Context: an optimization exercise on an open-source flow, tuned for small area. The choices shown serve that exercise and are no tape-out recipe. Only simulation tests tie the RTL to the original design; equivalence was not proved. Some runs may be left out. An edit can pass the tests and still lose a function that they never use. Power figures rest on the tool's default switching activity, not on a simulated workload.

==> flow/design.v <==
module dlc_fifo #(parameter W = 32) (
	input clk, input reset_n,
	input wr_en, input rd_en,
	input [W-1:0] din,
	output [W-1:0] rdata,    
	output popped,           
	output [3:0] count,
	output empty, output full, output wr_err, output rd_err
);
	reg [3:0] cnt;
	reg [2:0] last, tail;    
	reg rd_q, werr_q, rerr_q;
	reg [W-1:0] mem [0:7];
	wire do_wr = wr_en & ~rd_en & ~cnt[3];
	wire do_rd = rd_en & ~wr_en & (cnt != 4'd0);
	always @(posedge clk or negedge reset_n) begin
		if (!reset_n) begin
			cnt <= 4'd0; last <= 3'd7; tail <= 3'd0;
			rd_q <= 1'b0; werr_q <= 1'b0; rerr_q <= 1'b0;
		end else begin
			if (do_wr) begin cnt <= cnt + 4'd1; tail <= tail + 3'd1; end
			if (do_rd) begin cnt <= cnt - 4'd1; last <= last + 3'd1; end
			rd_q <= do_rd;
			werr_q <= wr_en & ~rd_en & cnt[3];
			rerr_q <= rd_en & ~wr_en & (cnt == 4'd0);
		end
	end
	always @(posedge clk)
		if (do_wr) mem[tail] <= din;
	assign rdata = mem[last];
	assign popped = rd_q;
	assign count = cnt;
	assign empty = (cnt == 4'd0);
	assign full = cnt[3];
	assign wr_err = werr_q;
	assign rd_err = rerr_q;
endmodule
module dlc_top(clk, reset_n, M0_req, M0_wr, M0_address, M0_dout, M0_grant, F_interrupt, D_interrupt, M_din);
	input clk, reset_n;
	input M0_req, M0_wr;
	input [7:0] M0_address;
	input [31:0] M0_dout;
	output M0_grant;
	output F_interrupt;
	output D_interrupt;
	output [31:0] M_din;
	reg arb;                          
	wire M1_req, M1_wr;
	wire [7:0] M1_address;
	wire [31:0] M1_dout;
	always @(posedge clk or negedge reset_n)
		if (!reset_n) arb <= 1'b0;
		else if (!arb) arb <= ~M0_req & M1_req;
		else arb <= ~(~M1_req & M0_req);
	assign M0_grant = ~arb;
	wire S_wr = arb ? M1_wr : M0_wr;
	wire [7:0] S_address = arb ? M1_address : M0_address;
	wire [31:0] S_din = arb ? M1_dout : M0_dout;
	wire [3:0] off = S_address[3:0];
	wire sel0 = (S_address[7:4] == 4'h0);
	wire sel1 = (S_address[7:4] == 4'h1);
	wire sel2 = (S_address[7:5] == 3'b001);
	wire sel3 = (S_address[7:5] == 3'b010);
	reg sel1_q, selr_q, p2, p3;
	always @(posedge clk or negedge reset_n)
		if (!reset_n) begin sel1_q <= 1'b0; selr_q <= 1'b0; end
		else begin sel1_q <= sel1; selr_q <= sel0 | sel2 | sel3; end
	always @(posedge clk) begin p2 <= sel2; p3 <= sel3; end
	reg [31:0] mem [0:63];
	wire [5:0] maddr = {S_address[6], S_address[4:0]};
	always @(posedge clk)
		if ((sel2 | sel3) & S_wr) mem[maddr] <= S_din;
	wire d_wsel = sel0 & S_wr;
	reg [2:0] mstate;
	reg [2:0] m_next;
	wire d_op_done = (mstate == 3'd5);
	reg d_oc0, d_os0, d_push, d_done_q;
	reg [31:0] d_ien, d_src, d_dst, d_dsz, d_size, d_mode;
	wire d_op_clear = d_op_done & d_oc0;
	always @(posedge clk or negedge reset_n) begin
		if (!reset_n) begin
			d_oc0 <= 1'b0; d_os0 <= 1'b0; d_push <= 1'b0; d_done_q <= 1'b0;
			d_ien <= 32'd0; d_src <= 32'd0; d_dst <= 32'd0; d_dsz <= 32'd0;
			d_size <= 32'd0; d_mode <= 32'd0;
		end else if (d_op_clear) begin
			d_oc0 <= 1'b0; d_os0 <= 1'b0; d_push <= 1'b0; d_done_q <= 1'b0;
			d_ien <= 32'd0; d_src <= 32'd0; d_dst <= 32'd0; d_dsz <= 32'd0;
			d_size <= 32'd0; d_mode <= 32'd0;
		end else begin
			if (d_wsel && off == 4'h0) d_oc0 <= S_din[0];
			if (d_wsel && off == 4'h1) d_os0 <= S_din[0];
			if (d_wsel && off == 4'h2) d_ien <= S_din;
			if (d_wsel && off == 4'h3) d_src <= S_din;
			if (d_wsel && off == 4'h4) d_dst <= S_din;
			d_push <= d_wsel && off == 4'h5 && S_din[0];
			if (d_wsel && off == 4'h5 && S_din[0]) d_dsz <= d_dsz + 32'd1;
			else if (m_next == 3'd1) d_dsz <= d_dsz - 32'd1;
			if (d_wsel && off == 4'h7) d_size <= S_din;
			if (d_wsel && off == 4'h8) d_mode <= S_din;
			d_done_q <= d_op_done;
		end
	end
	assign D_interrupt = d_ien[0] & d_op_done;
	reg [31:0] d_rd;
	always @(*) begin
		d_rd = 32'd0;
		if (!S_wr)
			case (off)
				4'h2: d_rd = d_ien;
				4'h3: d_rd = d_src;
				4'h4: d_rd = d_dst;
				4'h6: d_rd = d_dsz;
				4'h7: d_rd = d_size;
				4'h8: d_rd = d_mode;
				4'h9: d_rd = {31'd0, d_done_q};
				default: d_rd = 32'd0;
			endcase
	end
	wire [47:0] df_rdata;
	wire df_popped;
	wire df_rd = (m_next == 3'd1);
	dlc_fifo #(.W(48)) u_dfifo(.clk(clk), .reset_n(reset_n), .wr_en(d_push), .rd_en(df_rd),
		.din({d_size, d_dst[7:0], d_src[7:0]}), .rdata(df_rdata), .popped(df_popped),
		.count(), .empty(), .full(), .wr_err(), .rd_err());
	wire [31:0] df_size = df_popped ? df_rdata[47:16] : 32'd0;
	reg [7:0] m_src, m_dst;
	reg [31:0] m_size;
	wire d_cnt_nz = (d_dsz[3:0] != 4'd0);
	wire m_size_nz = (m_size != 32'd0);
	wire df_size_nz = (df_size != 32'd0);
	wire M1_grant = arb;
	always @(*) begin
		case (mstate)
			3'd0: m_next = d_os0 ? 3'd1 : 3'd0;
			3'd1: m_next = df_size_nz ? 3'd2 : (d_cnt_nz ? 3'd1 : 3'd5);
			3'd2: m_next = M1_grant ? 3'd3 : 3'd2;
			3'd3: m_next = 3'd4;
			3'd4: m_next = m_size_nz ? 3'd3 : (d_cnt_nz ? 3'd1 : 3'd5);
			3'd5: m_next = d_op_clear ? 3'd0 : 3'd5;
			default: m_next = 3'd0;
		endcase
	end
	always @(posedge clk or negedge reset_n)
		if (!reset_n) mstate <= 3'd0;
		else mstate <= m_next;
	always @(posedge clk) begin
		case (mstate)
			3'd1: begin m_src <= df_rdata[7:0]; m_dst <= df_rdata[15:8]; m_size <= df_size; end
			3'd3: m_size <= m_size - 32'd1;
			3'd4: begin
				if (d_mode[0]) m_src <= m_src + 8'd1;
				if (d_mode[1] | d_mode[2]) m_dst <= m_dst + 8'd1;
			end
			default: ;
		endcase
	end
	assign M1_req = (mstate == 3'd2) | (mstate == 3'd3) | (mstate == 3'd4);
	assign M1_wr = (mstate == 3'd4);
	assign M1_address = (mstate == 3'd3) ? m_src : (mstate == 3'd4) ? m_dst : 8'd0;
	assign M1_dout = (mstate == 3'd4 && !d_mode[2]) ? M_din : 32'd0;
	localparam F_IDLE = 4'd0, F_POP = 4'd1, F_EXEC = 4'd2, F_PUSH1 = 4'd3, F_PUSH2 = 4'd4,
	           F_MW1 = 4'd5, F_MW2 = 4'd6, F_STOP1 = 4'd7, F_DONE = 4'd8, F_STOP2 = 4'd9;
	reg [3:0] fstate, f_next;
	wire f_wsel = sel1 & S_wr;
	wire f_rsel = sel1 & ~S_wr;
	wire f_rd4 = f_rsel & (off == 4'h4);
	reg f_oc0, f_oc1, f_ien, f_os0, f_nwr, f_done;
	reg [31:0] f_ndin;
	wire n_popped, n_empty, n_full, n_werr, n_rerr;
	wire [3:0] n_count;
	wire [31:0] n_rdata;
	dlc_fifo #(.W(32)) u_nfifo(.clk(clk), .reset_n(reset_n), .wr_en(f_nwr), .rd_en(f_next == F_POP),
		.din(f_ndin), .rdata(n_rdata), .popped(n_popped),
		.count(n_count), .empty(n_empty), .full(n_full), .wr_err(n_werr), .rd_err(n_rerr));
	wire [31:0] n_dout = n_popped ? n_rdata : 32'd0;
	reg [63:0] fac;
	reg [5:0] fmul;
	reg f_fod;
	wire r1_popped, r2_popped, r2_empty, r2_full, r2_werr, r2_rerr;
	wire [3:0] r1_count, r2_count;
	wire [31:0] r1_rdata, r2_rdata;
	dlc_fifo #(.W(32)) u_r1fifo(.clk(clk), .reset_n(reset_n), .wr_en(f_next == F_PUSH1), .rd_en(f_next == F_MW1),
		.din(fac[63:32]), .rdata(r1_rdata), .popped(r1_popped),
		.count(r1_count), .empty(), .full(), .wr_err(), .rd_err());
	dlc_fifo #(.W(32)) u_r2fifo(.clk(clk), .reset_n(reset_n), .wr_en(f_next == F_PUSH2), .rd_en(f_next == F_MW2),
		.din(fac[31:0]), .rdata(r2_rdata), .popped(r2_popped),
		.count(r2_count), .empty(r2_empty), .full(r2_full), .wr_err(r2_werr), .rd_err(r2_rerr));
	always @(*) begin
		case (fstate)
			F_IDLE: f_next = (f_os0 & ~n_empty) ? F_POP : F_IDLE;
			F_POP: f_next = F_EXEC;
			F_EXEC: f_next = f_fod ? F_PUSH1 : F_EXEC;
			F_PUSH1: f_next = F_PUSH2;
			F_PUSH2: f_next = (f_done & f_rd4) ? F_MW1 : f_done ? F_STOP1 : F_POP;
			F_MW1: f_next = (~r2_empty & f_rd4) ? F_MW2 : F_STOP2;
			F_STOP2: f_next = (~r2_empty & f_rd4) ? F_MW2 : F_STOP2;
			F_MW2: f_next = (~r2_empty & f_rd4) ? F_MW1 : r2_empty ? F_DONE : F_STOP1;
			F_STOP1: f_next = (~r2_empty & f_rd4) ? F_MW1 : F_STOP1;
			F_DONE: f_next = f_oc1 ? F_IDLE : F_DONE;
			default: f_next = F_IDLE;
		endcase
	end
	always @(posedge clk or negedge reset_n) begin
		if (!reset_n) begin
			fstate <= F_IDLE;
			f_oc0 <= 1'b0; f_oc1 <= 1'b0; f_ien <= 1'b0; f_os0 <= 1'b0; f_nwr <= 1'b0; f_done <= 1'b0;
		end else begin
			fstate <= f_next;
			f_oc0 <= f_wsel & (off == 4'h0) & (fstate == F_DONE) & S_din[0];
			f_oc1 <= f_wsel & (off == 4'h0) & (fstate == F_DONE) & (S_din == 32'd1);
			if (f_wsel && off == 4'h1 && !f_oc0) f_ien <= S_din[0];
			else if (f_oc0) f_ien <= 1'b0;
			f_os0 <= f_wsel & (off == 4'h2) & (fstate == F_IDLE) & ~f_oc0 & S_din[0];
			f_nwr <= f_wsel & (off == 4'h3) & (fstate == F_IDLE) & ~f_oc0;
			if (f_next == F_PUSH1 && n_empty && !f_oc0) f_done <= 1'b1;
			else if (f_oc0) f_done <= 1'b0;
		end
	end
	always @(posedge clk) f_ndin <= S_din;
	assign F_interrupt = f_ien & f_done;
	reg [1:0] mstate_x;      
	reg [1:0] mcount;
	reg m_op_done;
	reg [6:0] mx;            
	reg [67:0] uv;           
	wire m_step = (mstate_x == 2'd1) & (mcount != 2'd3);
	wire [2:0] dig = mx[2:0];
	wire d_zero = (dig == 3'b000) | (dig == 3'b111);
	wire d_two = (dig == 3'b011) | (dig == 3'b100);
	wire d_neg = dig[2] & ~d_zero;
	wire [63:0] bsel = d_zero ? 64'd0 : d_two ? {fac[62:0], 1'b0} : fac;
	wire [63:0] usum = {uv[67], uv[67], uv[67:6]} + (bsel ^ {64{d_neg}}) + {63'd0, d_neg};
	wire [63:0] mtp_result = uv[63:0];
	always @(posedge clk or negedge reset_n)
		if (!reset_n) mstate_x <= 2'd0;
		else case (mstate_x)
			2'd0: mstate_x <= (fstate == F_EXEC) ? 2'd1 : 2'd0;
			2'd1: mstate_x <= (mcount == 2'd3) ? 2'd2 : 2'd1;
			2'd2: mstate_x <= (fmul != 6'd2) ? 2'd0 : 2'd2;
			default: mstate_x <= 2'd0;
		endcase
	always @(posedge clk) begin
		m_op_done <= (mstate_x == 2'd1) & (mcount == 2'd3);
		if (mstate_x == 2'd0) begin
			mx <= {fmul, 1'b0};
			mcount <= 2'd0;
			uv <= 68'd0;
		end else if (m_step) begin
			mx <= {2'b00, mx[6:2]};
			mcount <= mcount + 2'd1;
			uv <= {usum[63:0], uv[5:2]};
		end
	end
	wire f_m2 = (fmul == 6'd2);
	wire f_mgt2 = (fmul > 6'd2);
	always @(posedge clk) begin
		case (fstate)
			F_POP: begin fac <= {32'd0, n_dout}; fmul <= n_dout[5:0] - 6'd1; f_fod <= 1'b0; end
			F_EXEC: begin
				if (f_m2 & m_op_done) begin fac <= mtp_result; f_fod <= 1'b1; end
				else if (m_op_done & f_mgt2) begin fac <= mtp_result; fmul <= fmul - 6'd1; f_fod <= 1'b0; end
				else if (fac < 64'd3) f_fod <= 1'b1;
				else f_fod <= 1'b0;
			end
			default: begin fac <= 64'd0; fmul <= 6'd0; f_fod <= 1'b0; end
		endcase
	end
	wire f_mw = (fstate == F_MW1) | (fstate == F_MW2);
	wire [4:0] r_total = {1'b0, r1_count} + {1'b0, r2_count};
	reg [31:0] f_rd;
	always @(*) begin
		if (f_rsel && off == 4'h3 && !f_mw) f_rd = n_dout;
		else if (fstate == F_MW1) f_rd = r1_popped ? r1_rdata : 32'd0;
		else if (fstate == F_MW2) f_rd = r2_popped ? r2_rdata : 32'd0;
		else if (f_rsel && off == 4'h5) f_rd = {28'd0, n_count};
		else if (f_rsel && off == 4'h6) f_rd = {28'd0, n_empty, n_full, n_rerr, n_werr};
		else if (f_rsel && off == 4'h7) f_rd = {27'd0, r_total};
		else if (f_rsel && off == 4'h8) f_rd = {28'd0, r2_empty, r2_full, r2_rerr, r2_werr};
		else if (f_rsel && off == 4'h9) f_rd = {31'd0, f_done};
		else f_rd = 32'd0;
	end
	reg [31:0] rq;
	wire ram_wr = (sel2 | sel3) & S_wr;
	wire ram_keep = (sel2 & p2) | (sel3 & p3);
	always @(posedge clk)
		if (ram_wr) rq <= ram_keep ? rq : 32'd0;
		else if (sel0) rq <= d_rd;
		else rq <= mem[maddr];
	assign M_din = sel1_q ? f_rd : (selr_q ? rq : 32'd0);
endmodule
==> flow/run.sh <==
#!/bin/bash
# synth_recipe.tcl (not shown) runs the flow's synth.tcl, then flattens the netlist and writes it again
# the make line also repeats each setting of config.mk as NAME=value (left out here)
make -C /OpenROAD-flow-scripts/flow DESIGN_CONFIG=/design/flow/config.mk WORK_HOME=/design/flow/orfs CLKGATE_MAP_FILE= SYNTH_SCRIPT=/design/flow/synth_recipe.tcl finish
==> flow/config.mk <==
export PLATFORM = sky130hd
export DESIGN_NAME = dlc_top
export DESIGN_NICKNAME = dlc_top
export VERILOG_FILES = /design/flow/design.v
export SDC_FILE = /design/flow/constraint.sdc
export NUM_CORES = 4
export LEC_CHECK = 0
export CAP_MARGIN = 35
export CORE_MARGIN = 2
export CORE_UTILIZATION = 35
export SLEW_MARGIN = 35
==> flow/constraint.sdc <==
create_clock -name core_clock -period 20.0 [get_ports {clk}]
set_input_delay 4.0000 -clock core_clock [delete_from_list [all_inputs] [get_ports {clk}]]
set_output_delay 4.0000 -clock core_clock [all_outputs]
set_load 0.01 [all_outputs]
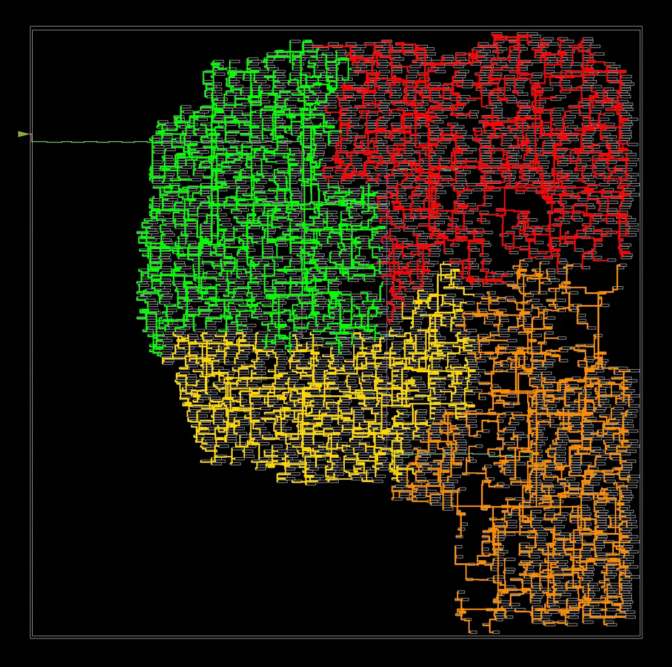
*CTS result over the die, run 1*
Root Driver: clkbuf_16
Clock Sinks: 3,725

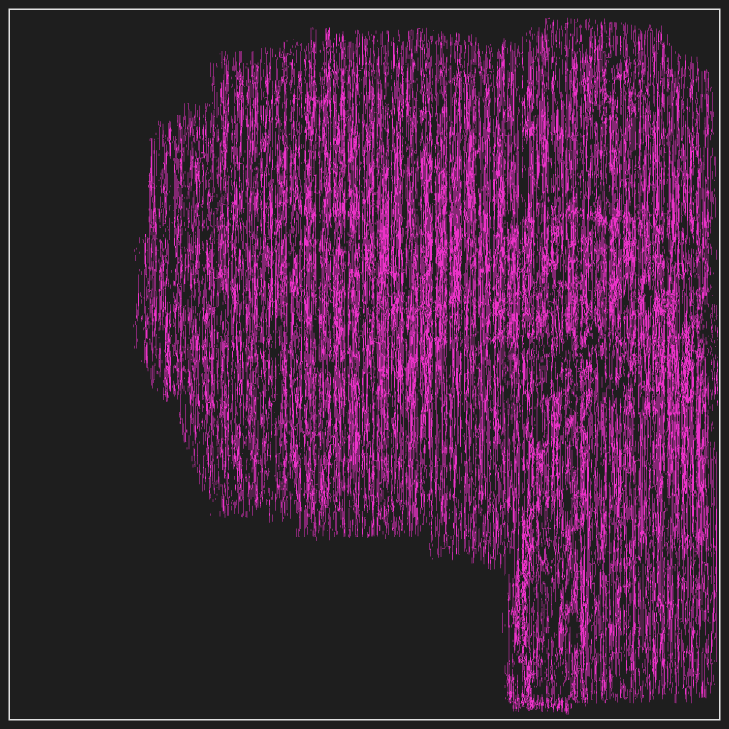
*Metal 2, run 1*
- share of all routed wire: 46%
- wire length on this layer: 202 mm
- longest straight run: 203 um
- main direction: vertical
- nets with wire on the layer: 7,798
DRT Wirelength: 434,000 um
routing usage on met2: 30.5%

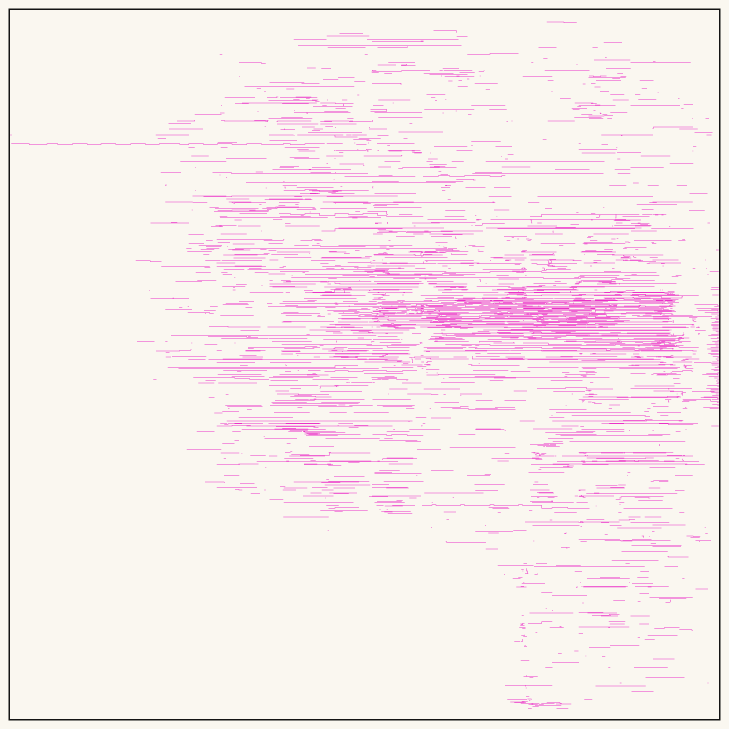
*Signal wires on met3, run 1*
- wire length on this layer: 43.5 mm
- main direction: horizontal
- share of all routed wire: 10%
- nets with wire on the layer: 909
- longest straight run: 261 um
DR vias: 84,400
met3 Track Usage GR: 5.14%

==> reports/results.tsv, run 1 <==
metric	value	unit
status	finished clean	
switching_share	33.0	%
crit_buf_inv	2	
period_needed	11.48	ns
nets	8979	
routedWlPerCell	29.3	um
use_met1	25.5	%
synth-xor-area-share	1.29	%
synth_top_family_by_area	multiplexers	
synth_area_leaders	edfxtp_1 66%, mux4_2 12%, dfrtp_1 4.1%, mux2i_1 1.4%, dfxtp_1 1.4%	
hold_end	uv[0]$_SDFFE_PP0P_	
taps	5710	
multi_input_area	41000	um^2
initialDrtViolationCount	10800	
ys_ff_latch	3725	
slew_headroom	33.0	%
arrival	7.48	ns
synth_cell_types	92	
io_pins	79	
rr_worst_depth	24	
path_cells	clkdlybuf4s50_1 -> nor3_1 -> a31o_4 -> nand2_2 -> or3_1 -> o22a_1 -> a31oi_1 -> clkdlybuf4s50_1	
placed_cell_area	161000	um^2
largest_class	sequential cells	
nMultiInputCombCells	4251	
powerClk	6860	uW
setup_viol	0	
async_reset_ff_share	7.03	%
synth_area_leader_cell	edfxtp_1	
diodes	9	
muxShareOfSynthArea	13.6	%
finalCritPeriodShare	57.4	%
finalClockSkew	0.0800	ns
synth_compound_area_share	5.97	%
pre_cts_ws	8.41	ns
fmax	87.1	MHz
path_class	input port to primary output	
clk_pin_slew_worst_paths	0.06	ns
grt_pass1_wl	616000	um
yosysWarnings	3	
antenna_found_initial	25	
r2r_slack	12.09	ns
clockPowerShare	29.5	%
fin_area	173000	um^2
r2r_start	mstate[1]$_DFF_PN0_	
switchingPower	7680	uW
highest_layer	met5	
final_cells	14800	
hold_viol_final	0	
hold_class	flip-flop to flip-flop	
hold-worst-slack	0.461	ns
worstMarginPinSlew	1.01	ns
grt.total_usage	19.2	%
synth-simple-area-share	4.33	%
synth_most_common_cell	edfxtp_1	
syn-cell-area	152000	um^2
die_h	662	um
power_density	134	nW/um^2
top_regs	mem (2048), u_dfifo.mem (384)	
cts_buffer_depth	4	
cts_resized	0	
synth_cells	8554	
dieWidth	662	um
pg_comb	6410	uW
routed-wl-met3	43500	um
r2r_end	d_dsz[31]$_DFFE_PN0P_	
end_kind	primary output	
ir_drop	0.0000899	V
die-area	439000	um^2
nonClkBufAreaFrac	1.95	%
drc	0	
inverters	77	
cts_tree	built	
==> run 1 -> run 2 <==
--- a/flow/design.v
+++ b/flow/design.v
@@ -27,7 +27,14 @@
 	end
 	always @(posedge clk)
 		if (do_wr) mem[tail] <= din;
-	assign rdata = mem[last];
+	reg [W-1:0] rd_or;
+	integer j;
+	always @(*) begin
+		rd_or = {W{1'b0}};
+		for (j = 0; j < 8; j = j + 1)
+			rd_or = rd_or | (mem[j] & {W{last == j}});
+	end
+	assign rdata = rd_or;
 	assign popped = rd_q;
 	assign count = cnt;
 	assign empty = (cnt == 4'd0);
@@ -45,6 +52,7 @@
 	output D_interrupt;
 	output [31:0] M_din;
 	reg arb;                          
+	reg [31:0] rq;                    
 	wire M1_req, M1_wr;
 	wire [7:0] M1_address;
 	wire [31:0] M1_dout;
@@ -75,31 +83,45 @@
 	reg [2:0] m_next;
 	wire d_op_done = (mstate == 3'd5);
 	reg d_oc0, d_os0, d_push, d_done_q;
-	reg [31:0] d_ien, d_src, d_dst, d_dsz, d_size, d_mode;
+	reg [31:0] d_dsz;
+	reg [31:0] d_ien_r, d_src_r, d_dst_r, d_size_r, d_mode_r;
+	reg v_ien, v_src, v_dst, v_size, v_mode;
 	wire d_op_clear = d_op_done & d_oc0;
 	always @(posedge clk or negedge reset_n) begin
 		if (!reset_n) begin
 			d_oc0 <= 1'b0; d_os0 <= 1'b0; d_push <= 1'b0; d_done_q <= 1'b0;
-			d_ien <= 32'd0; d_src <= 32'd0; d_dst <= 32'd0; d_dsz <= 32'd0;
-			d_size <= 32'd0; d_mode <= 32'd0;
+			d_dsz <= 32'd0;
+			v_ien <= 1'b0; v_src <= 1'b0; v_dst <= 1'b0; v_size <= 1'b0; v_mode <= 1'b0;
 		end else if (d_op_clear) begin
 			d_oc0 <= 1'b0; d_os0 <= 1'b0; d_push <= 1'b0; d_done_q <= 1'b0;
-			d_ien <= 32'd0; d_src <= 32'd0; d_dst <= 32'd0; d_dsz <= 32'd0;
-			d_size <= 32'd0; d_mode <= 32'd0;
+			d_dsz <= 32'd0;
+			v_ien <= 1'b0; v_src <= 1'b0; v_dst <= 1'b0; v_size <= 1'b0; v_mode <= 1'b0;
 		end else begin
 			if (d_wsel && off == 4'h0) d_oc0 <= S_din[0];
 			if (d_wsel && off == 4'h1) d_os0 <= S_din[0];
-			if (d_wsel && off == 4'h2) d_ien <= S_din;
-			if (d_wsel && off == 4'h3) d_src <= S_din;
-			if (d_wsel && off == 4'h4) d_dst <= S_din;
+			if (d_wsel && off == 4'h2) v_ien <= 1'b1;
+			if (d_wsel && off == 4'h3) v_src <= 1'b1;
+			if (d_wsel && off == 4'h4) v_dst <= 1'b1;
 			d_push <= d_wsel && off == 4'h5 && S_din[0];
 			if (d_wsel && off == 4'h5 && S_din[0]) d_dsz <= d_dsz + 32'd1;
 			else if (m_next == 3'd1) d_dsz <= d_dsz - 32'd1;
-			if (d_wsel && off == 4'h7) d_size <= S_din;
-			if (d_wsel && off == 4'h8) d_mode <= S_din;
+			if (d_wsel && off == 4'h7) v_size <= 1'b1;
+			if (d_wsel && off == 4'h8) v_mode <= 1'b1;
 			d_done_q <= d_op_done;
 		end
 	end
+	always @(posedge clk) begin
+		if (d_wsel && off == 4'h2) d_ien_r <= S_din;
+		if (d_wsel && off == 4'h3) d_src_r <= S_din;
+		if (d_wsel && off == 4'h4) d_dst_r <= S_din;
+		if (d_wsel && off == 4'h7) d_size_r <= S_din;
+		if (d_wsel && off == 4'h8) d_mode_r <= S_din;
+	end
+	wire [31:0] d_ien = d_ien_r & {32{v_ien}};
+	wire [31:0] d_src = d_src_r & {32{v_src}};
+	wire [31:0] d_dst = d_dst_r & {32{v_dst}};
+	wire [31:0] d_size = d_size_r & {32{v_size}};
+	wire [31:0] d_mode = d_mode_r & {32{v_mode}};
 	assign D_interrupt = d_ien[0] & d_op_done;
 	reg [31:0] d_rd;
 	always @(*) begin
@@ -122,12 +144,12 @@
 	dlc_fifo #(.W(48)) u_dfifo(.clk(clk), .reset_n(reset_n), .wr_en(d_push), .rd_en(df_rd),
 		.din({d_size, d_dst[7:0], d_src[7:0]}), .rdata(df_rdata), .popped(df_popped),
 		.count(), .empty(), .full(), .wr_err(), .rd_err());
-	wire [31:0] df_size = df_popped ? df_rdata[47:16] : 32'd0;
+	wire [31:0] df_size = df_rdata[47:16];
 	reg [7:0] m_src, m_dst;
 	reg [31:0] m_size;
 	wire d_cnt_nz = (d_dsz[3:0] != 4'd0);
 	wire m_size_nz = (m_size != 32'd0);
-	wire df_size_nz = (df_size != 32'd0);
+	wire df_size_nz = df_popped & (df_size != 32'd0);
 	wire M1_grant = arb;
 	always @(*) begin
 		case (mstate)
@@ -165,12 +187,11 @@
 	wire f_rsel = sel1 & ~S_wr;
 	wire f_rd4 = f_rsel & (off == 4'h4);
 	reg f_oc0, f_oc1, f_ien, f_os0, f_nwr, f_done;
-	reg [31:0] f_ndin;
 	wire n_popped, n_empty, n_full, n_werr, n_rerr;
 	wire [3:0] n_count;
 	wire [31:0] n_rdata;
 	dlc_fifo #(.W(32)) u_nfifo(.clk(clk), .reset_n(reset_n), .wr_en(f_nwr), .rd_en(f_next == F_POP),
-		.din(f_ndin), .rdata(n_rdata), .popped(n_popped),
+		.din(rq), .rdata(n_rdata), .popped(n_popped),
 		.count(n_count), .empty(n_empty), .full(n_full), .wr_err(n_werr), .rd_err(n_rerr));
 	wire [31:0] n_dout = n_popped ? n_rdata : 32'd0;
 	reg [63:0] fac;
@@ -216,7 +237,6 @@
 			else if (f_oc0) f_done <= 1'b0;
 		end
 	end
-	always @(posedge clk) f_ndin <= S_din;
 	assign F_interrupt = f_ien & f_done;
 	reg [1:0] mstate_x;      
 	reg [1:0] mcount;
@@ -279,12 +299,19 @@
 		else if (f_rsel && off == 4'h9) f_rd = {31'd0, f_done};
 		else f_rd = 32'd0;
 	end
-	reg [31:0] rq;
+	reg [31:0] memrd;
+	integer j;
+	always @(*) begin
+		memrd = 32'd0;
+		for (j = 0; j < 64; j = j + 1)
+			memrd = memrd | (mem[j] & {32{maddr == j}});
+	end
 	wire ram_wr = (sel2 | sel3) & S_wr;
 	wire ram_keep = (sel2 & p2) | (sel3 & p3);
 	always @(posedge clk)
 		if (ram_wr) rq <= ram_keep ? rq : 32'd0;
 		else if (sel0) rq <= d_rd;
-		else rq <= mem[maddr];
+		else if (sel1) rq <= S_din;
+		else rq <= memrd;
 	assign M_din = sel1_q ? f_rd : (selr_q ? rq : 32'd0);
 endmodule
==> flow/flow/run.sh (new file) <==
#!/bin/bash
# Standard layout (standard.sh, unchanged synthesis and steps) with one change to clock
# tree synthesis: clkbuf_8 buffers, sink clusters of at most 16 flops within 60 um, and no
# dummy loads. Each step's full log stays in orfs/logs/; make's own output goes to standard.log.
set -euo pipefail
export CTS_ARGS="-sink_clustering_enable -repair_clock_nets -dont_use_dummy_load -buf_list sky130_fd_sc_hd__clkbuf_8 -sink_clustering_size 16 -sink_clustering_max_diameter 60"
bash standard.sh > standard.log 2>&1
==> flow/standard.sh (new file) <==
#!/bin/bash
# synth_recipe.tcl (not shown) runs the flow's synth.tcl, then flattens the netlist and writes it again
# the make line also repeats each setting of config.mk as NAME=value (left out here)
make -C /OpenROAD-flow-scripts/flow DESIGN_CONFIG=/design/flow/config.mk WORK_HOME=/design/flow/orfs CLKGATE_MAP_FILE= SYNTH_SCRIPT=/design/flow/synth_recipe.tcl "${@:-finish}"
==> flow/config.mk (replaced) <==
export PLATFORM = sky130hd
export DESIGN_NAME = dlc_top
export DESIGN_NICKNAME = dlc_top
export VERILOG_FILES = /design/flow/design.v
export SDC_FILE = /design/flow/constraint.sdc
export NUM_CORES = 4
export LEC_CHECK = 0
export CAP_MARGIN = 10
export CORE_MARGIN = 2
export CORE_UTILIZATION = 65
export PLACE_DENSITY = 0.75
export SLEW_MARGIN = 10
removed: flow/run.sh
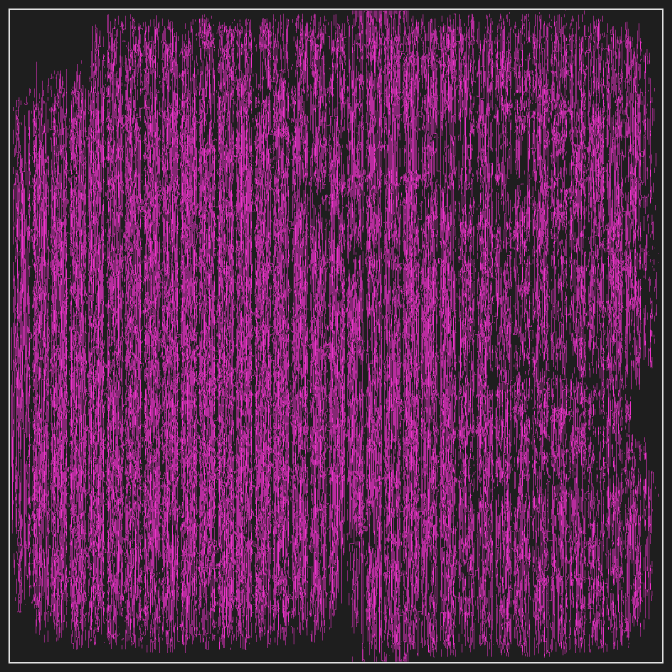
*Metal 2, run 2*
routing usage on met2: 62.9%
DRT Wirelength: 520,000 um
DR vias: 97,200

==> run 2 against run 1 <==
Effect of this change:
- the layout now fails its checks (max-capacitance violations, max-slew violations)
- register-to-register slack gained 0.48 ns
- worst hold slack got worse by 0.0035 ns
- worst setup slack lost 1.4 ns
- cell count shrank 17%
- synthesized cell count up 6.8%
- die area is 48% lower
- total power shrank 24%
- critical path depth increased by 3
- first-iteration DRC count up 76%
- largest cell class unchanged
- highest routed layer unchanged
==> reports/results.tsv, run 2 <==
metric	value	unit	change
finalClockSkew	0.113	ns	+0.0330 ns
area_delta_synth_final	7.34	%	
avgSynthCellArea	16.0	um^2	
ir_drop	0.000118	V	+32%
synth-simple-area-share	5.79	%	+1.5 points
layout.non_clock_buffers	447		
synth_compound_area_share	12.3	%	+6.3 points
seq_cells	3698		
die-area	229000	um^2	-48%
placed_cell_area	153000	um^2	-5.2%
power.total	17800	uW	
switching_share	33.4	%	+0.44 points
inverters	95		+23%
drv_cap	2		
multi_input_area	35300	um^2	-14%
path_cells	clkdlybuf4s50_1 -> nor2b_1 -> a221oi_2 -> nand2b_2 -> buf_4 -> nor3_2 -> and3_1 -> a21oi_1 -> nor2b_1 -> o21ai_0 -> clkdlybuf4s50_1		
firstDrtPassIters	10		
powerClk	3640	uW	-47%
fmax	77.4	MHz	-11%
hold_end	uv[66]$_SDFFE_PP0P_		
pre_cts_ws	7.36	ns	-1.05 ns
die_h	478	um	-28%
wl_met1	166000	um	
arrival	8.93	ns	+1.45 ns
highest_layer	met5		
fin_area	157000	um^2	-9.4%
yosysWarnings	3		unchanged
synth_cell_types	99		+7.6%
synth_most_common_cell	edfxtp_1		
async_reset_ff_share	2.89	%	-4.1 points
muxShareOfSynthArea	2.58	%	-11 points
cts_tree	built		
synth-xor-area-share	1.27	%	-0.022 points
clock_area_share	2.56	%	
initialDrtViolationCount	19000		+76%
final_cells	12400		-17%
report.final.slew_viol_count	2		
hold_viol_final	0		unchanged
diodes	27		+18
synth_top_family_by_area	compound AO/OA/AOI/OAI gates		
clockPowerShare	20.5	%	-9.0 points
top_regs	mem (2048), u_dfifo.mem (384)		
nets	9522		+6.0%
routedWlPerCell	42.1	um	+44%
status	finished with violations		
p_int	11800	uW	
rows	174		
finalCritPeriodShare	64.6	%	+7.2 points
crit_buf_inv	3		+1
r2r_start	u_r2fifo.last[2]$_DFFE_PN1P_		
largest_class	sequential cells		
io_pins	79		unchanged
cts_resized	0		unchanged
ys_ff_latch	3698		-0.72%
use_met1	57.2	%	+32 points
n_clock_buffer	292		
taps	2992		-48%
met3_usage	18.4	%	+13 points
critPathSlowestCell	and3_1		
drc	0		unchanged
period_needed	12.93	ns	+1.44 ns
setup_slack	7.07	ns	
synth_flop_cell	edfxtp_1		
rsz0062_at_grt	false		
startpoint	M0_address[4]		
fill_cells	14300		
syn-cell-area	146000	um^2	-3.7%
vias_per_cell	7.87		
nonClkBufAreaFrac	2.27	%	+0.31 points
end_kind	primary output		
setup_viol	0		unchanged
grt_max_degree	72		
nMultiInputCombCells	4800		+13%
r2r_slack	12.57	ns	+0.48 ns
routed-wl-met3	90200	um	+110%
seq_share	70.0	%	
grt.total_usage	44.9	%	+26 points
regMostFlops	mem		
hold_class	flip-flop to flip-flop		
synth_area_leader_cell	edfxtp_1		
p_comb_share	25.2	%	
r2r_end	d_dsz[30]$_DFFE_PN0P_		
initial_utilization	65.2	%	
clk_pin_slew_worst_paths	0.05	ns	about the same
synthAdderAreaFrac	1.27	%	
switchingPower	5950	uW	-23%
path_class	input port to primary output		
rr_worst_depth	22		-8.3%
slew_headroom	-2.04	%	-35 points
pg_comb	4480	uW	-30%
cp.depth	11		
largest_reg_flops	2048		
grt_pass1_wl	707000	um	+15%
hold-worst-slack	0.458	ns	-0.00353 ns
antenna_found_initial	42		+68%
synth_area_leaders	edfxtp_1 72%, a22oi_1 3.8%, mux2_2 2.1%, dfrtp_1 1.6%, a221oi_1 1.5%		
power_density	113	nW/um^2	-16%
synth_cells	9132		+6.8%
dieWidth	478	um	-28%
worstMarginPinSlew	1.52	ns	+0.514 ns
so_faults	max-capacitance violations, max-slew violations		
cts_buffer_depth	4		unchanged
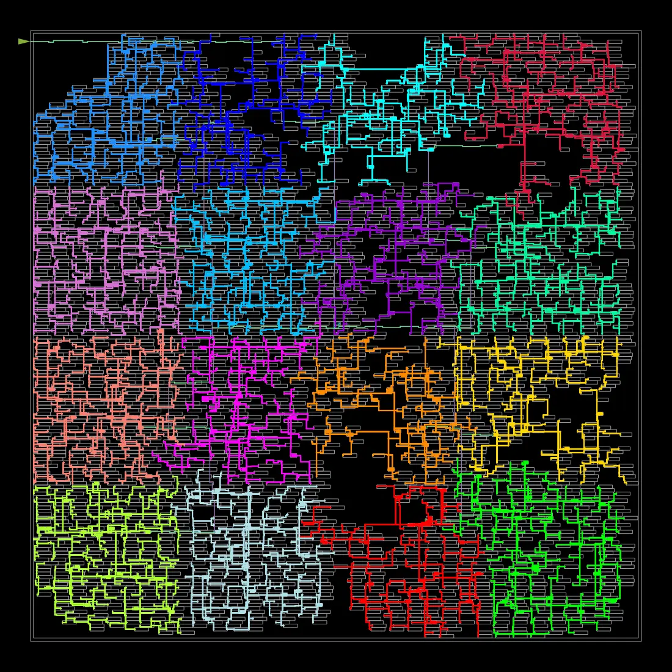
*CTS result over the die, run 2*
Root Driver: clkbuf_8
Clock Sinks: 3,698
Clock H-tree levels: 5
CTS Buf Count: 292

==> run 2 -> run 3 <==
--- a/flow/design.v
+++ b/flow/design.v
@@ -5,7 +5,8 @@
 	output [W-1:0] rdata,    
 	output popped,           
 	output [3:0] count,
-	output empty, output full, output wr_err, output rd_err
+	output empty, output full, output wr_err, output rd_err,
+	output [2:0] tail_o, output [2:0] last_o
 );
 	reg [3:0] cnt;
 	reg [2:0] last, tail;    
@@ -41,6 +42,8 @@
 	assign full = cnt[3];
 	assign wr_err = werr_q;
 	assign rd_err = rerr_q;
+	assign tail_o = tail;
+	assign last_o = last;
 endmodule
 module dlc_top(clk, reset_n, M0_req, M0_wr, M0_address, M0_dout, M0_grant, F_interrupt, D_interrupt, M_din);
 	input clk, reset_n;
@@ -143,7 +146,7 @@
 	wire df_rd = (m_next == 3'd1);
 	dlc_fifo #(.W(48)) u_dfifo(.clk(clk), .reset_n(reset_n), .wr_en(d_push), .rd_en(df_rd),
 		.din({d_size, d_dst[7:0], d_src[7:0]}), .rdata(df_rdata), .popped(df_popped),
-		.count(), .empty(), .full(), .wr_err(), .rd_err());
+		.count(), .empty(), .full(), .wr_err(), .rd_err(), .tail_o(), .last_o());
 	wire [31:0] df_size = df_rdata[47:16];
 	reg [7:0] m_src, m_dst;
 	reg [31:0] m_size;
@@ -192,20 +195,32 @@
 	wire [31:0] n_rdata;
 	dlc_fifo #(.W(32)) u_nfifo(.clk(clk), .reset_n(reset_n), .wr_en(f_nwr), .rd_en(f_next == F_POP),
 		.din(rq), .rdata(n_rdata), .popped(n_popped),
-		.count(n_count), .empty(n_empty), .full(n_full), .wr_err(n_werr), .rd_err(n_rerr));
+		.count(n_count), .empty(n_empty), .full(n_full), .wr_err(n_werr), .rd_err(n_rerr), .tail_o(), .last_o());
 	wire [31:0] n_dout = n_popped ? n_rdata : 32'd0;
 	reg [63:0] fac;
 	reg [5:0] fmul;
 	reg f_fod;
-	wire r1_popped, r2_popped, r2_empty, r2_full, r2_werr, r2_rerr;
-	wire [3:0] r1_count, r2_count;
-	wire [31:0] r1_rdata, r2_rdata;
-	dlc_fifo #(.W(32)) u_r1fifo(.clk(clk), .reset_n(reset_n), .wr_en(f_next == F_PUSH1), .rd_en(f_next == F_MW1),
-		.din(fac[63:32]), .rdata(r1_rdata), .popped(r1_popped),
-		.count(r1_count), .empty(), .full(), .wr_err(), .rd_err());
+	wire r2_popped, r2_empty, r2_full, r2_werr, r2_rerr;
+	wire [3:0] r2_count;
+	wire [2:0] r2_tail, r2_last;
+	wire [31:0] r2_rdata;
 	dlc_fifo #(.W(32)) u_r2fifo(.clk(clk), .reset_n(reset_n), .wr_en(f_next == F_PUSH2), .rd_en(f_next == F_MW2),
 		.din(fac[31:0]), .rdata(r2_rdata), .popped(r2_popped),
-		.count(r2_count), .empty(r2_empty), .full(r2_full), .wr_err(r2_werr), .rd_err(r2_rerr));
+		.count(r2_count), .empty(r2_empty), .full(r2_full), .wr_err(r2_werr), .rd_err(r2_rerr),
+		.tail_o(r2_tail), .last_o(r2_last));
+	reg [31:0] rhi [0:7];
+	always @(posedge clk)
+		if ((f_next == F_PUSH1) & ~r2_full) rhi[r2_tail] <= fac[63:32];
+	wire [2:0] r1_idx = r2_last + 3'd1;
+	reg [31:0] r1_rdata;
+	integer ri;
+	always @(*) begin
+		r1_rdata = 32'd0;
+		for (ri = 0; ri < 8; ri = ri + 1)
+			r1_rdata = r1_rdata | (rhi[ri] & {32{r1_idx == ri}});
+	end
+	wire r1_ahead = (fstate == F_PUSH1) & ~r2_full;
+	wire r1_behind = (fstate == F_MW1) | (fstate == F_STOP2);
 	always @(*) begin
 		case (fstate)
 			F_IDLE: f_next = (f_os0 & ~n_empty) ? F_POP : F_IDLE;
@@ -286,11 +301,11 @@
 		endcase
 	end
 	wire f_mw = (fstate == F_MW1) | (fstate == F_MW2);
-	wire [4:0] r_total = {1'b0, r1_count} + {1'b0, r2_count};
+	wire [4:0] r_total = {r2_count, 1'b0} + {4'd0, r1_ahead} - {4'd0, r1_behind};
 	reg [31:0] f_rd;
 	always @(*) begin
 		if (f_rsel && off == 4'h3 && !f_mw) f_rd = n_dout;
-		else if (fstate == F_MW1) f_rd = r1_popped ? r1_rdata : 32'd0;
+		else if (fstate == F_MW1) f_rd = r1_rdata;
 		else if (fstate == F_MW2) f_rd = r2_popped ? r2_rdata : 32'd0;
 		else if (f_rsel && off == 4'h5) f_rd = {28'd0, n_count};
 		else if (f_rsel && off == 4'h6) f_rd = {28'd0, n_empty, n_full, n_rerr, n_werr};
--- a/flow/config.mk
+++ b/flow/config.mk
@@ -7,6 +7,6 @@
 export LEC_CHECK = 0
 export CAP_MARGIN = 10
 export CORE_MARGIN = 2
-export CORE_UTILIZATION = 65
-export PLACE_DENSITY = 0.75
+export CORE_UTILIZATION = 55
+export PLACE_DENSITY = 0.65
 export SLEW_MARGIN = 10
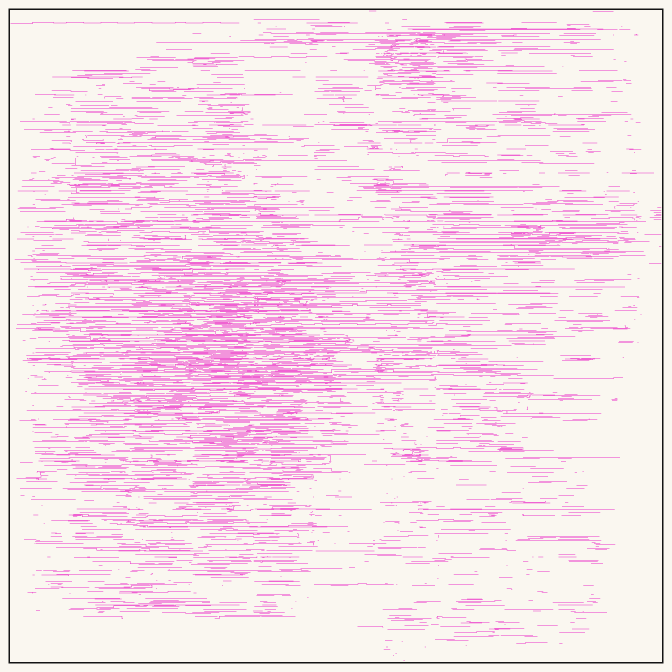
*Signal wires on met3, run 3*
- wire length on this layer: 69.9 mm
- share of all routed wire: 14%
- longest straight run: 251 um
- nets with wire on the layer: 1,261
met3 Track Usage GR: 10.1%
DR vias: 93,500
DRT Wirelength: 512,000 um

==> run 3 against run 2 <==
Effect of this change:
- still fails the layout checks on max-capacitance violations, max-slew violations
- total power rose by 3.1%
- critical path type unchanged
- synthesized area fell by 0.81%
- sequential share of layout area grew 0.15 points
- critical path depth is 2 lower
- highest routed layer unchanged
- sequential power up 0.4%
- flip-flop and latch count fell by 11
- synthesized cell count fell by 0.68%
- cell count increased by 3.3%
==> reports/results.tsv, run 3 <==
metric	value	unit	change
status	finished with violations		
so_faults	max-capacitance violations, max-slew violations		
yosysWarnings	3		unchanged
avgSynthCellArea	16.0	um^2	-0.14%
hold_class	flip-flop to flip-flop		
area_delta_synth_final	7.70	%	
inverters	77		-19%
syn-cell-area	145000	um^2	-0.81%
clockPowerShare	20.1	%	-0.4 points
largest_class	sequential cells		
final_cells	12800		+3.3%
clk_pin_slew_worst_paths	0.09	ns	+0.04 ns
layout_commonest_cell	edfxtp_1		
hold-worst-slack	0.454	ns	-0.00332 ns
synth_area_leaders	edfxtp_1 73%, a22oi_1 3.8%, a222oi_1 1.7%, dfrtp_1 1.5%, a22o_1 1.4%		
drv_cap	1		-1
synth_area_leader_cell	edfxtp_1		
arrival	9.05	ns	+0.12 ns
top_regs	mem (2048), u_dfifo.mem (384)		
taps	3515		+17%
root_buffer	clkbuf_8		
crit_buf_inv	2		-1
clock_area_share	2.64	%	+0.074 points
power_density	118	nW/um^2	+3.6%
grt_max_degree	76		+5.6%
r2r_end	d_dsz[31]$_DFFE_PN0P_		
path_class	input port to primary output		
die-area	268000	um^2	+17%
async_reset_ff_share	2.60	%	-0.29 points
fin_area	156000	um^2	-0.48%
layout.non_clock_buffers	412		-7.8%
cts_tree	built		
wl_met1	179000	um	+8.4%
synth-xor-area-share	1.28	%	+0.016 points
p_int	12000	uW	+1.1%
dieWidth	517	um	+8.2%
r2r_start	arb$_DFF_PN0_		
power.total	18300	uW	+3.1%
routed-wl-met3	69900	um	-22%
power_frac_seq	52.9	%	
period_needed	13.05	ns	+0.123 ns
finalClockSkew	0.113	ns	-0.0000230 ns
min-delay-start	uv[4]$_SDFFE_PP0P_		
ys_ff_latch	3687		-0.30%
rows	188		+8.0%
drc	0		unchanged
slew_headroom	-7.99	%	-6.0 points
highest_layer	met5		
finalCritPeriodShare	65.2	%	+0.62 points
synth_cells	9070		-0.68%
nets	9400		-1.3%
synth_most_common_cell	edfxtp_1		
multi_input_area	34400	um^2	-2.5%
hold_end	uv[2]$_SDFFE_PP0P_		
die_h	517	um	+8.2%
switching_share	34.7	%	+1.3 points
regMostFlops	mem		
ir_drop	0.0000807	V	-32%
hold_viol_final	0		unchanged
nonClkBufAreaFrac	2.11	%	-0.15 points
fill_cells	19600		+37%
synthAdderAreaFrac	1.17	%	-0.10 points
firstDrtPassIters	12		+2
muxShareOfSynthArea	1.67	%	-0.91 points
cp-start-kind	input port		
rr_worst_depth	24		+9.1%
synth-simple-area-share	5.90	%	+0.11 points
switchingPower	6360	uW	+7.0%
powerClk	3690	uW	+1%
initial_utilization	55.2	%	-10 points
largest_reg_flops	2048		unchanged
setup_viol	0		unchanged
initialDrtViolationCount	17000		-10%
grt_pass1_wl	696000	um	-1.5%
use_met1	50.2	%	-7.0 points
vias_per_cell	7.33		-6.9%
diodes	16		-41%
cp.depth	9		-2
antenna_found_initial	39		-7.1%
grt.total_usage	37.7	%	-7.2 points
placed_cell_area	152000	um^2	-0.54%
use_met2	56.4	%	-6.4 points
ctsHtreeMaxLevel	5		unchanged
critPathSlowestCell	nor3_2		
io_pins	79		unchanged
n_clock_buffer	299		+2.4%
synth_top_family_by_area	compound AO/OA/AOI/OAI gates		
nMultiInputCombCells	4747		-1.1%
r2r_slack	11.18	ns	-1.39 ns
pg_comb	4940	uW	+10%
routedWlPerCell	40.1	um	-4.8%
setup_slack	6.95	ns	-0.123 ns
startpoint	M0_address[2]		
synth_compound_area_share	12.7	%	+0.42 points
p_comb_share	26.9	%	+1.7 points
end_kind	primary output		
rsz0062_at_grt	false		
report.final.slew_viol_count	3		+1
cts_resized	0		unchanged
pre_cts_ws	7.28	ns	-0.0856 ns
synth_cell_types	102		+3.0%
cts_buffer_depth	4		unchanged
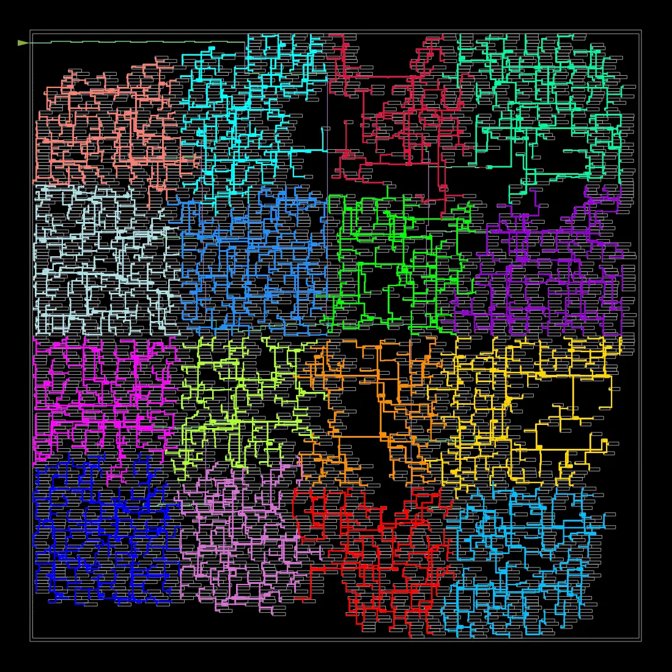
*CTS result over the die, run 3*
flip-flop and latch count: 3,687
CTS Buf Count: 299
Clock Sinks: 3,687

==> run 3 -> run 4 <==
--- a/flow/design.v
+++ b/flow/design.v
@@ -1,3 +1,55 @@
+module dlc_onehot #(parameter N = 3) (input [N-1:0] a, output [(1<<N)-1:0] y);
+	genvar i;
+	generate for (i = 0; i < (1 << N); i = i + 1) begin : g
+		assign y[i] = (a == i);
+	end endgenerate
+endmodule
+module dlc_andor #(parameter K = 8, parameter W = 32) (input [K*W-1:0] d, input [K-1:0] s, output [W-1:0] y);
+	reg [W-1:0] r;
+	integer j;
+	always @(*) begin
+		r = {W{1'b0}};
+		for (j = 0; j < K; j = j + 1)
+			r = r | (d[W*j +: W] & {W{s[j]}});
+	end
+	assign y = r;
+endmodule
+module dlc_add #(parameter W = 64) (input [W-1:0] a, input [W-1:0] b, input ci, output [W-1:0] s);
+	wire [W:0] c;
+	assign c[0] = ci;
+	genvar i;
+	generate for (i = 0; i < W; i = i + 1) begin : g
+		assign c[i+1] = (a[i] & b[i]) | (c[i] & (a[i] ^ b[i]));
+	end endgenerate
+	assign s = a ^ b ^ c[W-1:0];
+endmodule
+module dlc_step #(parameter W = 32) (input [W-1:0] a, input dec, output [W-1:0] s);
+	wire [W:0] c;
+	assign c[0] = 1'b1;
+	genvar i;
+	generate for (i = 0; i < W; i = i + 1) begin : g
+		assign c[i+1] = c[i] & (a[i] ^ dec);
+	end endgenerate
+	assign s = a ^ c[W-1:0];
+endmodule
+module dlc_inc #(parameter W = 8) (input [W-1:0] a, output [W-1:0] s);
+	wire [W:0] c;
+	assign c[0] = 1'b1;
+	genvar i;
+	generate for (i = 0; i < W; i = i + 1) begin : g
+		assign c[i+1] = c[i] & a[i];
+	end endgenerate
+	assign s = a ^ c[W-1:0];
+endmodule
+module dlc_dec #(parameter W = 8) (input [W-1:0] a, output [W-1:0] s);
+	wire [W:0] c;
+	assign c[0] = 1'b1;
+	genvar i;
+	generate for (i = 0; i < W; i = i + 1) begin : g
+		assign c[i+1] = c[i] & ~a[i];
+	end endgenerate
+	assign s = a ^ c[W-1:0];
+endmodule
 module dlc_fifo #(parameter W = 32) (
 	input clk, input reset_n,
 	input wr_en, input rd_en,
@@ -28,14 +80,14 @@
 	end
 	always @(posedge clk)
 		if (do_wr) mem[tail] <= din;
-	reg [W-1:0] rd_or;
-	integer j;
-	always @(*) begin
-		rd_or = {W{1'b0}};
-		for (j = 0; j < 8; j = j + 1)
-			rd_or = rd_or | (mem[j] & {W{last == j}});
-	end
-	assign rdata = rd_or;
+	wire [7:0] last_sel;
+	wire [8*W-1:0] mem_flat;
+	genvar gi;
+	generate for (gi = 0; gi < 8; gi = gi + 1) begin : gf
+		assign mem_flat[W*gi +: W] = mem[gi];
+	end endgenerate
+	dlc_onehot #(.N(3)) u_dec(.a(last), .y(last_sel));
+	dlc_andor #(.K(8), .W(W)) u_rd(.d(mem_flat), .s(last_sel), .y(rdata));
 	assign popped = rd_q;
 	assign count = cnt;
 	assign empty = (cnt == 4'd0);
@@ -87,6 +139,8 @@
 	wire d_op_done = (mstate == 3'd5);
 	reg d_oc0, d_os0, d_push, d_done_q;
 	reg [31:0] d_dsz;
+	wire [31:0] d_dsz_step;
+	dlc_step #(.W(32)) u_dsz_step(.a(d_dsz), .dec(~(d_wsel && off == 4'h5 && S_din[0])), .s(d_dsz_step));
 	reg [31:0] d_ien_r, d_src_r, d_dst_r, d_size_r, d_mode_r;
 	reg v_ien, v_src, v_dst, v_size, v_mode;
 	wire d_op_clear = d_op_done & d_oc0;
@@ -106,8 +160,7 @@
 			if (d_wsel && off == 4'h3) v_src <= 1'b1;
 			if (d_wsel && off == 4'h4) v_dst <= 1'b1;
 			d_push <= d_wsel && off == 4'h5 && S_din[0];
-			if (d_wsel && off == 4'h5 && S_din[0]) d_dsz <= d_dsz + 32'd1;
-			else if (m_next == 3'd1) d_dsz <= d_dsz - 32'd1;
+			if ((d_wsel && off == 4'h5 && S_din[0]) || m_next == 3'd1) d_dsz <= d_dsz_step;
 			if (d_wsel && off == 4'h7) v_size <= 1'b1;
 			if (d_wsel && off == 4'h8) v_mode <= 1'b1;
 			d_done_q <= d_op_done;
@@ -151,6 +204,11 @@
 	reg [7:0] m_src, m_dst;
 	reg [31:0] m_size;
 	wire d_cnt_nz = (d_dsz[3:0] != 4'd0);
+	wire [31:0] m_size_dec;
+	wire [7:0] m_src_inc, m_dst_inc;
+	dlc_dec #(.W(32)) u_msize_dec(.a(m_size), .s(m_size_dec));
+	dlc_inc #(.W(8)) u_msrc_inc(.a(m_src), .s(m_src_inc));
+	dlc_inc #(.W(8)) u_mdst_inc(.a(m_dst), .s(m_dst_inc));
 	wire m_size_nz = (m_size != 32'd0);
 	wire df_size_nz = df_popped & (df_size != 32'd0);
 	wire M1_grant = arb;
@@ -171,10 +229,10 @@
 	always @(posedge clk) begin
 		case (mstate)
 			3'd1: begin m_src <= df_rdata[7:0]; m_dst <= df_rdata[15:8]; m_size <= df_size; end
-			3'd3: m_size <= m_size - 32'd1;
+			3'd3: m_size <= m_size_dec;
 			3'd4: begin
-				if (d_mode[0]) m_src <= m_src + 8'd1;
-				if (d_mode[1] | d_mode[2]) m_dst <= m_dst + 8'd1;
+				if (d_mode[0]) m_src <= m_src_inc;
+				if (d_mode[1] | d_mode[2]) m_dst <= m_dst_inc;
 			end
 			default: ;
 		endcase
@@ -212,13 +270,15 @@
 	always @(posedge clk)
 		if ((f_next == F_PUSH1) & ~r2_full) rhi[r2_tail] <= fac[63:32];
 	wire [2:0] r1_idx = r2_last + 3'd1;
-	reg [31:0] r1_rdata;
-	integer ri;
-	always @(*) begin
-		r1_rdata = 32'd0;
-		for (ri = 0; ri < 8; ri = ri + 1)
-			r1_rdata = r1_rdata | (rhi[ri] & {32{r1_idx == ri}});
-	end
+	wire [31:0] r1_rdata;
+	wire [7:0] r1_sel;
+	wire [255:0] rhi_flat;
+	genvar ri;
+	generate for (ri = 0; ri < 8; ri = ri + 1) begin : grh
+		assign rhi_flat[32*ri +: 32] = rhi[ri];
+	end endgenerate
+	dlc_onehot #(.N(3)) u_r1dec(.a(r1_idx), .y(r1_sel));
+	dlc_andor #(.K(8), .W(32)) u_r1rd(.d(rhi_flat), .s(r1_sel), .y(r1_rdata));
 	wire r1_ahead = (fstate == F_PUSH1) & ~r2_full;
 	wire r1_behind = (fstate == F_MW1) | (fstate == F_STOP2);
 	always @(*) begin
@@ -264,7 +324,8 @@
 	wire d_two = (dig == 3'b011) | (dig == 3'b100);
 	wire d_neg = dig[2] & ~d_zero;
 	wire [63:0] bsel = d_zero ? 64'd0 : d_two ? {fac[62:0], 1'b0} : fac;
-	wire [63:0] usum = {uv[67], uv[67], uv[67:6]} + (bsel ^ {64{d_neg}}) + {63'd0, d_neg};
+	wire [63:0] usum;
+	dlc_add #(.W(64)) u_uadd(.a({uv[67], uv[67], uv[67:6]}), .b(bsel ^ {64{d_neg}}), .ci(d_neg), .s(usum));
 	wire [63:0] mtp_result = uv[63:0];
 	always @(posedge clk or negedge reset_n)
 		if (!reset_n) mstate_x <= 2'd0;
@@ -287,14 +348,18 @@
 		end
 	end
 	wire f_m2 = (fmul == 6'd2);
-	wire f_mgt2 = (fmul > 6'd2);
+	wire f_mgt2 = (fmul[5:2] != 4'd0) | (fmul[1] & fmul[0]);
+	wire f_lt3 = (fac[63:2] == 62'd0) & ~(fac[1] & fac[0]);
+	wire [5:0] fmul_dec, n_dec;
+	dlc_dec #(.W(6)) u_fmul_dec(.a(fmul), .s(fmul_dec));
+	dlc_dec #(.W(6)) u_n_dec(.a(n_dout[5:0]), .s(n_dec));
 	always @(posedge clk) begin
 		case (fstate)
-			F_POP: begin fac <= {32'd0, n_dout}; fmul <= n_dout[5:0] - 6'd1; f_fod <= 1'b0; end
+			F_POP: begin fac <= {32'd0, n_dout}; fmul <= n_dec; f_fod <= 1'b0; end
 			F_EXEC: begin
 				if (f_m2 & m_op_done) begin fac <= mtp_result; f_fod <= 1'b1; end
-				else if (m_op_done & f_mgt2) begin fac <= mtp_result; fmul <= fmul - 6'd1; f_fod <= 1'b0; end
-				else if (fac < 64'd3) f_fod <= 1'b1;
+				else if (m_op_done & f_mgt2) begin fac <= mtp_result; fmul <= fmul_dec; f_fod <= 1'b0; end
+				else if (f_lt3) f_fod <= 1'b1;
 				else f_fod <= 1'b0;
 			end
 			default: begin fac <= 64'd0; fmul <= 6'd0; f_fod <= 1'b0; end
@@ -314,13 +379,15 @@
 		else if (f_rsel && off == 4'h9) f_rd = {31'd0, f_done};
 		else f_rd = 32'd0;
 	end
-	reg [31:0] memrd;
-	integer j;
-	always @(*) begin
-		memrd = 32'd0;
-		for (j = 0; j < 64; j = j + 1)
-			memrd = memrd | (mem[j] & {32{maddr == j}});
-	end
+	wire [31:0] memrd;
+	wire [63:0] msel;
+	wire [2047:0] mem_flat;
+	genvar mi;
+	generate for (mi = 0; mi < 64; mi = mi + 1) begin : gm
+		assign mem_flat[32*mi +: 32] = mem[mi];
+	end endgenerate
+	dlc_onehot #(.N(6)) u_mdec(.a(maddr), .y(msel));
+	dlc_andor #(.K(64), .W(32)) u_mrd(.d(mem_flat), .s(msel), .y(memrd));
 	wire ram_wr = (sel2 | sel3) & S_wr;
 	wire ram_keep = (sel2 & p2) | (sel3 & p3);
 	always @(posedge clk)
==> flow/flow/run.sh (replaced) <==
#!/bin/bash
# Standard layout (standard.sh: unchanged synthesis script and steps) with two changes:
# - port buffers are buf_1 cells (every input and output still gets its own buffer);
# - clock tree synthesis uses clkbuf_8 buffers, sink clusters of at most 16 flops within
#   60 um, and no dummy loads.
# Each step's full log stays in orfs/logs/; make's own output goes to standard.log.
set -euo pipefail
export BUFFER_PORTS_ARGS="-buffer_cell sky130_fd_sc_hd__buf_1"
export CTS_ARGS="-sink_clustering_enable -repair_clock_nets -dont_use_dummy_load -buf_list sky130_fd_sc_hd__clkbuf_8 -sink_clustering_size 16 -sink_clustering_max_diameter 60"
bash standard.sh > standard.log 2>&1
==> flow/config.mk (replaced) <==
export PLATFORM = sky130hd
export DESIGN_NAME = dlc_top
export DESIGN_NICKNAME = dlc_top
export VERILOG_FILES = /design/flow/design.v
export SDC_FILE = /design/flow/constraint.sdc
export NUM_CORES = 4
export LEC_CHECK = 0
export CAP_MARGIN = 20
export CORE_MARGIN = 2
export CORE_UTILIZATION = 45
export PLACE_DENSITY = 0.6
export SLEW_MARGIN = 20
export SYNTH_HIERARCHICAL = 1
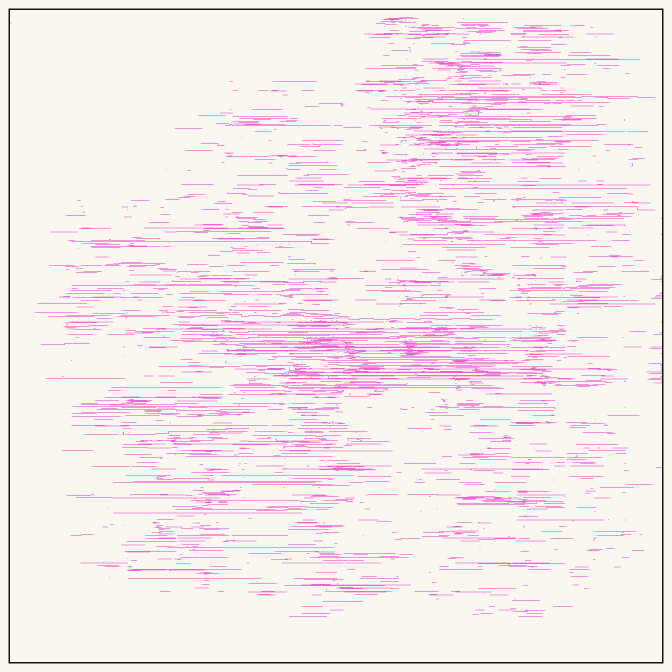
*Signal wires on met3, run 4*
- longest straight run: 265 um
- main direction: horizontal
DR vias: 83,000
DRT Wirelength: 425,000 um
met3 Track Usage GR: 5.67%

==> run 4 against run 3 <==
Effect of this change:
- the layout fails its checks (negative setup slack)
- sequential power rose by 1%
- non-clock buffer count fell by 19
- register-to-register slack got worse by 14 ns
- via count fell by 11%
- global-route usage fell by 12 points
- sequential share of layout area rose by 1.2 points
- worst hold slack improved by 0.0094 ns
- critical path type is now flip-flop to flip-flop
- critical endpoint is now uv[67]$_SDFFE_PP0P_
- highest routed layer unchanged
==> reports/results.tsv, run 4 <==
metric	value	unit	change
slew_headroom	17.6	%	+26 points
setup_slack	-3.21	ns	-10.16 ns
drc	0		unchanged
die-area	321000	um^2	+20%
clock_sinks	3687		unchanged
dieWidth	567	um	+9.5%
cts_resized	11		+11
status	finished with violations		
largest_reg_flops	2048		unchanged
clk_pin_slew_worst_paths	0.10	ns	about the same
rows	206		+9.6%
cts_buffer_depth	4		unchanged
clock_area_share	2.68	%	+0.045 points
taps	4160		+18%
rsz0062_at_grt	true		
power_density	115	nW/um^2	-2.3%
pre_cts_ws	-3.49	ns	-10.77 ns
grt_pass1_wl	598000	um	-14%
hold_class	flip-flop to flip-flop		
cts_buffers	299		unchanged
rr_worst_depth	71		+200%
routed-wl-met3	43300	um	-38%
use_met2	40.4	%	-16 points
die_h	567	um	+9.5%
finalClockSkew	0.118	ns	+0.00525 ns
vias_per_cell	6.50		-11%
p_int	11800	uW	-1.9%
cts_tree	built		
ctsHtreeMaxLevel	5		unchanged
synth_cells	8416		-7.2%
fill_cells	26100		+33%
drv_cap	0		-1
initial_utilization	45.2	%	-10 points
cp-start-kind	flip-flop		
nMultiInputCombCells	4083		-14%
final_cells	12800		+0.21%
critPathSlowestCell	edfxtp_1		
antenna_found_initial	27		-31%
layout_commonest_cell	edfxtp_1		
multi_input_area	31100	um^2	-9.5%
arrival	24.11	ns	+15.06 ns
drive_gt1_share	11.8	%	
root_buffer	clkbuf_8		
pg_comb	4110	uW	-17%
so_faults	negative setup slack		
largest_class	sequential cells		
r2r_slack	-3.21	ns	-14.39 ns
switchingPower	5860	uW	-7.9%
crit_buf_inv	2		unchanged
layout.non_clock_buffers	393		-4.6%
nets	8774		-6.7%
power.total	17600	uW	-4.0%
diodes	24		+8
finalCritPeriodShare	116	%	+51 points
seq_cells	3687		unchanged
clockPowerShare	20.8	%	+0.7 points
area_delta_synth_final	7.75	%	about the same
firstDrtPassIters	9		-3
io_pins	79		unchanged
min-delay-start	uv[4]$_SDFFE_PP0P_		
switching_share	33.3	%	-1.4 points
nonClkBufAreaFrac	1.90	%	-0.21 points
hold_viol_final	0		unchanged
wl_met1	165000	um	-8.0%
end_kind	flip-flop		
ir_drop	0.0000818	V	+1.4%
n_clock_buffer	299		unchanged
report.final.slew_viol_count	0		-3
r2r_end	uv[67]$_SDFFE_PP0P_		
inverters	134		+74%
period_needed	23.21	ns	+10.16 ns
startpoint	mx[2]$_DFFE_PP_		
setup_viol	11		+11
grt_max_degree	77		+1.3%
coreArea	315000	um^2	
placed_cell_area	149000	um^2	-1.9%
cp.depth	71		+62
highest_layer	met5		
power_frac_seq	55.8	%	+2.9 points
path_class	flip-flop to flip-flop		
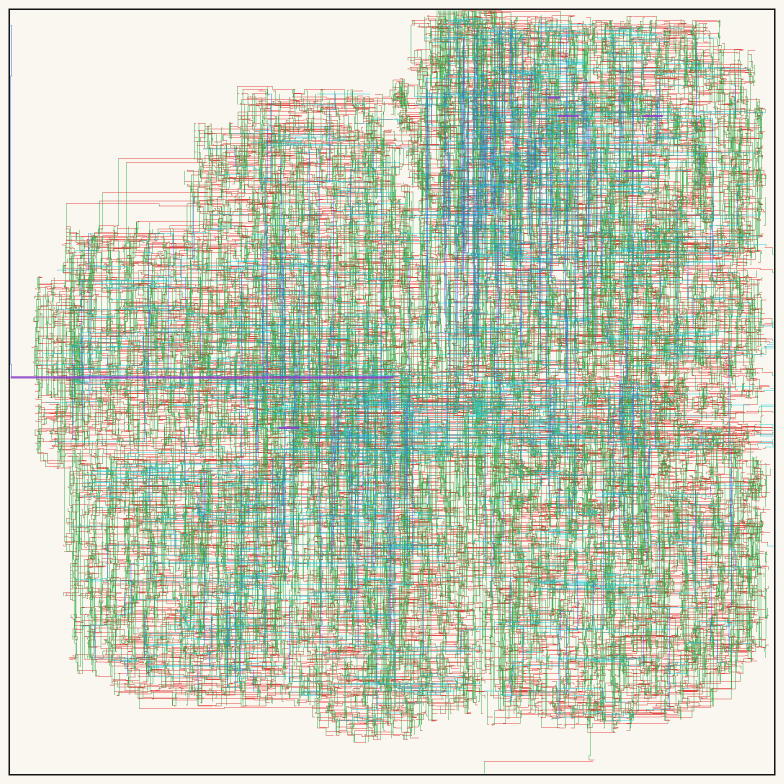
*Metal layers overlaid, run 4*
- metal 4: blue (wire length 20.5 mm)
- metal 2: green (wire length 196 mm)
- metal 1: red (wire length 165 mm)
- metal 3: cyan (wire length 43.3 mm)
- metal 5: purple (wire length 345 um)
average wire per cell in the routed design: 33.3 um
GR Util All Layers: 25.8%

==> run 4 -> run 5 <==
--- a/flow/config.mk
+++ b/flow/config.mk
@@ -5,9 +5,9 @@
 export SDC_FILE = /design/flow/constraint.sdc
 export NUM_CORES = 4
 export LEC_CHECK = 0
-export CAP_MARGIN = 20
+export CAP_MARGIN = 35
 export CORE_MARGIN = 2
 export CORE_UTILIZATION = 45
 export PLACE_DENSITY = 0.6
-export SLEW_MARGIN = 20
+export SLEW_MARGIN = 35
 export SYNTH_HIERARCHICAL = 1
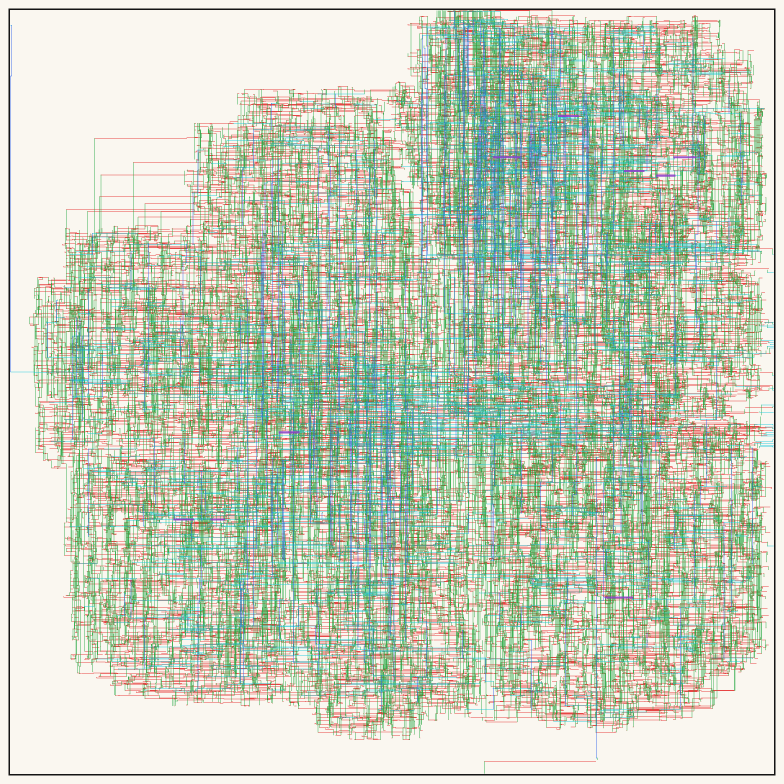
*Metal layers overlaid, run 5*
- metal 3: cyan (wire length 42.1 mm)
- metal 1: red (wire length 166 mm)
- metal 2: green (wire length 194 mm)
- metal 5: purple (wire length 131 um)
- metal 4: blue (wire length 21.9 mm)
DRT Wirelength: 425,000 um
GR Util All Layers: 25.8%
average wire per cell in the routed design: 33.2 um

==> run 5 against run 4 <==
Effect of this change:
- still fails the layout checks on negative setup slack
- final area grew 0.39%
- non-clock buffer count grew 25
- synthesized cell count is the same
- combinational power grew 1%
- sequential power is essentially flat
- first-iteration DRC count grew 0.35%
- critical path type unchanged
- largest power group unchanged
- highest routed layer unchanged
==> reports/results.tsv, run 5 <==
metric	value	unit	change
startpoint	mx[1]$_DFFE_PP_		
slew_headroom	36.4	%	+19 points
power_density	114	nW/um^2	-0.26%
arrival	24.13	ns	+0.02 ns
nets	8795		+0.24%
so_faults	negative setup slack		
largest_reg_flops	2048		unchanged
inverters	134		unchanged
r2r_slack	-3.27	ns	-0.06 ns
crit_buf_inv	2		unchanged
routed-wl-met3	42100	um	-2.8%
cp-start-kind	flip-flop		
ir_drop	0.0000881	V	+7.7%
pg_comb	4160	uW	+1%
finalCritPeriodShare	116	%	+0.29 points
cp.depth	72		+1.4%
clk_pin_slew_worst_paths	0.11	ns	about the same
drv_cap	0		unchanged
setup_slack	-3.27	ns	-0.0574 ns
met3_usage	5.52	%	-0.15 points
largest_class	sequential cells		
clock_area_share	2.64	%	-0.046 points
cts_buffer_depth	4		unchanged
nonClkBufAreaFrac	2.30	%	+0.40 points
power.total	17600	uW	+0.13%
status	finished with violations		
n_clock_buffer	295		-1.3%
report.final.slew_viol_count	0		unchanged
switchingPower	5870	uW	+0.18%
r2r_end	uv[67]$_SDFFE_PP0P_		
rsz0062_at_grt	true		
antenna_found_initial	30		+11%
synth_cells	8416		unchanged
drc	0		unchanged
firstDrtPassIters	6		-3
layout_commonest_cell	edfxtp_1		
dieWidth	567	um	unchanged
finalClockSkew	0.133	ns	+0.0149 ns
setup_viol	11		unchanged
cts_buffers	295		-1.3%
grt_pass1_wl	598000	um	+0.11%
end_kind	flip-flop		
die-area	321000	um^2	unchanged
area_delta_synth_final	8.17	%	
die_h	567	um	unchanged
taps	4160		unchanged
cts_tree	built		
period_needed	23.27	ns	+0.0574 ns
pre_cts_ws	-3.49	ns	-0.00147 ns
coreArea	315000	um^2	unchanged
highest_layer	met5		
p_int	11800	uW	+0.10%
layout.non_clock_buffers	418		+6.4%
wl_met1	166000	um	+0.79%
cts_resized	5		-6
initial_utilization	45.2	%	unchanged
grt_max_degree	77		unchanged
fill_cells	26100		-0.21%
rr_worst_depth	72		+1.4%
placed_cell_area	150000	um^2	+0.38%
drive_gt1_share	12.1	%	+0.28 points
critPathSlowestCell	edfxtp_1		
switching_share	33.3	%	about the same
power_frac_seq	55.7	%	about the same
clock_sinks	3687		unchanged
nMultiInputCombCells	4083		unchanged
multi_input_area	31200	um^2	+0.15%
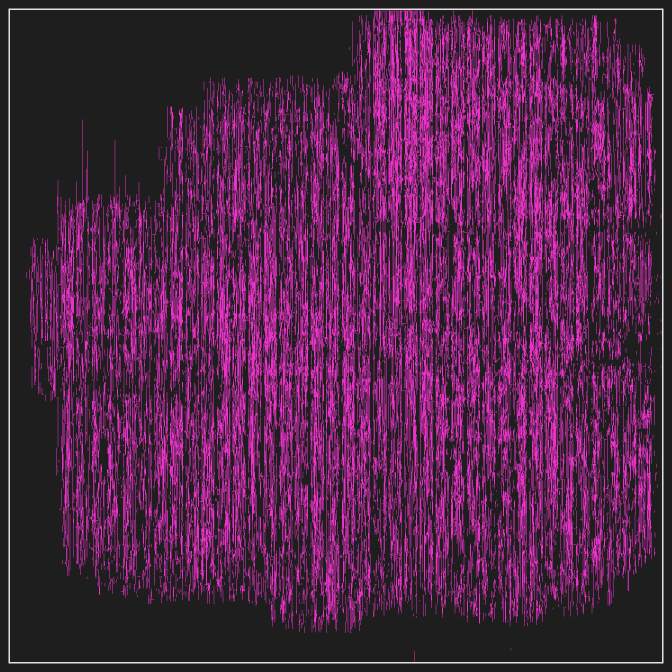
*Metal 2, run 5*
- share of all routed wire: 46%
- wire length on this layer: 194 mm
- longest straight run: 204 um
- main direction: vertical
- nets with wire on the layer: 7,269
routing usage on met2: 40.1%
DR vias: 83,100

==> run 5 -> run 6 <==
--- a/flow/design.v
+++ b/flow/design.v
@@ -4,17 +4,31 @@
 		assign y[i] = (a == i);
 	end endgenerate
 endmodule
+module dlc_aoi3(input a0, input s0, input a1, input s1, input a2, input s2, output y);
+	assign y = ~((a0 & s0) | (a1 & s1) | (a2 & s2));
+endmodule
+module dlc_orfin #(parameter N = 3, parameter R = 0) (input [N-1:0] t, input a0, input s0, input a1, input s1, output y);
+	wire x0 = (R >= 1) ? (a0 & s0) : 1'b0;
+	wire x1 = (R >= 2) ? (a1 & s1) : 1'b0;
+	assign y = ~&t | x0 | x1;
+endmodule
 module dlc_andor #(parameter K = 8, parameter W = 32) (input [K*W-1:0] d, input [K-1:0] s, output [W-1:0] y);
-	reg [W-1:0] r;
-	integer j;
-	always @(*) begin
-		r = {W{1'b0}};
-		for (j = 0; j < K; j = j + 1)
-			r = r | (d[W*j +: W] & {W{s[j]}});
-	end
-	assign y = r;
+	localparam G3 = K / 3;
+	localparam R = K % 3;
+	wire [K*W+2*W-1:0] dx = {{(2*W){1'b0}}, d};
+	wire [K+1:0] sx = {2'b00, s};
+	genvar b, g;
+	generate for (b = 0; b < W; b = b + 1) begin : bit_
+		wire [G3-1:0] t;
+		for (g = 0; g < G3; g = g + 1) begin : grp
+			dlc_aoi3 u(.a0(d[W*(3*g) + b]), .s0(s[3*g]), .a1(d[W*(3*g+1) + b]), .s1(s[3*g+1]),
+				.a2(d[W*(3*g+2) + b]), .s2(s[3*g+2]), .y(t[g]));
+		end
+		dlc_orfin #(.N(G3), .R(R)) u_or(.t(t), .a0(dx[W*(3*G3) + b]), .s0(sx[3*G3]),
+			.a1(dx[W*(3*G3+1) + b]), .s1(sx[3*G3+1]), .y(y[b]));
+	end endgenerate
 endmodule
-module dlc_add #(parameter W = 64) (input [W-1:0] a, input [W-1:0] b, input ci, output [W-1:0] s);
+module dlc_add #(parameter W = 32) (input [W-1:0] a, input [W-1:0] b, input ci, output [W-1:0] s, output co);
 	wire [W:0] c;
 	assign c[0] = ci;
 	genvar i;
@@ -22,6 +36,28 @@
 		assign c[i+1] = (a[i] & b[i]) | (c[i] & (a[i] ^ b[i]));
 	end endgenerate
 	assign s = a ^ b ^ c[W-1:0];
+	assign co = c[W];
+endmodule
+module dlc_prefix #(parameter W = 32) (input [W-1:0] a, output [W-1:0] p);
+	wire [W:0] c;
+	assign c[0] = 1'b1;
+	genvar i;
+	generate for (i = 0; i < W; i = i + 1) begin : g
+		assign c[i+1] = c[i] & a[i];
+	end endgenerate
+	assign p = c[W-1:0];
+endmodule
+module dlc_cinc #(parameter W = 32) (input [W-1:0] a, input [W-1:0] p, input ci, output [W-1:0] s);
+	assign s = a ^ (p & {W{ci}});
+endmodule
+module dlc_add64 (input [63:0] a, input [63:0] b, input ci, output [63:0] s);
+	wire c32;
+	wire [31:0] h0;
+	dlc_add #(.W(32)) u_lo(.a(a[31:0]), .b(b[31:0]), .ci(ci), .s(s[31:0]), .co(c32));
+	dlc_add #(.W(32)) u_hi(.a(a[63:32]), .b(b[63:32]), .ci(1'b0), .s(h0), .co());
+	wire [31:0] hp;
+	dlc_prefix #(.W(32)) u_pre(.a(h0), .p(hp));
+	dlc_cinc #(.W(32)) u_inc(.a(h0), .p(hp), .ci(c32), .s(s[63:32]));
 endmodule
 module dlc_step #(parameter W = 32) (input [W-1:0] a, input dec, output [W-1:0] s);
 	wire [W:0] c;
@@ -325,7 +361,7 @@
 	wire d_neg = dig[2] & ~d_zero;
 	wire [63:0] bsel = d_zero ? 64'd0 : d_two ? {fac[62:0], 1'b0} : fac;
 	wire [63:0] usum;
-	dlc_add #(.W(64)) u_uadd(.a({uv[67], uv[67], uv[67:6]}), .b(bsel ^ {64{d_neg}}), .ci(d_neg), .s(usum));
+	dlc_add64 u_uadd(.a({uv[67], uv[67], uv[67:6]}), .b(bsel ^ {64{d_neg}}), .ci(d_neg), .s(usum));
 	wire [63:0] mtp_result = uv[63:0];
 	always @(posedge clk or negedge reset_n)
 		if (!reset_n) mstate_x <= 2'd0;
@@ -390,10 +426,22 @@
 	dlc_andor #(.K(64), .W(32)) u_mrd(.d(mem_flat), .s(msel), .y(memrd));
 	wire ram_wr = (sel2 | sel3) & S_wr;
 	wire ram_keep = (sel2 & p2) | (sel3 & p3);
-	always @(posedge clk)
-		if (ram_wr) rq <= ram_keep ? rq : 32'd0;
-		else if (sel0) rq <= d_rd;
-		else if (sel1) rq <= S_din;
-		else rq <= memrd;
+	wire d_rsel = sel0 & ~S_wr;
+	wire [9:0] rq_sel = {
+		ram_wr & ram_keep,                            
+		d_rsel & (off == 4'h2) & v_ien,
+		d_rsel & (off == 4'h3) & v_src,
+		d_rsel & (off == 4'h4) & v_dst,
+		d_rsel & (off == 4'h6),
+		d_rsel & (off == 4'h7) & v_size,
+		d_rsel & (off == 4'h8) & v_mode,
+		d_rsel & (off == 4'h9),
+		sel1,
+		(sel2 | sel3) & ~S_wr};
+	wire [319:0] rq_src = {rq, d_ien_r, d_src_r, d_dst_r, d_dsz, d_size_r, d_mode_r,
+		{31'd0, d_done_q}, S_din, memrd};
+	wire [31:0] rq_next;
+	dlc_andor #(.K(10), .W(32)) u_rqmux(.d(rq_src), .s(rq_sel), .y(rq_next));
+	always @(posedge clk) rq <= rq_next;
 	assign M_din = sel1_q ? f_rd : (selr_q ? rq : 32'd0);
 endmodule
--- a/flow/config.mk
+++ b/flow/config.mk
@@ -5,9 +5,9 @@
 export SDC_FILE = /design/flow/constraint.sdc
 export NUM_CORES = 4
 export LEC_CHECK = 0
-export CAP_MARGIN = 35
+export CAP_MARGIN = 20
 export CORE_MARGIN = 2
 export CORE_UTILIZATION = 45
 export PLACE_DENSITY = 0.6
-export SLEW_MARGIN = 35
+export SLEW_MARGIN = 20
 export SYNTH_HIERARCHICAL = 1
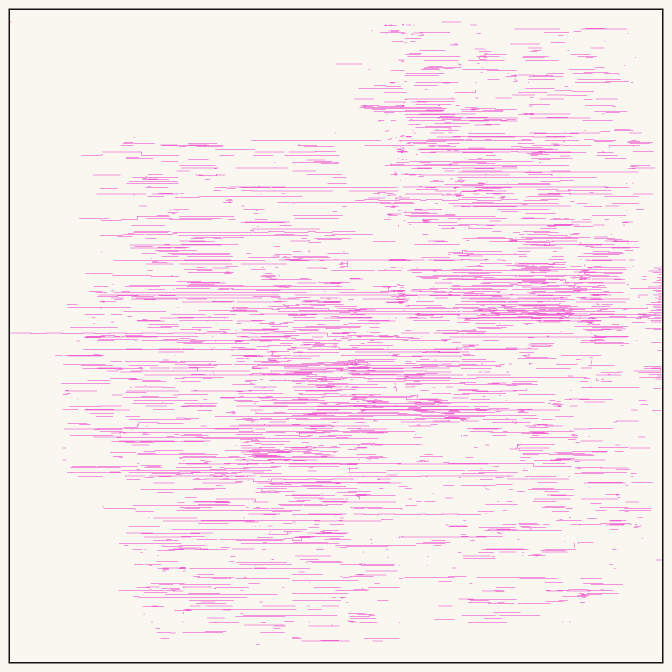
*Signal wires on met3, run 6*
- share of all routed wire: 12%
- main direction: horizontal
- nets with wire on the layer: 1,110
- wire length on this layer: 49.2 mm
DRT Wirelength: 421,000 um
met3 Track Usage GR: 6.09%

==> run 6 against run 5 <==
Effect of this change:
- now clean on timing, DRC and antenna
- worst setup slack improved by 7.7 ns
- largest cell class unchanged
- routed wire length shrank 0.80%
- flip-flop and latch count unchanged
- global-route usage rose by 0.53 points
- core utilization rose by 0.41 points
- cell count is 3.2% lower
- die area down 2.8%
- combinational power shrank 9.6%
- non-clock buffer count fell by 73
- synthesized area down 2.8%
- sequential share of layout area is 1.2 points higher
- clock skew down 0.012 ns
==> reports/results.tsv, run 6 <==
metric	value	unit	change
place_inst	12100		
tns	0	ns	
clockPowerShare	21.4	%	
wl_met2	192000	um	
p_comb_share	22.3	%	
r2r_slack	4.46	ns	+7.73 ns
portBuffers	78		
power_density	112	nW/um^2	-2.3%
nMultiInputCombCells	3783		-7.3%
root_buffer	clkbuf_8		
hold_viol_final	0		
cp_top_family	adder cells		
drc	0		unchanged
r2r_end	uv[65]$_SDFFE_PP0P_		
r2r_start	mx[2]$_DFFE_PP_		
vias_per_cell	6.67		
layout_common_cells	3,484 x edfxtp_1, 1,056 x a222oi_1, 566 x nand2_1		
ir_drop	0.0000703	V	-20%
routed-wl-met3	49200	um	+17%
inverters	148		+10%
clock_sinks	3687		unchanged
hold_class	flip-flop to flip-flop		
diodes	27		
drive_gt1_share	10.9	%	-1.2 points
clk_pin_slew_worst_paths	0.10	ns	about the same
placed_cell_area	147000	um^2	-2.0%
p_int	11300	uW	-3.6%
io_pins	79		
grt_max_degree	74		-3.9%
synth_cells	7751		-7.9%
seq_cells	3687		
cts_buffer_depth	4		unchanged
rsz0062_at_grt	false		
critPathCapture	uv[65]$_SDFFE_PP0P_		
cts_hold_buf	0		
switchingPower	5550	uW	-5.5%
fin_area	151000	um^2	
layout_commonest_cell	edfxtp_1		
register_area	109000	um^2	
hold_end	uv[1]$_SDFFE_PP0P_		
final_cells	12400		
antenna_found_initial	18		-40%
regMostFlops	mem		
leakage	0.0485	uW	
use_met1	36.5	%	
report.final.slew_viol_count	0		unchanged
pre_cts_ws	4.58	ns	+8.07 ns
cts_resized	0		-5
highest_layer	met5		
yosysWarnings	9		
powerClk	3610	uW	
max_stage_delay	0.61	ns	
hold-worst-slack	0.470	ns	
fmax	64.4	MHz	
seq-power	9520	uW	
grt_pass1_wl	586000	um	-2.0%
use_met2	40.7	%	+0.59 points
largest_class	sequential cells		
clock_area_share	2.66	%	+0.027 points
power.total	16900	uW	-4.2%
cts_buffers	292		-1.0%
top_regs	mem (2048), u_dfifo.mem (384)		
setup_viol	0		-11
critical_path_required	20.92	ns	
hold_depth	2		
slew_headroom	15.5	%	-21 points
grt.busiest_layer	met2		
startpoint	mx[2]$_DFFE_PP_		
switching_share	32.8	%	-0.44 points
antenna_left	0		
place.gp.congestion	0.892		
multi_input_area_share	19.5	%	
coreArea	306000	um^2	-2.8%
overflow	0		
rows	203		
dieWidth	559	um	-1.4%
path_common_cell	fa_1		
cts_tree	built		
critPathMaxFanout	62		
worstMarginPinSlew	1.23	ns	
final_util	49.3	%	
avgSynthCellArea	17.9	um^2	
largest_reg_flops	2048		unchanged
n_clock_buffer	292		-1.0%
cp-start-kind	flip-flop		
seq_share	72.3	%	
initial_utilization	45.2	%	about the same
period_needed	15.54	ns	-7.73 ns
nets	8434		-4.1%
area_delta_synth_final	9.05	%	
layout.non_clock_buffers	345		-17%
cts_setup_buffers	0		
nonClkBufAreaFrac	1.68	%	-0.62 points
die_h	559	um	-1.4%
status	finished clean		
syn-cell-area	138000	um^2	
power_leader	sequential cells		
power_frac_seq	56.3	%	+0.6 points
die-area	312000	um^2	-2.8%
finalClockSkew	0.121	ns	-0.0121 ns
finalCritPeriodShare	77.7	%	-39 points
dpl.hpwl	238000	um	
taps	4100		-1.4%
cp.depth	45		-38%
pg_comb	3760	uW	-9.6%
ctsHtreeMaxLevel	5		
setup_slack	4.46	ns	+7.73 ns
crit_buf_inv	7		+5
initialDrtViolationCount	15100		
multi_input_area	29400	um^2	-5.5%
grt_pass1_vias	78000		
firstDrtPassIters	13		+7
min-delay-start	uv[1]$_SDFFE_PP0P_		
rr_worst_depth	45		-38%
arrival	16.45	ns	-7.68 ns
critPathSlowestCell	buf_4		
fill_cells	25200		-3.5%
end_kind	flip-flop		
wl_met1	163000	um	-1.9%
drv_cap	0		unchanged
path_class	flip-flop to flip-flop		
clk-insertion-delay-late	1.09	ns	
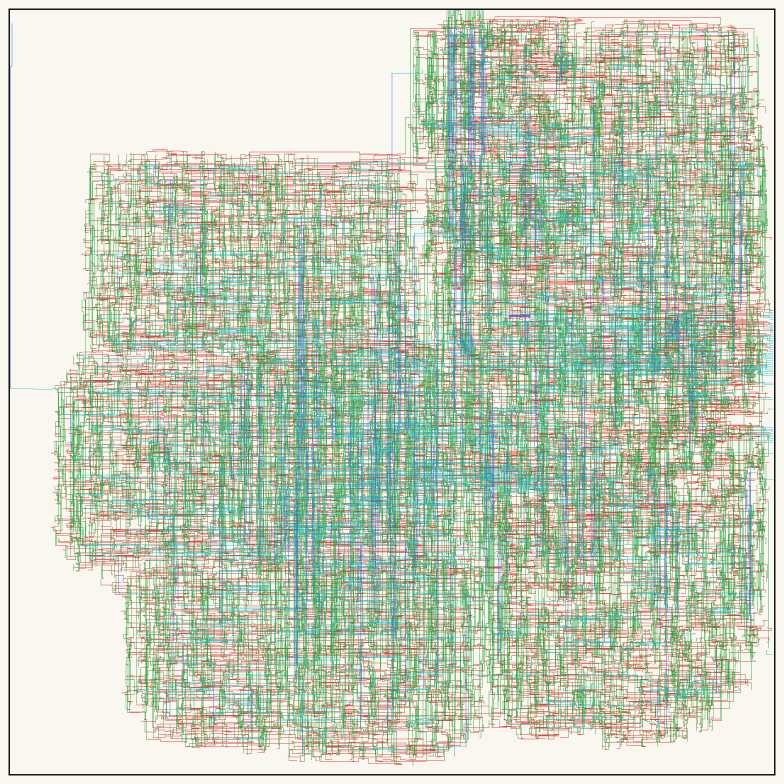
*Metal layers overlaid, run 6*
average wire per cell in the routed design: 34.0 um
DR vias: 82,600
GR Util All Layers: 26.3%

==> run 6 -> run 7 <==
--- a/flow/config.mk
+++ b/flow/config.mk
@@ -5,9 +5,9 @@
 export SDC_FILE = /design/flow/constraint.sdc
 export NUM_CORES = 4
 export LEC_CHECK = 0
-export CAP_MARGIN = 20
+export CAP_MARGIN = 35
 export CORE_MARGIN = 2
 export CORE_UTILIZATION = 45
 export PLACE_DENSITY = 0.6
-export SLEW_MARGIN = 20
+export SLEW_MARGIN = 35
 export SYNTH_HIERARCHICAL = 1
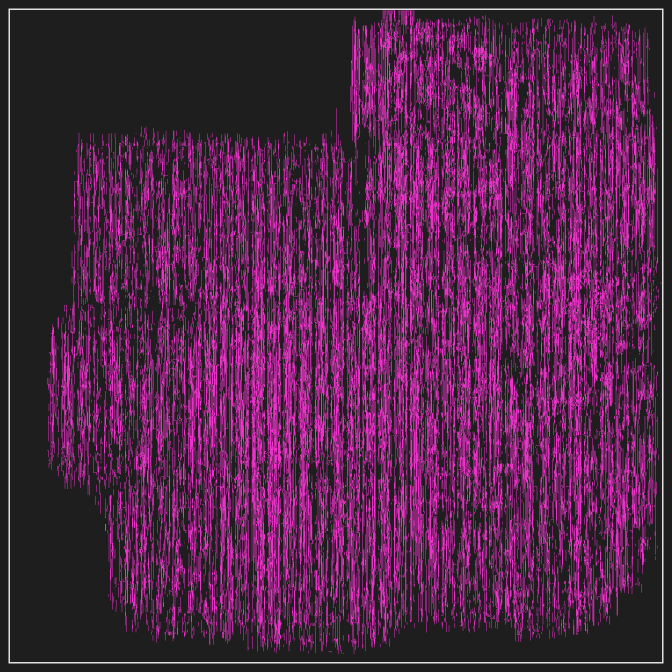
*Metal 2, run 7*
- main direction: vertical
- nets with wire on the layer: 7,177
- share of all routed wire: 46%
DR vias: 82,400
DRT Wirelength: 422,000 um
routing usage on met2: 40.8%

==> run 7 against run 6 <==
Effect of this change:
- synthesized area stayed put
- core utilization is 0.20 points higher
- clock power hardly changed
- combinational power is 1% higher
- final area is 0.40% higher
- sequential power hardly changed
- cell count is 0.11% higher
- first-iteration DRC count is 0.89% higher
- count of clock-buffer cells in the layout stayed put
- synthesized cell count stayed put
- flip-flop and latch count stayed put
- via count is 0.23% lower
- critical path type unchanged
- largest cell class unchanged
- largest power group unchanged
==> reports/results.tsv, run 7 <==
metric	value	unit	change
die_h	559	um	unchanged
switchingPower	5560	uW	+0.21%
seq_cells	3687		unchanged
layout.non_clock_buffers	371		+7.5%
largest_class	sequential cells		
setup_slack	4.77	ns	+0.307 ns
nonClkBufAreaFrac	2.04	%	+0.36 points
r2r_slack	4.77	ns	+0.31 ns
root_buffer	clkbuf_8		
ctsHtreeMaxLevel	5		unchanged
grt.total_usage	26.4	%	+0.075 points
initialDrtViolationCount	15300		+0.89%
critical_path_required	20.95	ns	+0.03 ns
pre_cts_ws	4.88	ns	+0.296 ns
r2r_start	mx[2]$_DFFE_PP_		
p_int	11400	uW	+0.24%
avgSynthCellArea	17.9	um^2	unchanged
hold_depth	2		unchanged
rr_worst_depth	45		unchanged
seq_share	72.0	%	-0.29 points
clock_area_share	2.65	%	-0.011 points
fmax	65.7	MHz	+2.0%
power_leader	sequential cells		
area_delta_synth_final	9.49	%	
pg_comb	3800	uW	+1%
cp-start-kind	flip-flop		
final_cells	12400		+0.11%
status	finished clean		
die-area	312000	um^2	unchanged
regMostFlops	mem		
io_pins	79		unchanged
drive_gt1_share	11.3	%	+0.45 points
tns	0	ns	unchanged
use_met1	37.1	%	+0.61 points
dieWidth	559	um	unchanged
seq-power	9510	uW	about the same
rsz0062_at_grt	false		
critPathCapture	uv[60]$_SDFFE_PP0P_		
report.final.slew_viol_count	0		unchanged
multi_input_area_share	19.5	%	-0.025 points
cts_setup_buffers	0		unchanged
placed_cell_area	147000	um^2	+0.50%
cts_buffer_depth	4		unchanged
place_inst	12100		+0.25%
power.total	16900	uW	+0.23%
path_class	flip-flop to flip-flop		
firstDrtPassIters	13		unchanged
arrival	16.18	ns	-0.27 ns
vias_per_cell	6.65		-0.35%
antenna_left	0		unchanged
cts_tree	built		
critPathSlowestCell	buf_4		
startpoint	mx[2]$_DFFE_PP_		
min-delay-start	d_src_r[15]$_DFFE_PP_		
power_density	112	nW/um^2	-0.17%
hold_viol_final	0		unchanged
fill_cells	25000		-0.85%
final_util	49.5	%	+0.20 points
setup_viol	0		unchanged
largest_reg_flops	2048		unchanged
cts_hold_buf	0		unchanged
grt_max_degree	74		unchanged
multi_input_area	29500	um^2	+0.27%
rows	203		unchanged
clk_pin_slew_worst_paths	0.10	ns	about the same
critPathMaxFanout	62		unchanged
coreArea	306000	um^2	unchanged
portBuffers	78		unchanged
grt.busiest_layer	met2		
dpl.hpwl	245000	um	+2.6%
worstMarginPinSlew	1.04	ns	-0.192 ns
n_clock_buffer	292		unchanged
antenna_found_initial	15		-3
ir_drop	0.000112	V	+60%
powerClk	3620	uW	about the same
nMultiInputCombCells	3783		unchanged
layout_commonest_cell	edfxtp_1		
drc	0		unchanged
synth_cells	7751		unchanged
top_regs	mem (2048), u_dfifo.mem (384)		
hold_end	rq[15]$_DFF_P_		
syn-cell-area	138000	um^2	unchanged
initial_utilization	45.2	%	unchanged
grt_pass1_wl	588000	um	+0.37%
highest_layer	met5		
period_needed	15.23	ns	-0.307 ns
max_stage_delay	0.62	ns	about the same
clk-insertion-delay-late	1.08	ns	about the same
place.gp.congestion	0.892		unchanged
power_frac_seq	56.2	%	about the same
drv_cap	0		unchanged
finalClockSkew	0.115	ns	-0.00581 ns
inverters	148		unchanged
cp.depth	45		unchanged
end_kind	flip-flop		
routedWlPerCell	34.0	um	about the same
cts_resized	0		unchanged
clockPowerShare	21.4	%	about the same
finalCritPeriodShare	76.1	%	-1.5 points
hold-worst-slack	0.466	ns	-0.00474 ns
slew_headroom	30.4	%	+15 points
crit_buf_inv	7		unchanged
p_comb_share	22.5	%	+0.2 points
clock_sinks	3687		unchanged
taps	4100		unchanged
cp_top_family	adder cells		
diodes	15		-44%
fin_area	152000	um^2	+0.40%
wl_met2	192000	um	+0.38%
register_area	109000	um^2	about the same
met3_usage	5.59	%	-0.50 points
switching_share	32.8	%	about the same
overflow	0		unchanged
hold_class	flip-flop to flip-flop		
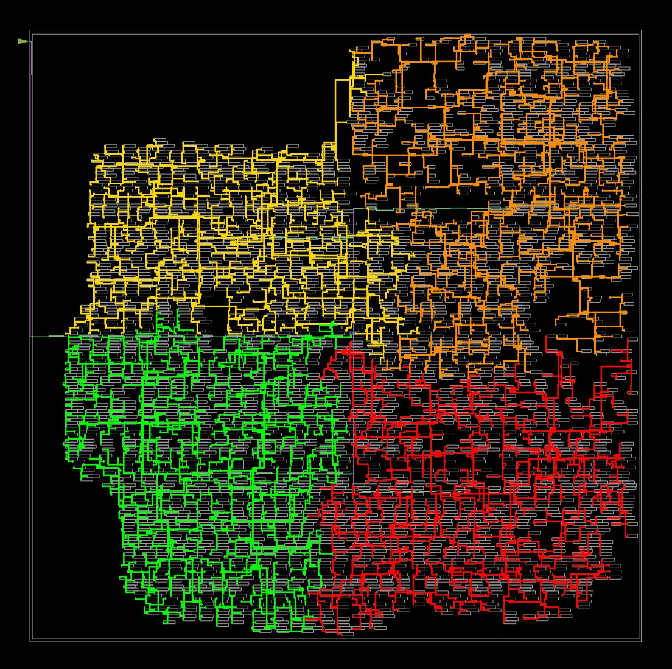
*CTS result over the die, run 7*
CTS Buf Count: 292

==> run 7 -> run 8 <==
--- a/flow/design.v
+++ b/flow/design.v
@@ -403,18 +403,6 @@
 	end
 	wire f_mw = (fstate == F_MW1) | (fstate == F_MW2);
 	wire [4:0] r_total = {r2_count, 1'b0} + {4'd0, r1_ahead} - {4'd0, r1_behind};
-	reg [31:0] f_rd;
-	always @(*) begin
-		if (f_rsel && off == 4'h3 && !f_mw) f_rd = n_dout;
-		else if (fstate == F_MW1) f_rd = r1_rdata;
-		else if (fstate == F_MW2) f_rd = r2_popped ? r2_rdata : 32'd0;
-		else if (f_rsel && off == 4'h5) f_rd = {28'd0, n_count};
-		else if (f_rsel && off == 4'h6) f_rd = {28'd0, n_empty, n_full, n_rerr, n_werr};
-		else if (f_rsel && off == 4'h7) f_rd = {27'd0, r_total};
-		else if (f_rsel && off == 4'h8) f_rd = {28'd0, r2_empty, r2_full, r2_rerr, r2_werr};
-		else if (f_rsel && off == 4'h9) f_rd = {31'd0, f_done};
-		else f_rd = 32'd0;
-	end
 	wire [31:0] memrd;
 	wire [63:0] msel;
 	wire [2047:0] mem_flat;
@@ -443,5 +431,21 @@
 	wire [31:0] rq_next;
 	dlc_andor #(.K(10), .W(32)) u_rqmux(.d(rq_src), .s(rq_sel), .y(rq_next));
 	always @(posedge clk) rq <= rq_next;
-	assign M_din = sel1_q ? f_rd : (selr_q ? rq : 32'd0);
+	wire [7:0] f_sel = {
+		f_rsel & (off == 4'h3) & ~f_mw & n_popped,
+		fstate == F_MW1,
+		(fstate == F_MW2) & r2_popped,
+		f_rsel & (off == 4'h5) & ~f_mw,
+		f_rsel & (off == 4'h6) & ~f_mw,
+		f_rsel & (off == 4'h7) & ~f_mw,
+		f_rsel & (off == 4'h8) & ~f_mw,
+		f_rsel & (off == 4'h9) & ~f_mw};
+	wire [3:0] m_hsel = {sel1_q & f_sel[7], sel1_q & f_sel[6], sel1_q & f_sel[5], selr_q};
+	dlc_andor #(.K(4), .W(27)) u_dhi(.d({n_rdata[31:5], r1_rdata[31:5], r2_rdata[31:5], rq[31:5]}),
+		.s(m_hsel), .y(M_din[31:5]));
+	wire [8:0] m_lsel = {sel1_q & f_sel[7], sel1_q & f_sel[6], sel1_q & f_sel[5], sel1_q & f_sel[4],
+		sel1_q & f_sel[3], sel1_q & f_sel[2], sel1_q & f_sel[1], sel1_q & f_sel[0], selr_q};
+	dlc_andor #(.K(9), .W(5)) u_dlo(.d({n_rdata[4:0], r1_rdata[4:0], r2_rdata[4:0], {1'b0, n_count},
+		{1'b0, n_empty, n_full, n_rerr, n_werr}, r_total, {1'b0, r2_empty, r2_full, r2_rerr, r2_werr},
+		{4'd0, f_done}, rq[4:0]}), .s(m_lsel), .y(M_din[4:0]));
 endmodule
--- a/flow/config.mk
+++ b/flow/config.mk
@@ -5,9 +5,9 @@
 export SDC_FILE = /design/flow/constraint.sdc
 export NUM_CORES = 4
 export LEC_CHECK = 0
-export CAP_MARGIN = 35
+export CAP_MARGIN = 20
 export CORE_MARGIN = 2
 export CORE_UTILIZATION = 45
 export PLACE_DENSITY = 0.6
-export SLEW_MARGIN = 35
+export SLEW_MARGIN = 20
 export SYNTH_HIERARCHICAL = 1
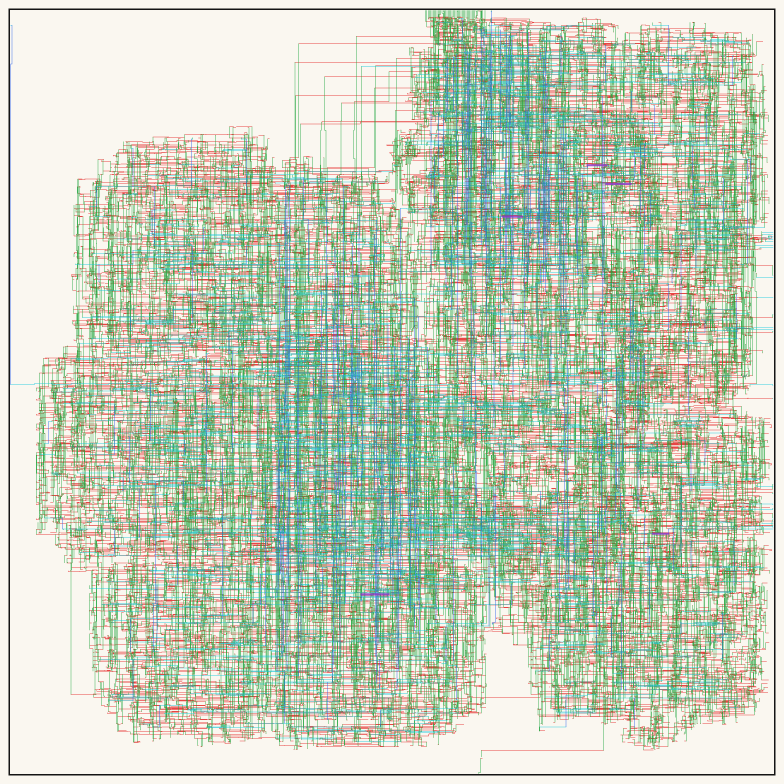
*Metal layers overlaid, run 8*
- metal 1: red (wire length 161 mm)
- metal 5: purple (wire length 75.4 um)
- metal 3: cyan (wire length 48.1 mm)
- metal 4: blue (wire length 18,400 um)
- metal 2: green (wire length 194 mm)
DR vias: 81,200
GR Util All Layers: 26.5%

==> run 8 against run 7 <==
Effect of this change:
- via count shrank 1.5%
- clock skew is 0.012 ns higher
- combinational power fell by 11%
- critical path depth shrank 1
- clock power fell by 1%
- register-to-register slack got worse by 0.54 ns
- non-clock buffer count fell by 19
- die area is 0.63% lower
- fmax shrank 3.4%
- largest cell class unchanged
- largest power group unchanged
==> reports/results.tsv, run 8 <==
metric	value	unit	change
overflow	0		unchanged
end_kind	flip-flop		
hold_class	flip-flop to flip-flop		
placed_cell_area	146000	um^2	-1.1%
slew_headroom	16.1	%	-14 points
startpoint	mx[2]$_DFFE_PP_		
met3_usage	6.17	%	+0.58 points
root_buffer	clkbuf_8		
max_stage_delay	0.82	ns	+0.20 ns
nMultiInputCombCells	3595		-5.0%
hold-worst-slack	0.474	ns	+0.00804 ns
avgSynthCellArea	18.3	um^2	+2.3%
finalCritPeriodShare	78.8	%	+2.7 points
drt-total-wl	422000	um	about the same
setup_slack	4.23	ns	-0.539 ns
power_density	109	nW/um^2	-2.1%
switchingPower	5190	uW	-6.5%
taps	4080		-0.49%
p_comb_share	20.7	%	-1.8 points
pre_cts_ws	4.23	ns	-0.649 ns
nonClkBufAreaFrac	1.68	%	-0.36 points
diodes	21		+6
cts_resized	0		unchanged
ctsHtreeMaxLevel	5		unchanged
status	finished clean		
critPathCapture	uv[67]$_SDFFE_PP0P_		
cts_buffer_depth	4		unchanged
clk-insertion-delay-late	1.08	ns	about the same
rsz0062_at_grt	false		
r2r_slack	4.23	ns	-0.54 ns
area_delta_synth_final	9.02	%	
layout_commonest_cell	edfxtp_1		
grt.busiest_layer	met2		
clockPowerShare	21.8	%	+0.4 points
vias_per_cell	6.68		+0.40%
antenna_left	0		unchanged
report.final.slew_viol_count	0		unchanged
hold_end	mcount[1]$_SDFFE_PP0P_		
register_area	109000	um^2	about the same
dpl.hpwl	241000	um	-1.4%
arrival	16.65	ns	+0.47 ns
fmax	63.4	MHz	-3.4%
n_clock_buffer	287		-1.7%
rr_worst_depth	44		-2.2%
firstDrtPassIters	14		+1
clk_pin_slew_worst_paths	0.09	ns	about the same
cts_hold_buf	0		unchanged
multi_input_area_share	19.1	%	-0.41 points
die-area	310000	um^2	-0.63%
critPathMaxFanout	63		+1.6%
switching_share	31.7	%	-1.1 points
grt_max_degree	76		+2.7%
final_cells	12200		-1.9%
period_needed	15.77	ns	+0.539 ns
cts_setup_buffers	0		unchanged
r2r_start	mx[2]$_DFFE_PP_		
place_inst	11800		-1.9%
seq_cells	3687		unchanged
inverters	141		-4.7%
ir_drop	0.000105	V	-6.4%
yosysWarnings	9		
cts_tree	built		
power.total	16400	uW	-3.2%
cp-start-kind	flip-flop		
top_regs	mem (2048), u_dfifo.mem (384)		
fill_cells	24800		-0.57%
die_h	557	um	-0.32%
path_class	flip-flop to flip-flop		
use_met2	41.2	%	+0.39 points
syn-cell-area	138000	um^2	-0.64%
dieWidth	557	um	-0.32%
drc	0		unchanged
drive_gt1_share	11.1	%	-0.26 points
path_common_cell	fa_1		
min-delay-start	mcount[1]$_SDFFE_PP0P_		
initial_utilization	45.3	%	+0.084 points
place.gp.congestion	0.907		+1.6%
cts_buffers	287		-1.7%
initialDrtViolationCount	14900		-2.2%
power_leader	sequential cells		
tns	0	ns	unchanged
regMostFlops	mem		
highest_layer	met5		
critical_path_required	20.88	ns	-0.07 ns
pg_comb	3390	uW	-11%
fin_area	150000	um^2	-1.1%
use_met1	36.1	%	-0.96 points
grt_pass1_wl	585000	um	-0.47%
hold_depth	2		unchanged
p_int	11200	uW	-1.5%
layout.non_clock_buffers	352		-5.1%
crit_buf_inv	4		-3
power_frac_seq	57.5	%	+1.3 points
final_util	49.4	%	-0.12 points
antenna_found_initial	29		+14
seq_share	72.8	%	+0.77 points
setup_viol	0		unchanged
seq-power	9420	uW	-0.9%
powerClk	3580	uW	-1%
routedWlPerCell	34.7	um	+2.0%
hold_viol_final	0		unchanged
cp.depth	44		-2.2%
critPathSlowestCell	edfxtp_1		
rows	202		-0.49%
finalClockSkew	0.127	ns	+0.0120 ns
synth_cells	7528		-2.9%
multi_input_area	28600	um^2	-3.2%
coreArea	304000	um^2	-0.82%
largest_reg_flops	2048		unchanged
cp_top_family	adder cells		
wl_met2	194000	um	+1.0%
clock_sinks	3687		unchanged
worstMarginPinSlew	1.26	ns	+0.215 ns
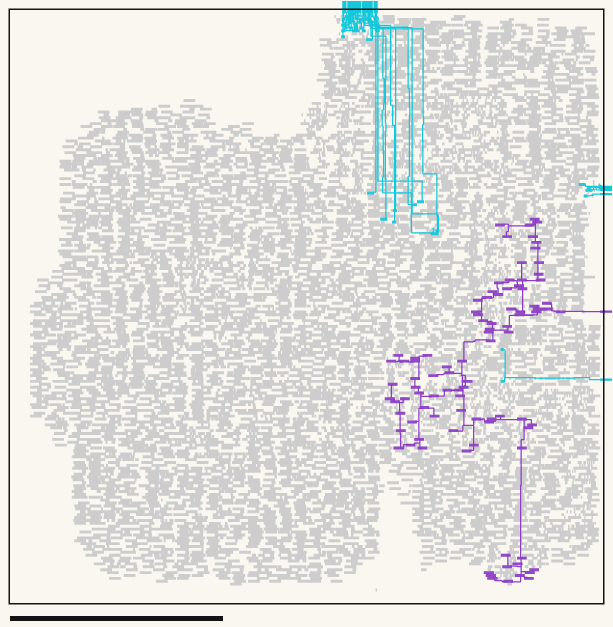
*Nets reached from selected ports, run 8*
Scale bar: 200 um.
- M0_dout: cyan (bits 32; direction input; edge 27 top, 5 right; end cells 40; buffers 32; wire 2,740 um)
- reset_n: purple (bits 1; direction input; edge right; end cells 96; buffers 3; wire 1,170 um)
I/O pin total: 79
PortBufs: 78

==> run 8 -> run 9 <==
--- a/flow/config.mk
+++ b/flow/config.mk
@@ -7,7 +7,7 @@
 export LEC_CHECK = 0
 export CAP_MARGIN = 20
 export CORE_MARGIN = 2
-export CORE_UTILIZATION = 45
-export PLACE_DENSITY = 0.6
+export CORE_UTILIZATION = 50
+export PLACE_DENSITY = 0.7
 export SLEW_MARGIN = 20
 export SYNTH_HIERARCHICAL = 1
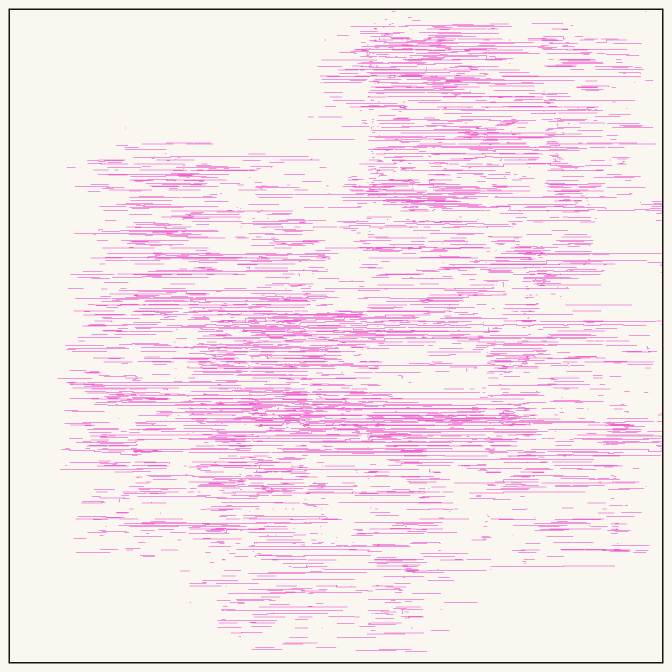
*Signal wires on met3, run 9*
- nets with wire on the layer: 1,249
- main direction: horizontal
DRT Wirelength: 402,000 um
met3 Track Usage GR: 8.02%
DR vias: 82,500

==> run 9 against run 8 <==
Effect of this change:
- still clean
- synthesized area unchanged
- count of clock-buffer cells in the layout decreased by 4
- fmax increased by 3.4%
- critical path depth decreased by 1
- cell count decreased by 4.1%
- worst setup slack improved by 0.51 ns
- core utilization increased by 5.1 points
- register-to-register slack improved by 0.51 ns
- clock power decreased by 1%
- largest power group unchanged
==> reports/results.tsv, run 9 <==
metric	value	unit	change
status	finished clean		
cts_tree	built		
cts_buffer_depth	4		unchanged
inverters	141		unchanged
grt.total_usage	28.0	%	+1.5 points
cp_top_family	adder cells		
regMostFlops	mem		
grt_pass1_wl	565000	um	-3.5%
setup_slack	4.74	ns	+0.512 ns
r2r_slack	4.74	ns	+0.51 ns
yosysWarnings	9		unchanged
dpl.hpwl	230000	um	-4.7%
largest_reg_flops	2048		unchanged
placed_cell_area	145000	um^2	-0.53%
multi_input_area	28500	um^2	-0.42%
cts_hold_buf	0		unchanged
highest_layer	met5		
powerClk	3530	uW	-1%
fmax	65.5	MHz	+3.4%
finalCritPeriodShare	76.3	%	-2.6 points
cts_setup_buffers	0		unchanged
path_class	flip-flop to flip-flop		
ir_drop	0.0000923	V	-12%
period_needed	15.26	ns	-0.512 ns
critPathMaxFanout	54		-14%
final_util	54.5	%	+5.1 points
cp.depth	43		-2.3%
end_kind	flip-flop		
die_h	528	um	-5.1%
overflow	0		unchanged
area_delta_synth_final	8.50	%	
place.gp.congestion	0.914		+0.76%
setup_viol	0		unchanged
p_comb_share	20.6	%	about the same
hold_class	flip-flop to flip-flop		
initialDrtViolationCount	17100		+15%
crit_buf_inv	5		+1
coreArea	274000	um^2	-9.9%
cp-start-kind	flip-flop		
taps	3589		-12%
antenna_found_initial	29		unchanged
startpoint	mx[2]$_DFFE_PP_		
power_frac_seq	57.7	%	+0.2 points
worstMarginPinSlew	1.26	ns	+0.00270 ns
power_leader	sequential cells		
clk-insertion-delay-late	1.05	ns	-0.03 ns
hold-worst-slack	0.468	ns	-0.00570 ns
report.final.slew_viol_count	0		unchanged
synth_cells	7528		unchanged
slew_headroom	15.3	%	-0.88 points
vias_per_cell	7.07		+6.0%
tns	0	ns	unchanged
finalClockSkew	0.164	ns	+0.0368 ns
initial_utilization	50.3	%	+5.0 points
fin_area	149000	um^2	-0.48%
wl_met2	180000	um	-7.4%
power_density	109	nW/um^2	-0.33%
cts_buffers	283		-1.4%
final_cells	11700		-4.1%
nonClkBufAreaFrac	1.75	%	+0.067 points
pre_cts_ws	4.84	ns	+0.611 ns
root_buffer	clkbuf_8		
register_area	109000	um^2	unchanged
syn-cell-area	138000	um^2	unchanged
io_pins	79		unchanged
critPathSlowestCell	edfxtp_1		
grt_max_degree	79		+3.9%
drc	0		unchanged
place_inst	11400		-4.2%
die-area	279000	um^2	-9.9%
dieWidth	528	um	-5.1%
avgSynthCellArea	18.3	um^2	unchanged
seq-power	9390	uW	about the same
hold_viol_final	0		unchanged
nMultiInputCombCells	3595		unchanged
hold_depth	2		unchanged
critPathCapture	uv[67]$_SDFFE_PP0P_		
multi_input_area_share	19.1	%	about the same
seq_cells	3687		unchanged
max_stage_delay	0.85	ns	+0.03 ns
firstDrtPassIters	15		+1
path_common_cell	fa_1		
rows	192		-5.0%
grt.busiest_layer	met2		
rr_worst_depth	43		-2.3%
switchingPower	5080	uW	-2.3%
layout_commonest_cell	edfxtp_1		
routedWlPerCell	34.5	um	-0.56%
drive_gt1_share	11.0	%	-0.054 points
portBuffers	78		unchanged
layout.non_clock_buffers	350		-0.57%
clock_sinks	3687		unchanged
ctsHtreeMaxLevel	5		unchanged
p_int	11200	uW	-0.12%
use_met1	37.8	%	+1.6 points
r2r_start	mx[2]$_DFFE_PP_		
diodes	17		-19%
switching_share	31.2	%	-0.47 points
n_clock_buffer	283		-1.4%
min-delay-start	uv[1]$_SDFFE_PP0P_		
fill_cells	20700		-17%
drv_cap	0		
top_regs	mem (2048), u_dfifo.mem (384)		
pg_comb	3340	uW	-1%
antenna_left	0		unchanged
cts_resized	0		unchanged
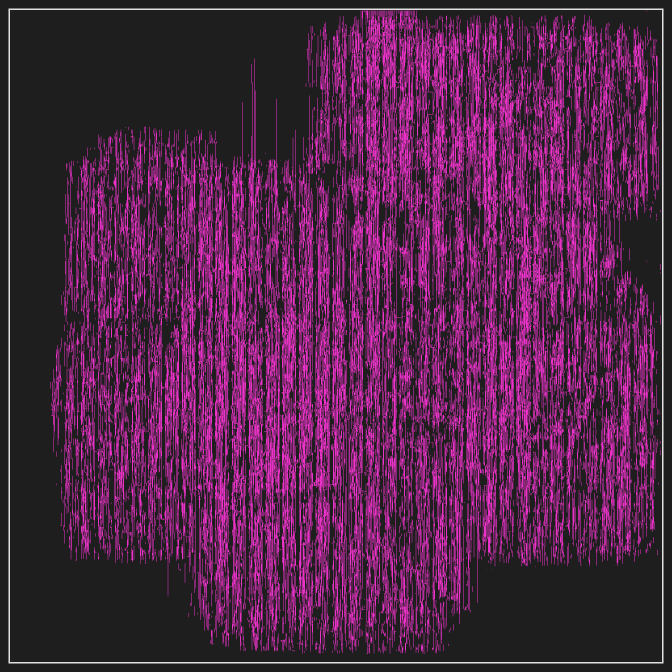
*Metal 2, run 9*
- longest straight run: 150 um
- nets with wire on the layer: 7,090
- main direction: vertical
- share of all routed wire: 45%
routing usage on met2: 42.2%

==> run 9 -> run 10 <==
==> flow/flow/run.sh (replaced) <==
#!/bin/bash
# Standard layout (standard.sh: unchanged synthesis script and steps) with two changes:
# - port buffers are buf_1 cells (every input and output still gets its own buffer);
# - clock tree synthesis uses clkbuf_8 buffers, sink clusters of at most 18 flops within
#   60 um, and no dummy loads.
# Each step's full log stays in orfs/logs/; make's own output goes to standard.log.
set -euo pipefail
export BUFFER_PORTS_ARGS="-buffer_cell sky130_fd_sc_hd__buf_1"
export CTS_ARGS="-sink_clustering_enable -repair_clock_nets -dont_use_dummy_load -buf_list sky130_fd_sc_hd__clkbuf_8 -sink_clustering_size 18 -sink_clustering_max_diameter 60"
bash standard.sh > standard.log 2>&1
--- a/flow/config.mk
+++ b/flow/config.mk
@@ -7,7 +7,7 @@
 export LEC_CHECK = 0
 export CAP_MARGIN = 20
 export CORE_MARGIN = 2
-export CORE_UTILIZATION = 50
-export PLACE_DENSITY = 0.7
+export CORE_UTILIZATION = 45
+export PLACE_DENSITY = 0.6
 export SLEW_MARGIN = 20
 export SYNTH_HIERARCHICAL = 1
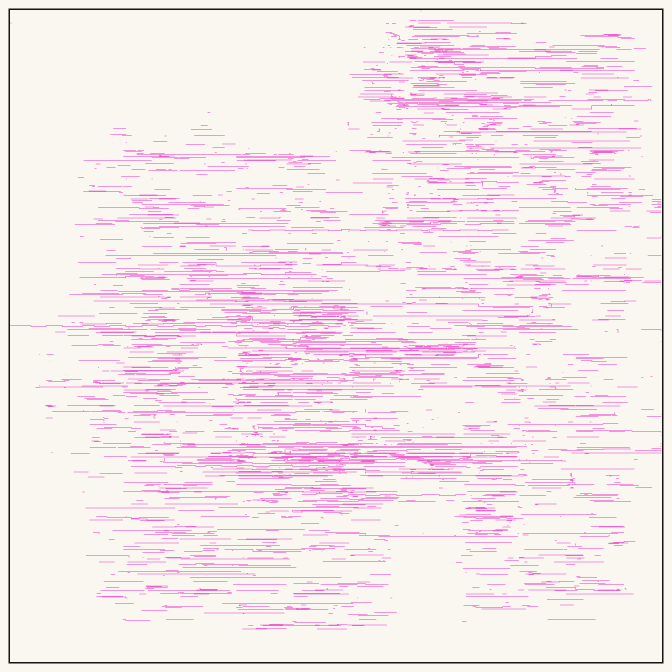
*Signal wires on met3, run 10*
DR vias: 81,400
met3 Track Usage GR: 6.20%
DRT Wirelength: 421,000 um

==> run 10 against run 9 <==
Effect of this change:
- still clean
- routed wire length up 4.6%
- non-clock buffer count up 3
- first-iteration DRC count down 17%
- fmax down 6.2%
- largest cell class unchanged
==> reports/results.tsv, run 10 <==
metric	value	unit	change
status	finished clean		
n_clock_buffer	269		-4.9%
cp-start-kind	flip-flop		
cts_resized	0		unchanged
fmax	61.5	MHz	-6.2%
final_util	49.3	%	-5.2 points
startpoint	mx[2]$_DFFE_PP_		
grt.total_usage	26.4	%	-1.6 points
crit_buf_inv	6		+1
min-delay-start	d_src_r[20]$_DFFE_PP_		
inverters	141		unchanged
path_common_cell	fa_1		
p_int	11100	uW	-0.51%
grt.busiest_layer	met2		
cts_buffers	269		-4.9%
nMultiInputCombCells	3595		unchanged
taps	4080		+14%
report.final.slew_viol_count	0		unchanged
area_delta_synth_final	8.87	%	
pg_comb	3390	uW	+1%
period_needed	16.26	ns	+1.00 ns
pre_cts_ws	4.23	ns	-0.611 ns
root_buffer	clkbuf_8		
clk-insertion-delay-late	1.11	ns	+0.06 ns
die-area	310000	um^2	+11%
r2r_start	mx[2]$_DFFE_PP_		
switchingPower	5150	uW	+1.5%
initial_utilization	45.3	%	-5.0 points
power_density	109	nW/um^2	-0.23%
use_met1	35.9	%	-1.9 points
cts_tree	built		
tns	0	ns	unchanged
multi_input_area	28600	um^2	+0.41%
portBuffers	78		unchanged
firstDrtPassIters	14		-1
highest_layer	met5		
multi_input_area_share	19.1	%	about the same
seq_cells	3687		unchanged
ir_drop	0.000105	V	+14%
grt_pass1_wl	584000	um	+3.4%
fill_cells	24800		+20%
powerClk	3470	uW	-2%
dpl.hpwl	241000	um	+4.9%
cts_setup_buffers	0		unchanged
setup_slack	3.74	ns	-1.00 ns
largest_reg_flops	2048		unchanged
setup_viol	0		unchanged
dieWidth	557	um	+5.4%
r2r_slack	3.74	ns	-1.00 ns
drv_cap	0		unchanged
path_class	flip-flop to flip-flop		
critPathCapture	uv[67]$_SDFFE_PP0P_		
vias_per_cell	6.69		-5.4%
placed_cell_area	146000	um^2	+0.53%
place_inst	11800		+4.4%
layout_commonest_cell	edfxtp_1		
hold-worst-slack	0.431	ns	-0.0371 ns
max_stage_delay	0.82	ns	-0.03 ns
rr_worst_depth	44		+2.3%
critPathMaxFanout	63		+17%
power_leader	sequential cells		
initialDrtViolationCount	14300		-17%
nonClkBufAreaFrac	1.70	%	-0.051 points
ctsHtreeMaxLevel	5		unchanged
switching_share	31.6	%	+0.43 points
critPathSlowestCell	edfxtp_1		
layout.non_clock_buffers	353		+0.86%
synth_cells	7528		unchanged
regMostFlops	mem		
syn-cell-area	138000	um^2	unchanged
overflow	0		unchanged
cts_buffer_depth	4		unchanged
top_regs	mem (2048), u_dfifo.mem (384)		
rsz0062_at_grt	false		
end_kind	flip-flop		
worstMarginPinSlew	1.22	ns	-0.0442 ns
routedWlPerCell	34.6	um	+0.38%
antenna_left	0		unchanged
hold_class	flip-flop to flip-flop		
yosysWarnings	9		unchanged
hold_viol_final	0		unchanged
finalCritPeriodShare	81.3	%	+5.0 points
seq-power	9420	uW	about the same
drc	0		unchanged
wl_met1	161000	um	
largest_class	sequential cells		
clock_sinks	3687		unchanged
fin_area	150000	um^2	+0.34%
diodes	32		+15
grt_max_degree	76		-3.8%
p_comb_share	20.8	%	+0.2 points
coreArea	304000	um^2	+11%
cp_top_family	adder cells		
cp.depth	44		+2.3%
wl_met2	194000	um	+7.9%
io_pins	79		unchanged
finalClockSkew	0.181	ns	+0.0169 ns
seq_share	72.9	%	
power_frac_seq	57.9	%	+0.2 points
slew_headroom	18.9	%	+3.6 points
place.gp.congestion	0.907		-0.76%
cts_hold_buf	0		unchanged
register_area	109000	um^2	unchanged
r2r_end	uv[67]$_SDFFE_PP0P_		
drive_gt1_share	10.9	%	-0.13 points
die_h	557	um	+5.4%
antenna_found_initial	27		-6.9%
avgSynthCellArea	18.3	um^2	unchanged
hold_depth	2		unchanged
rows	202		+5.2%
final_cells	12200		+4.2%
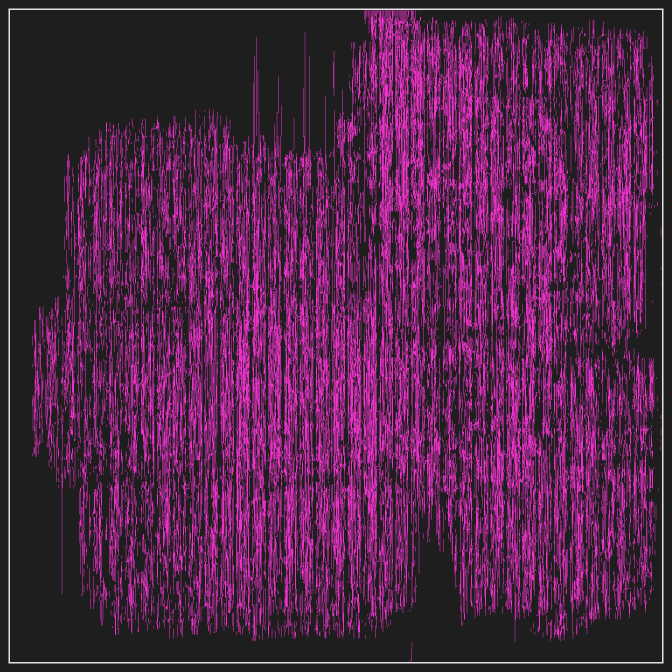
*Metal 2, run 10*
- main direction: vertical
- longest straight run: 185 um
routing usage on met2: 41.3%


==> screenshots <==
Metal layers overlaid.
panel A
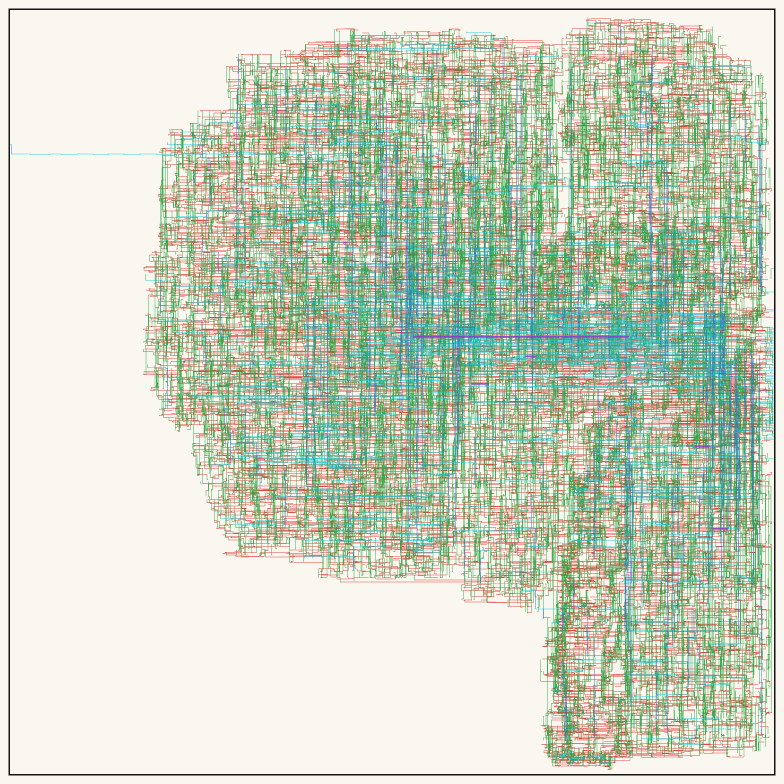
panel B
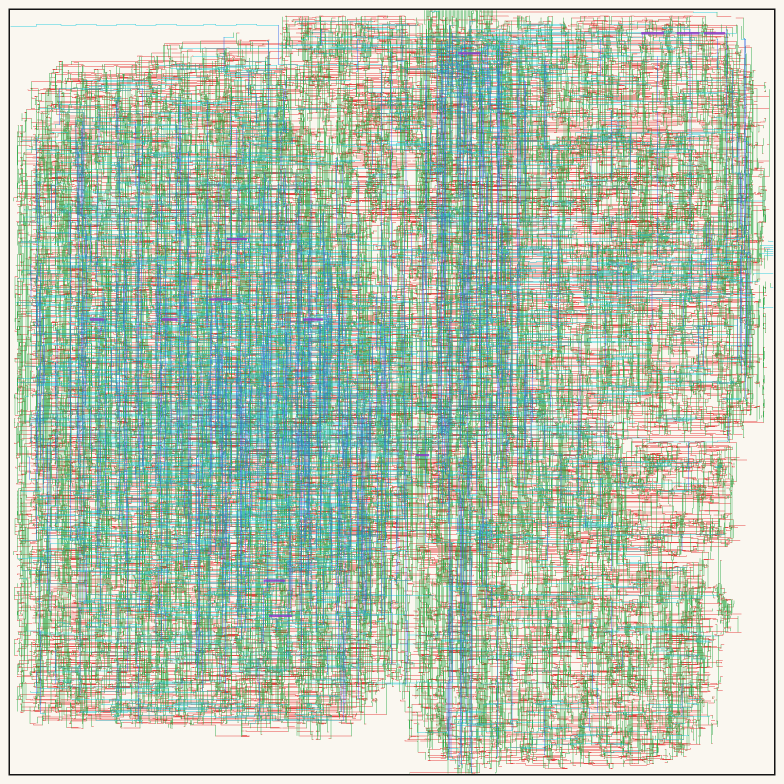
panel C
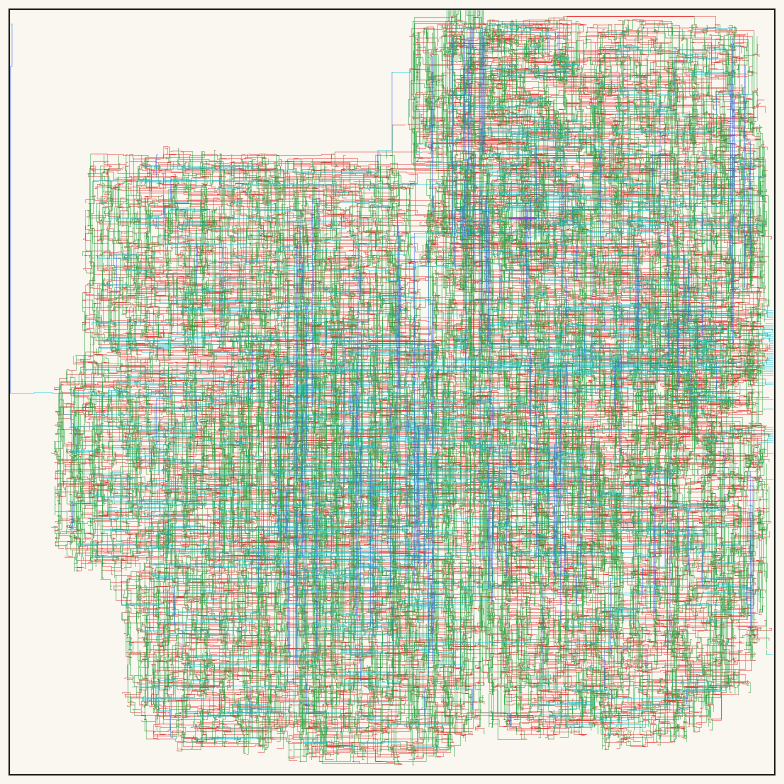
panel D
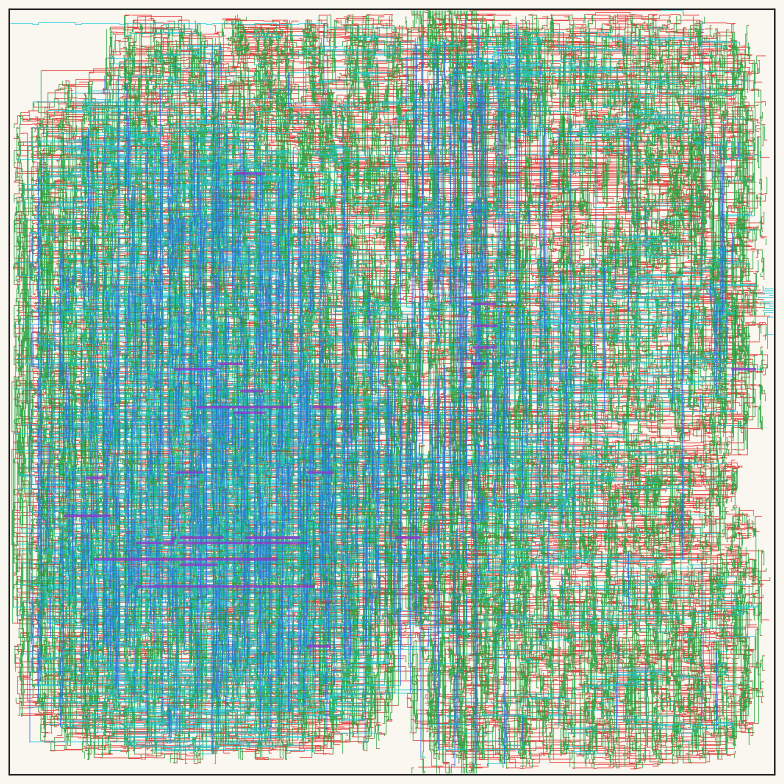
Panel B comes from run 3.
Panel A comes from run 1.
Panel C comes from run 7.
Panel D comes from run 2.

Key to panel A:
- metal 2: green (wire length 202 mm)
- metal 4: blue (wire length 17,300 um)
- metal 3: cyan (wire length 43.5 mm)
- metal 1: red (wire length 171 mm)
- metal 5: purple (wire length 233 um)

-- static timing again, ports no longer ideal --
The results above use ideal ports. As a check the final layouts listed here were re-extracted and re-timed, cells and wires unchanged.
Step 1 (the two cells are an assumption about what drives the block):
set clk [get_ports {clk}]
set_driving_cell -lib_cell sky130_fd_sc_hd__clkbuf_16 $clk
set_driving_cell -lib_cell sky130_fd_sc_hd__buf_2 [delete_from_list [all_inputs] $clk]
Step 2 adds t to the input delays and takes it off the output delays; t is the mean of the earliest and latest rising clock arrival at the registers after step 1. Input paths then give back, and output paths get back, about the clock's delay inside the block.
a / b / c = ideal ports / drivers / drivers and shift; a / b = the first two.
run	t, ns	setup WS [ns]	worst hold slack (ns)	worst setup path after step 2	pins driven straight from the clock port
run 1	1.038	8.519 / 8.480 / 8.480	0.461 / 0.461 / 0.461	input to output	1
run 2	1.208	7.074 / 7.037 / 7.037	0.458 / 0.458 / 0.458	input to output	1
run 3	1.188	6.950 / 6.846 / 6.846	0.454 / 0.454 / 0.454	input to output	1
run 4	1.136	-3.211 / -3.211 / -3.211	0.464 / 0.464 / 0.464	register to register	1
run 5	1.119	-3.268 / -3.268 / -3.268	0.475 / 0.475 / 0.475	register to register	1
run 6	1.131	4.464 / 4.464 / 4.464	0.470 / 0.470 / 0.470	register to register	1
run 7	1.122	4.771 / 4.771 / 4.771	0.466 / 0.466 / 0.466	register to register	1
run 8	1.123	4.232 / 4.232 / 4.232	0.474 / 0.474 / 0.474	register to register	1
run 9	1.081	4.744 / 4.744 / 4.744	0.468 / 0.468 / 0.468	register to register	1
run 10	1.113	3.744 / 3.744 / 3.744	0.431 / 0.431 / 0.431	register to register	1
For run 3, which loses most, drivers alone change the setup slack by -0.104 ns; drivers and shift together by -0.104 ns.
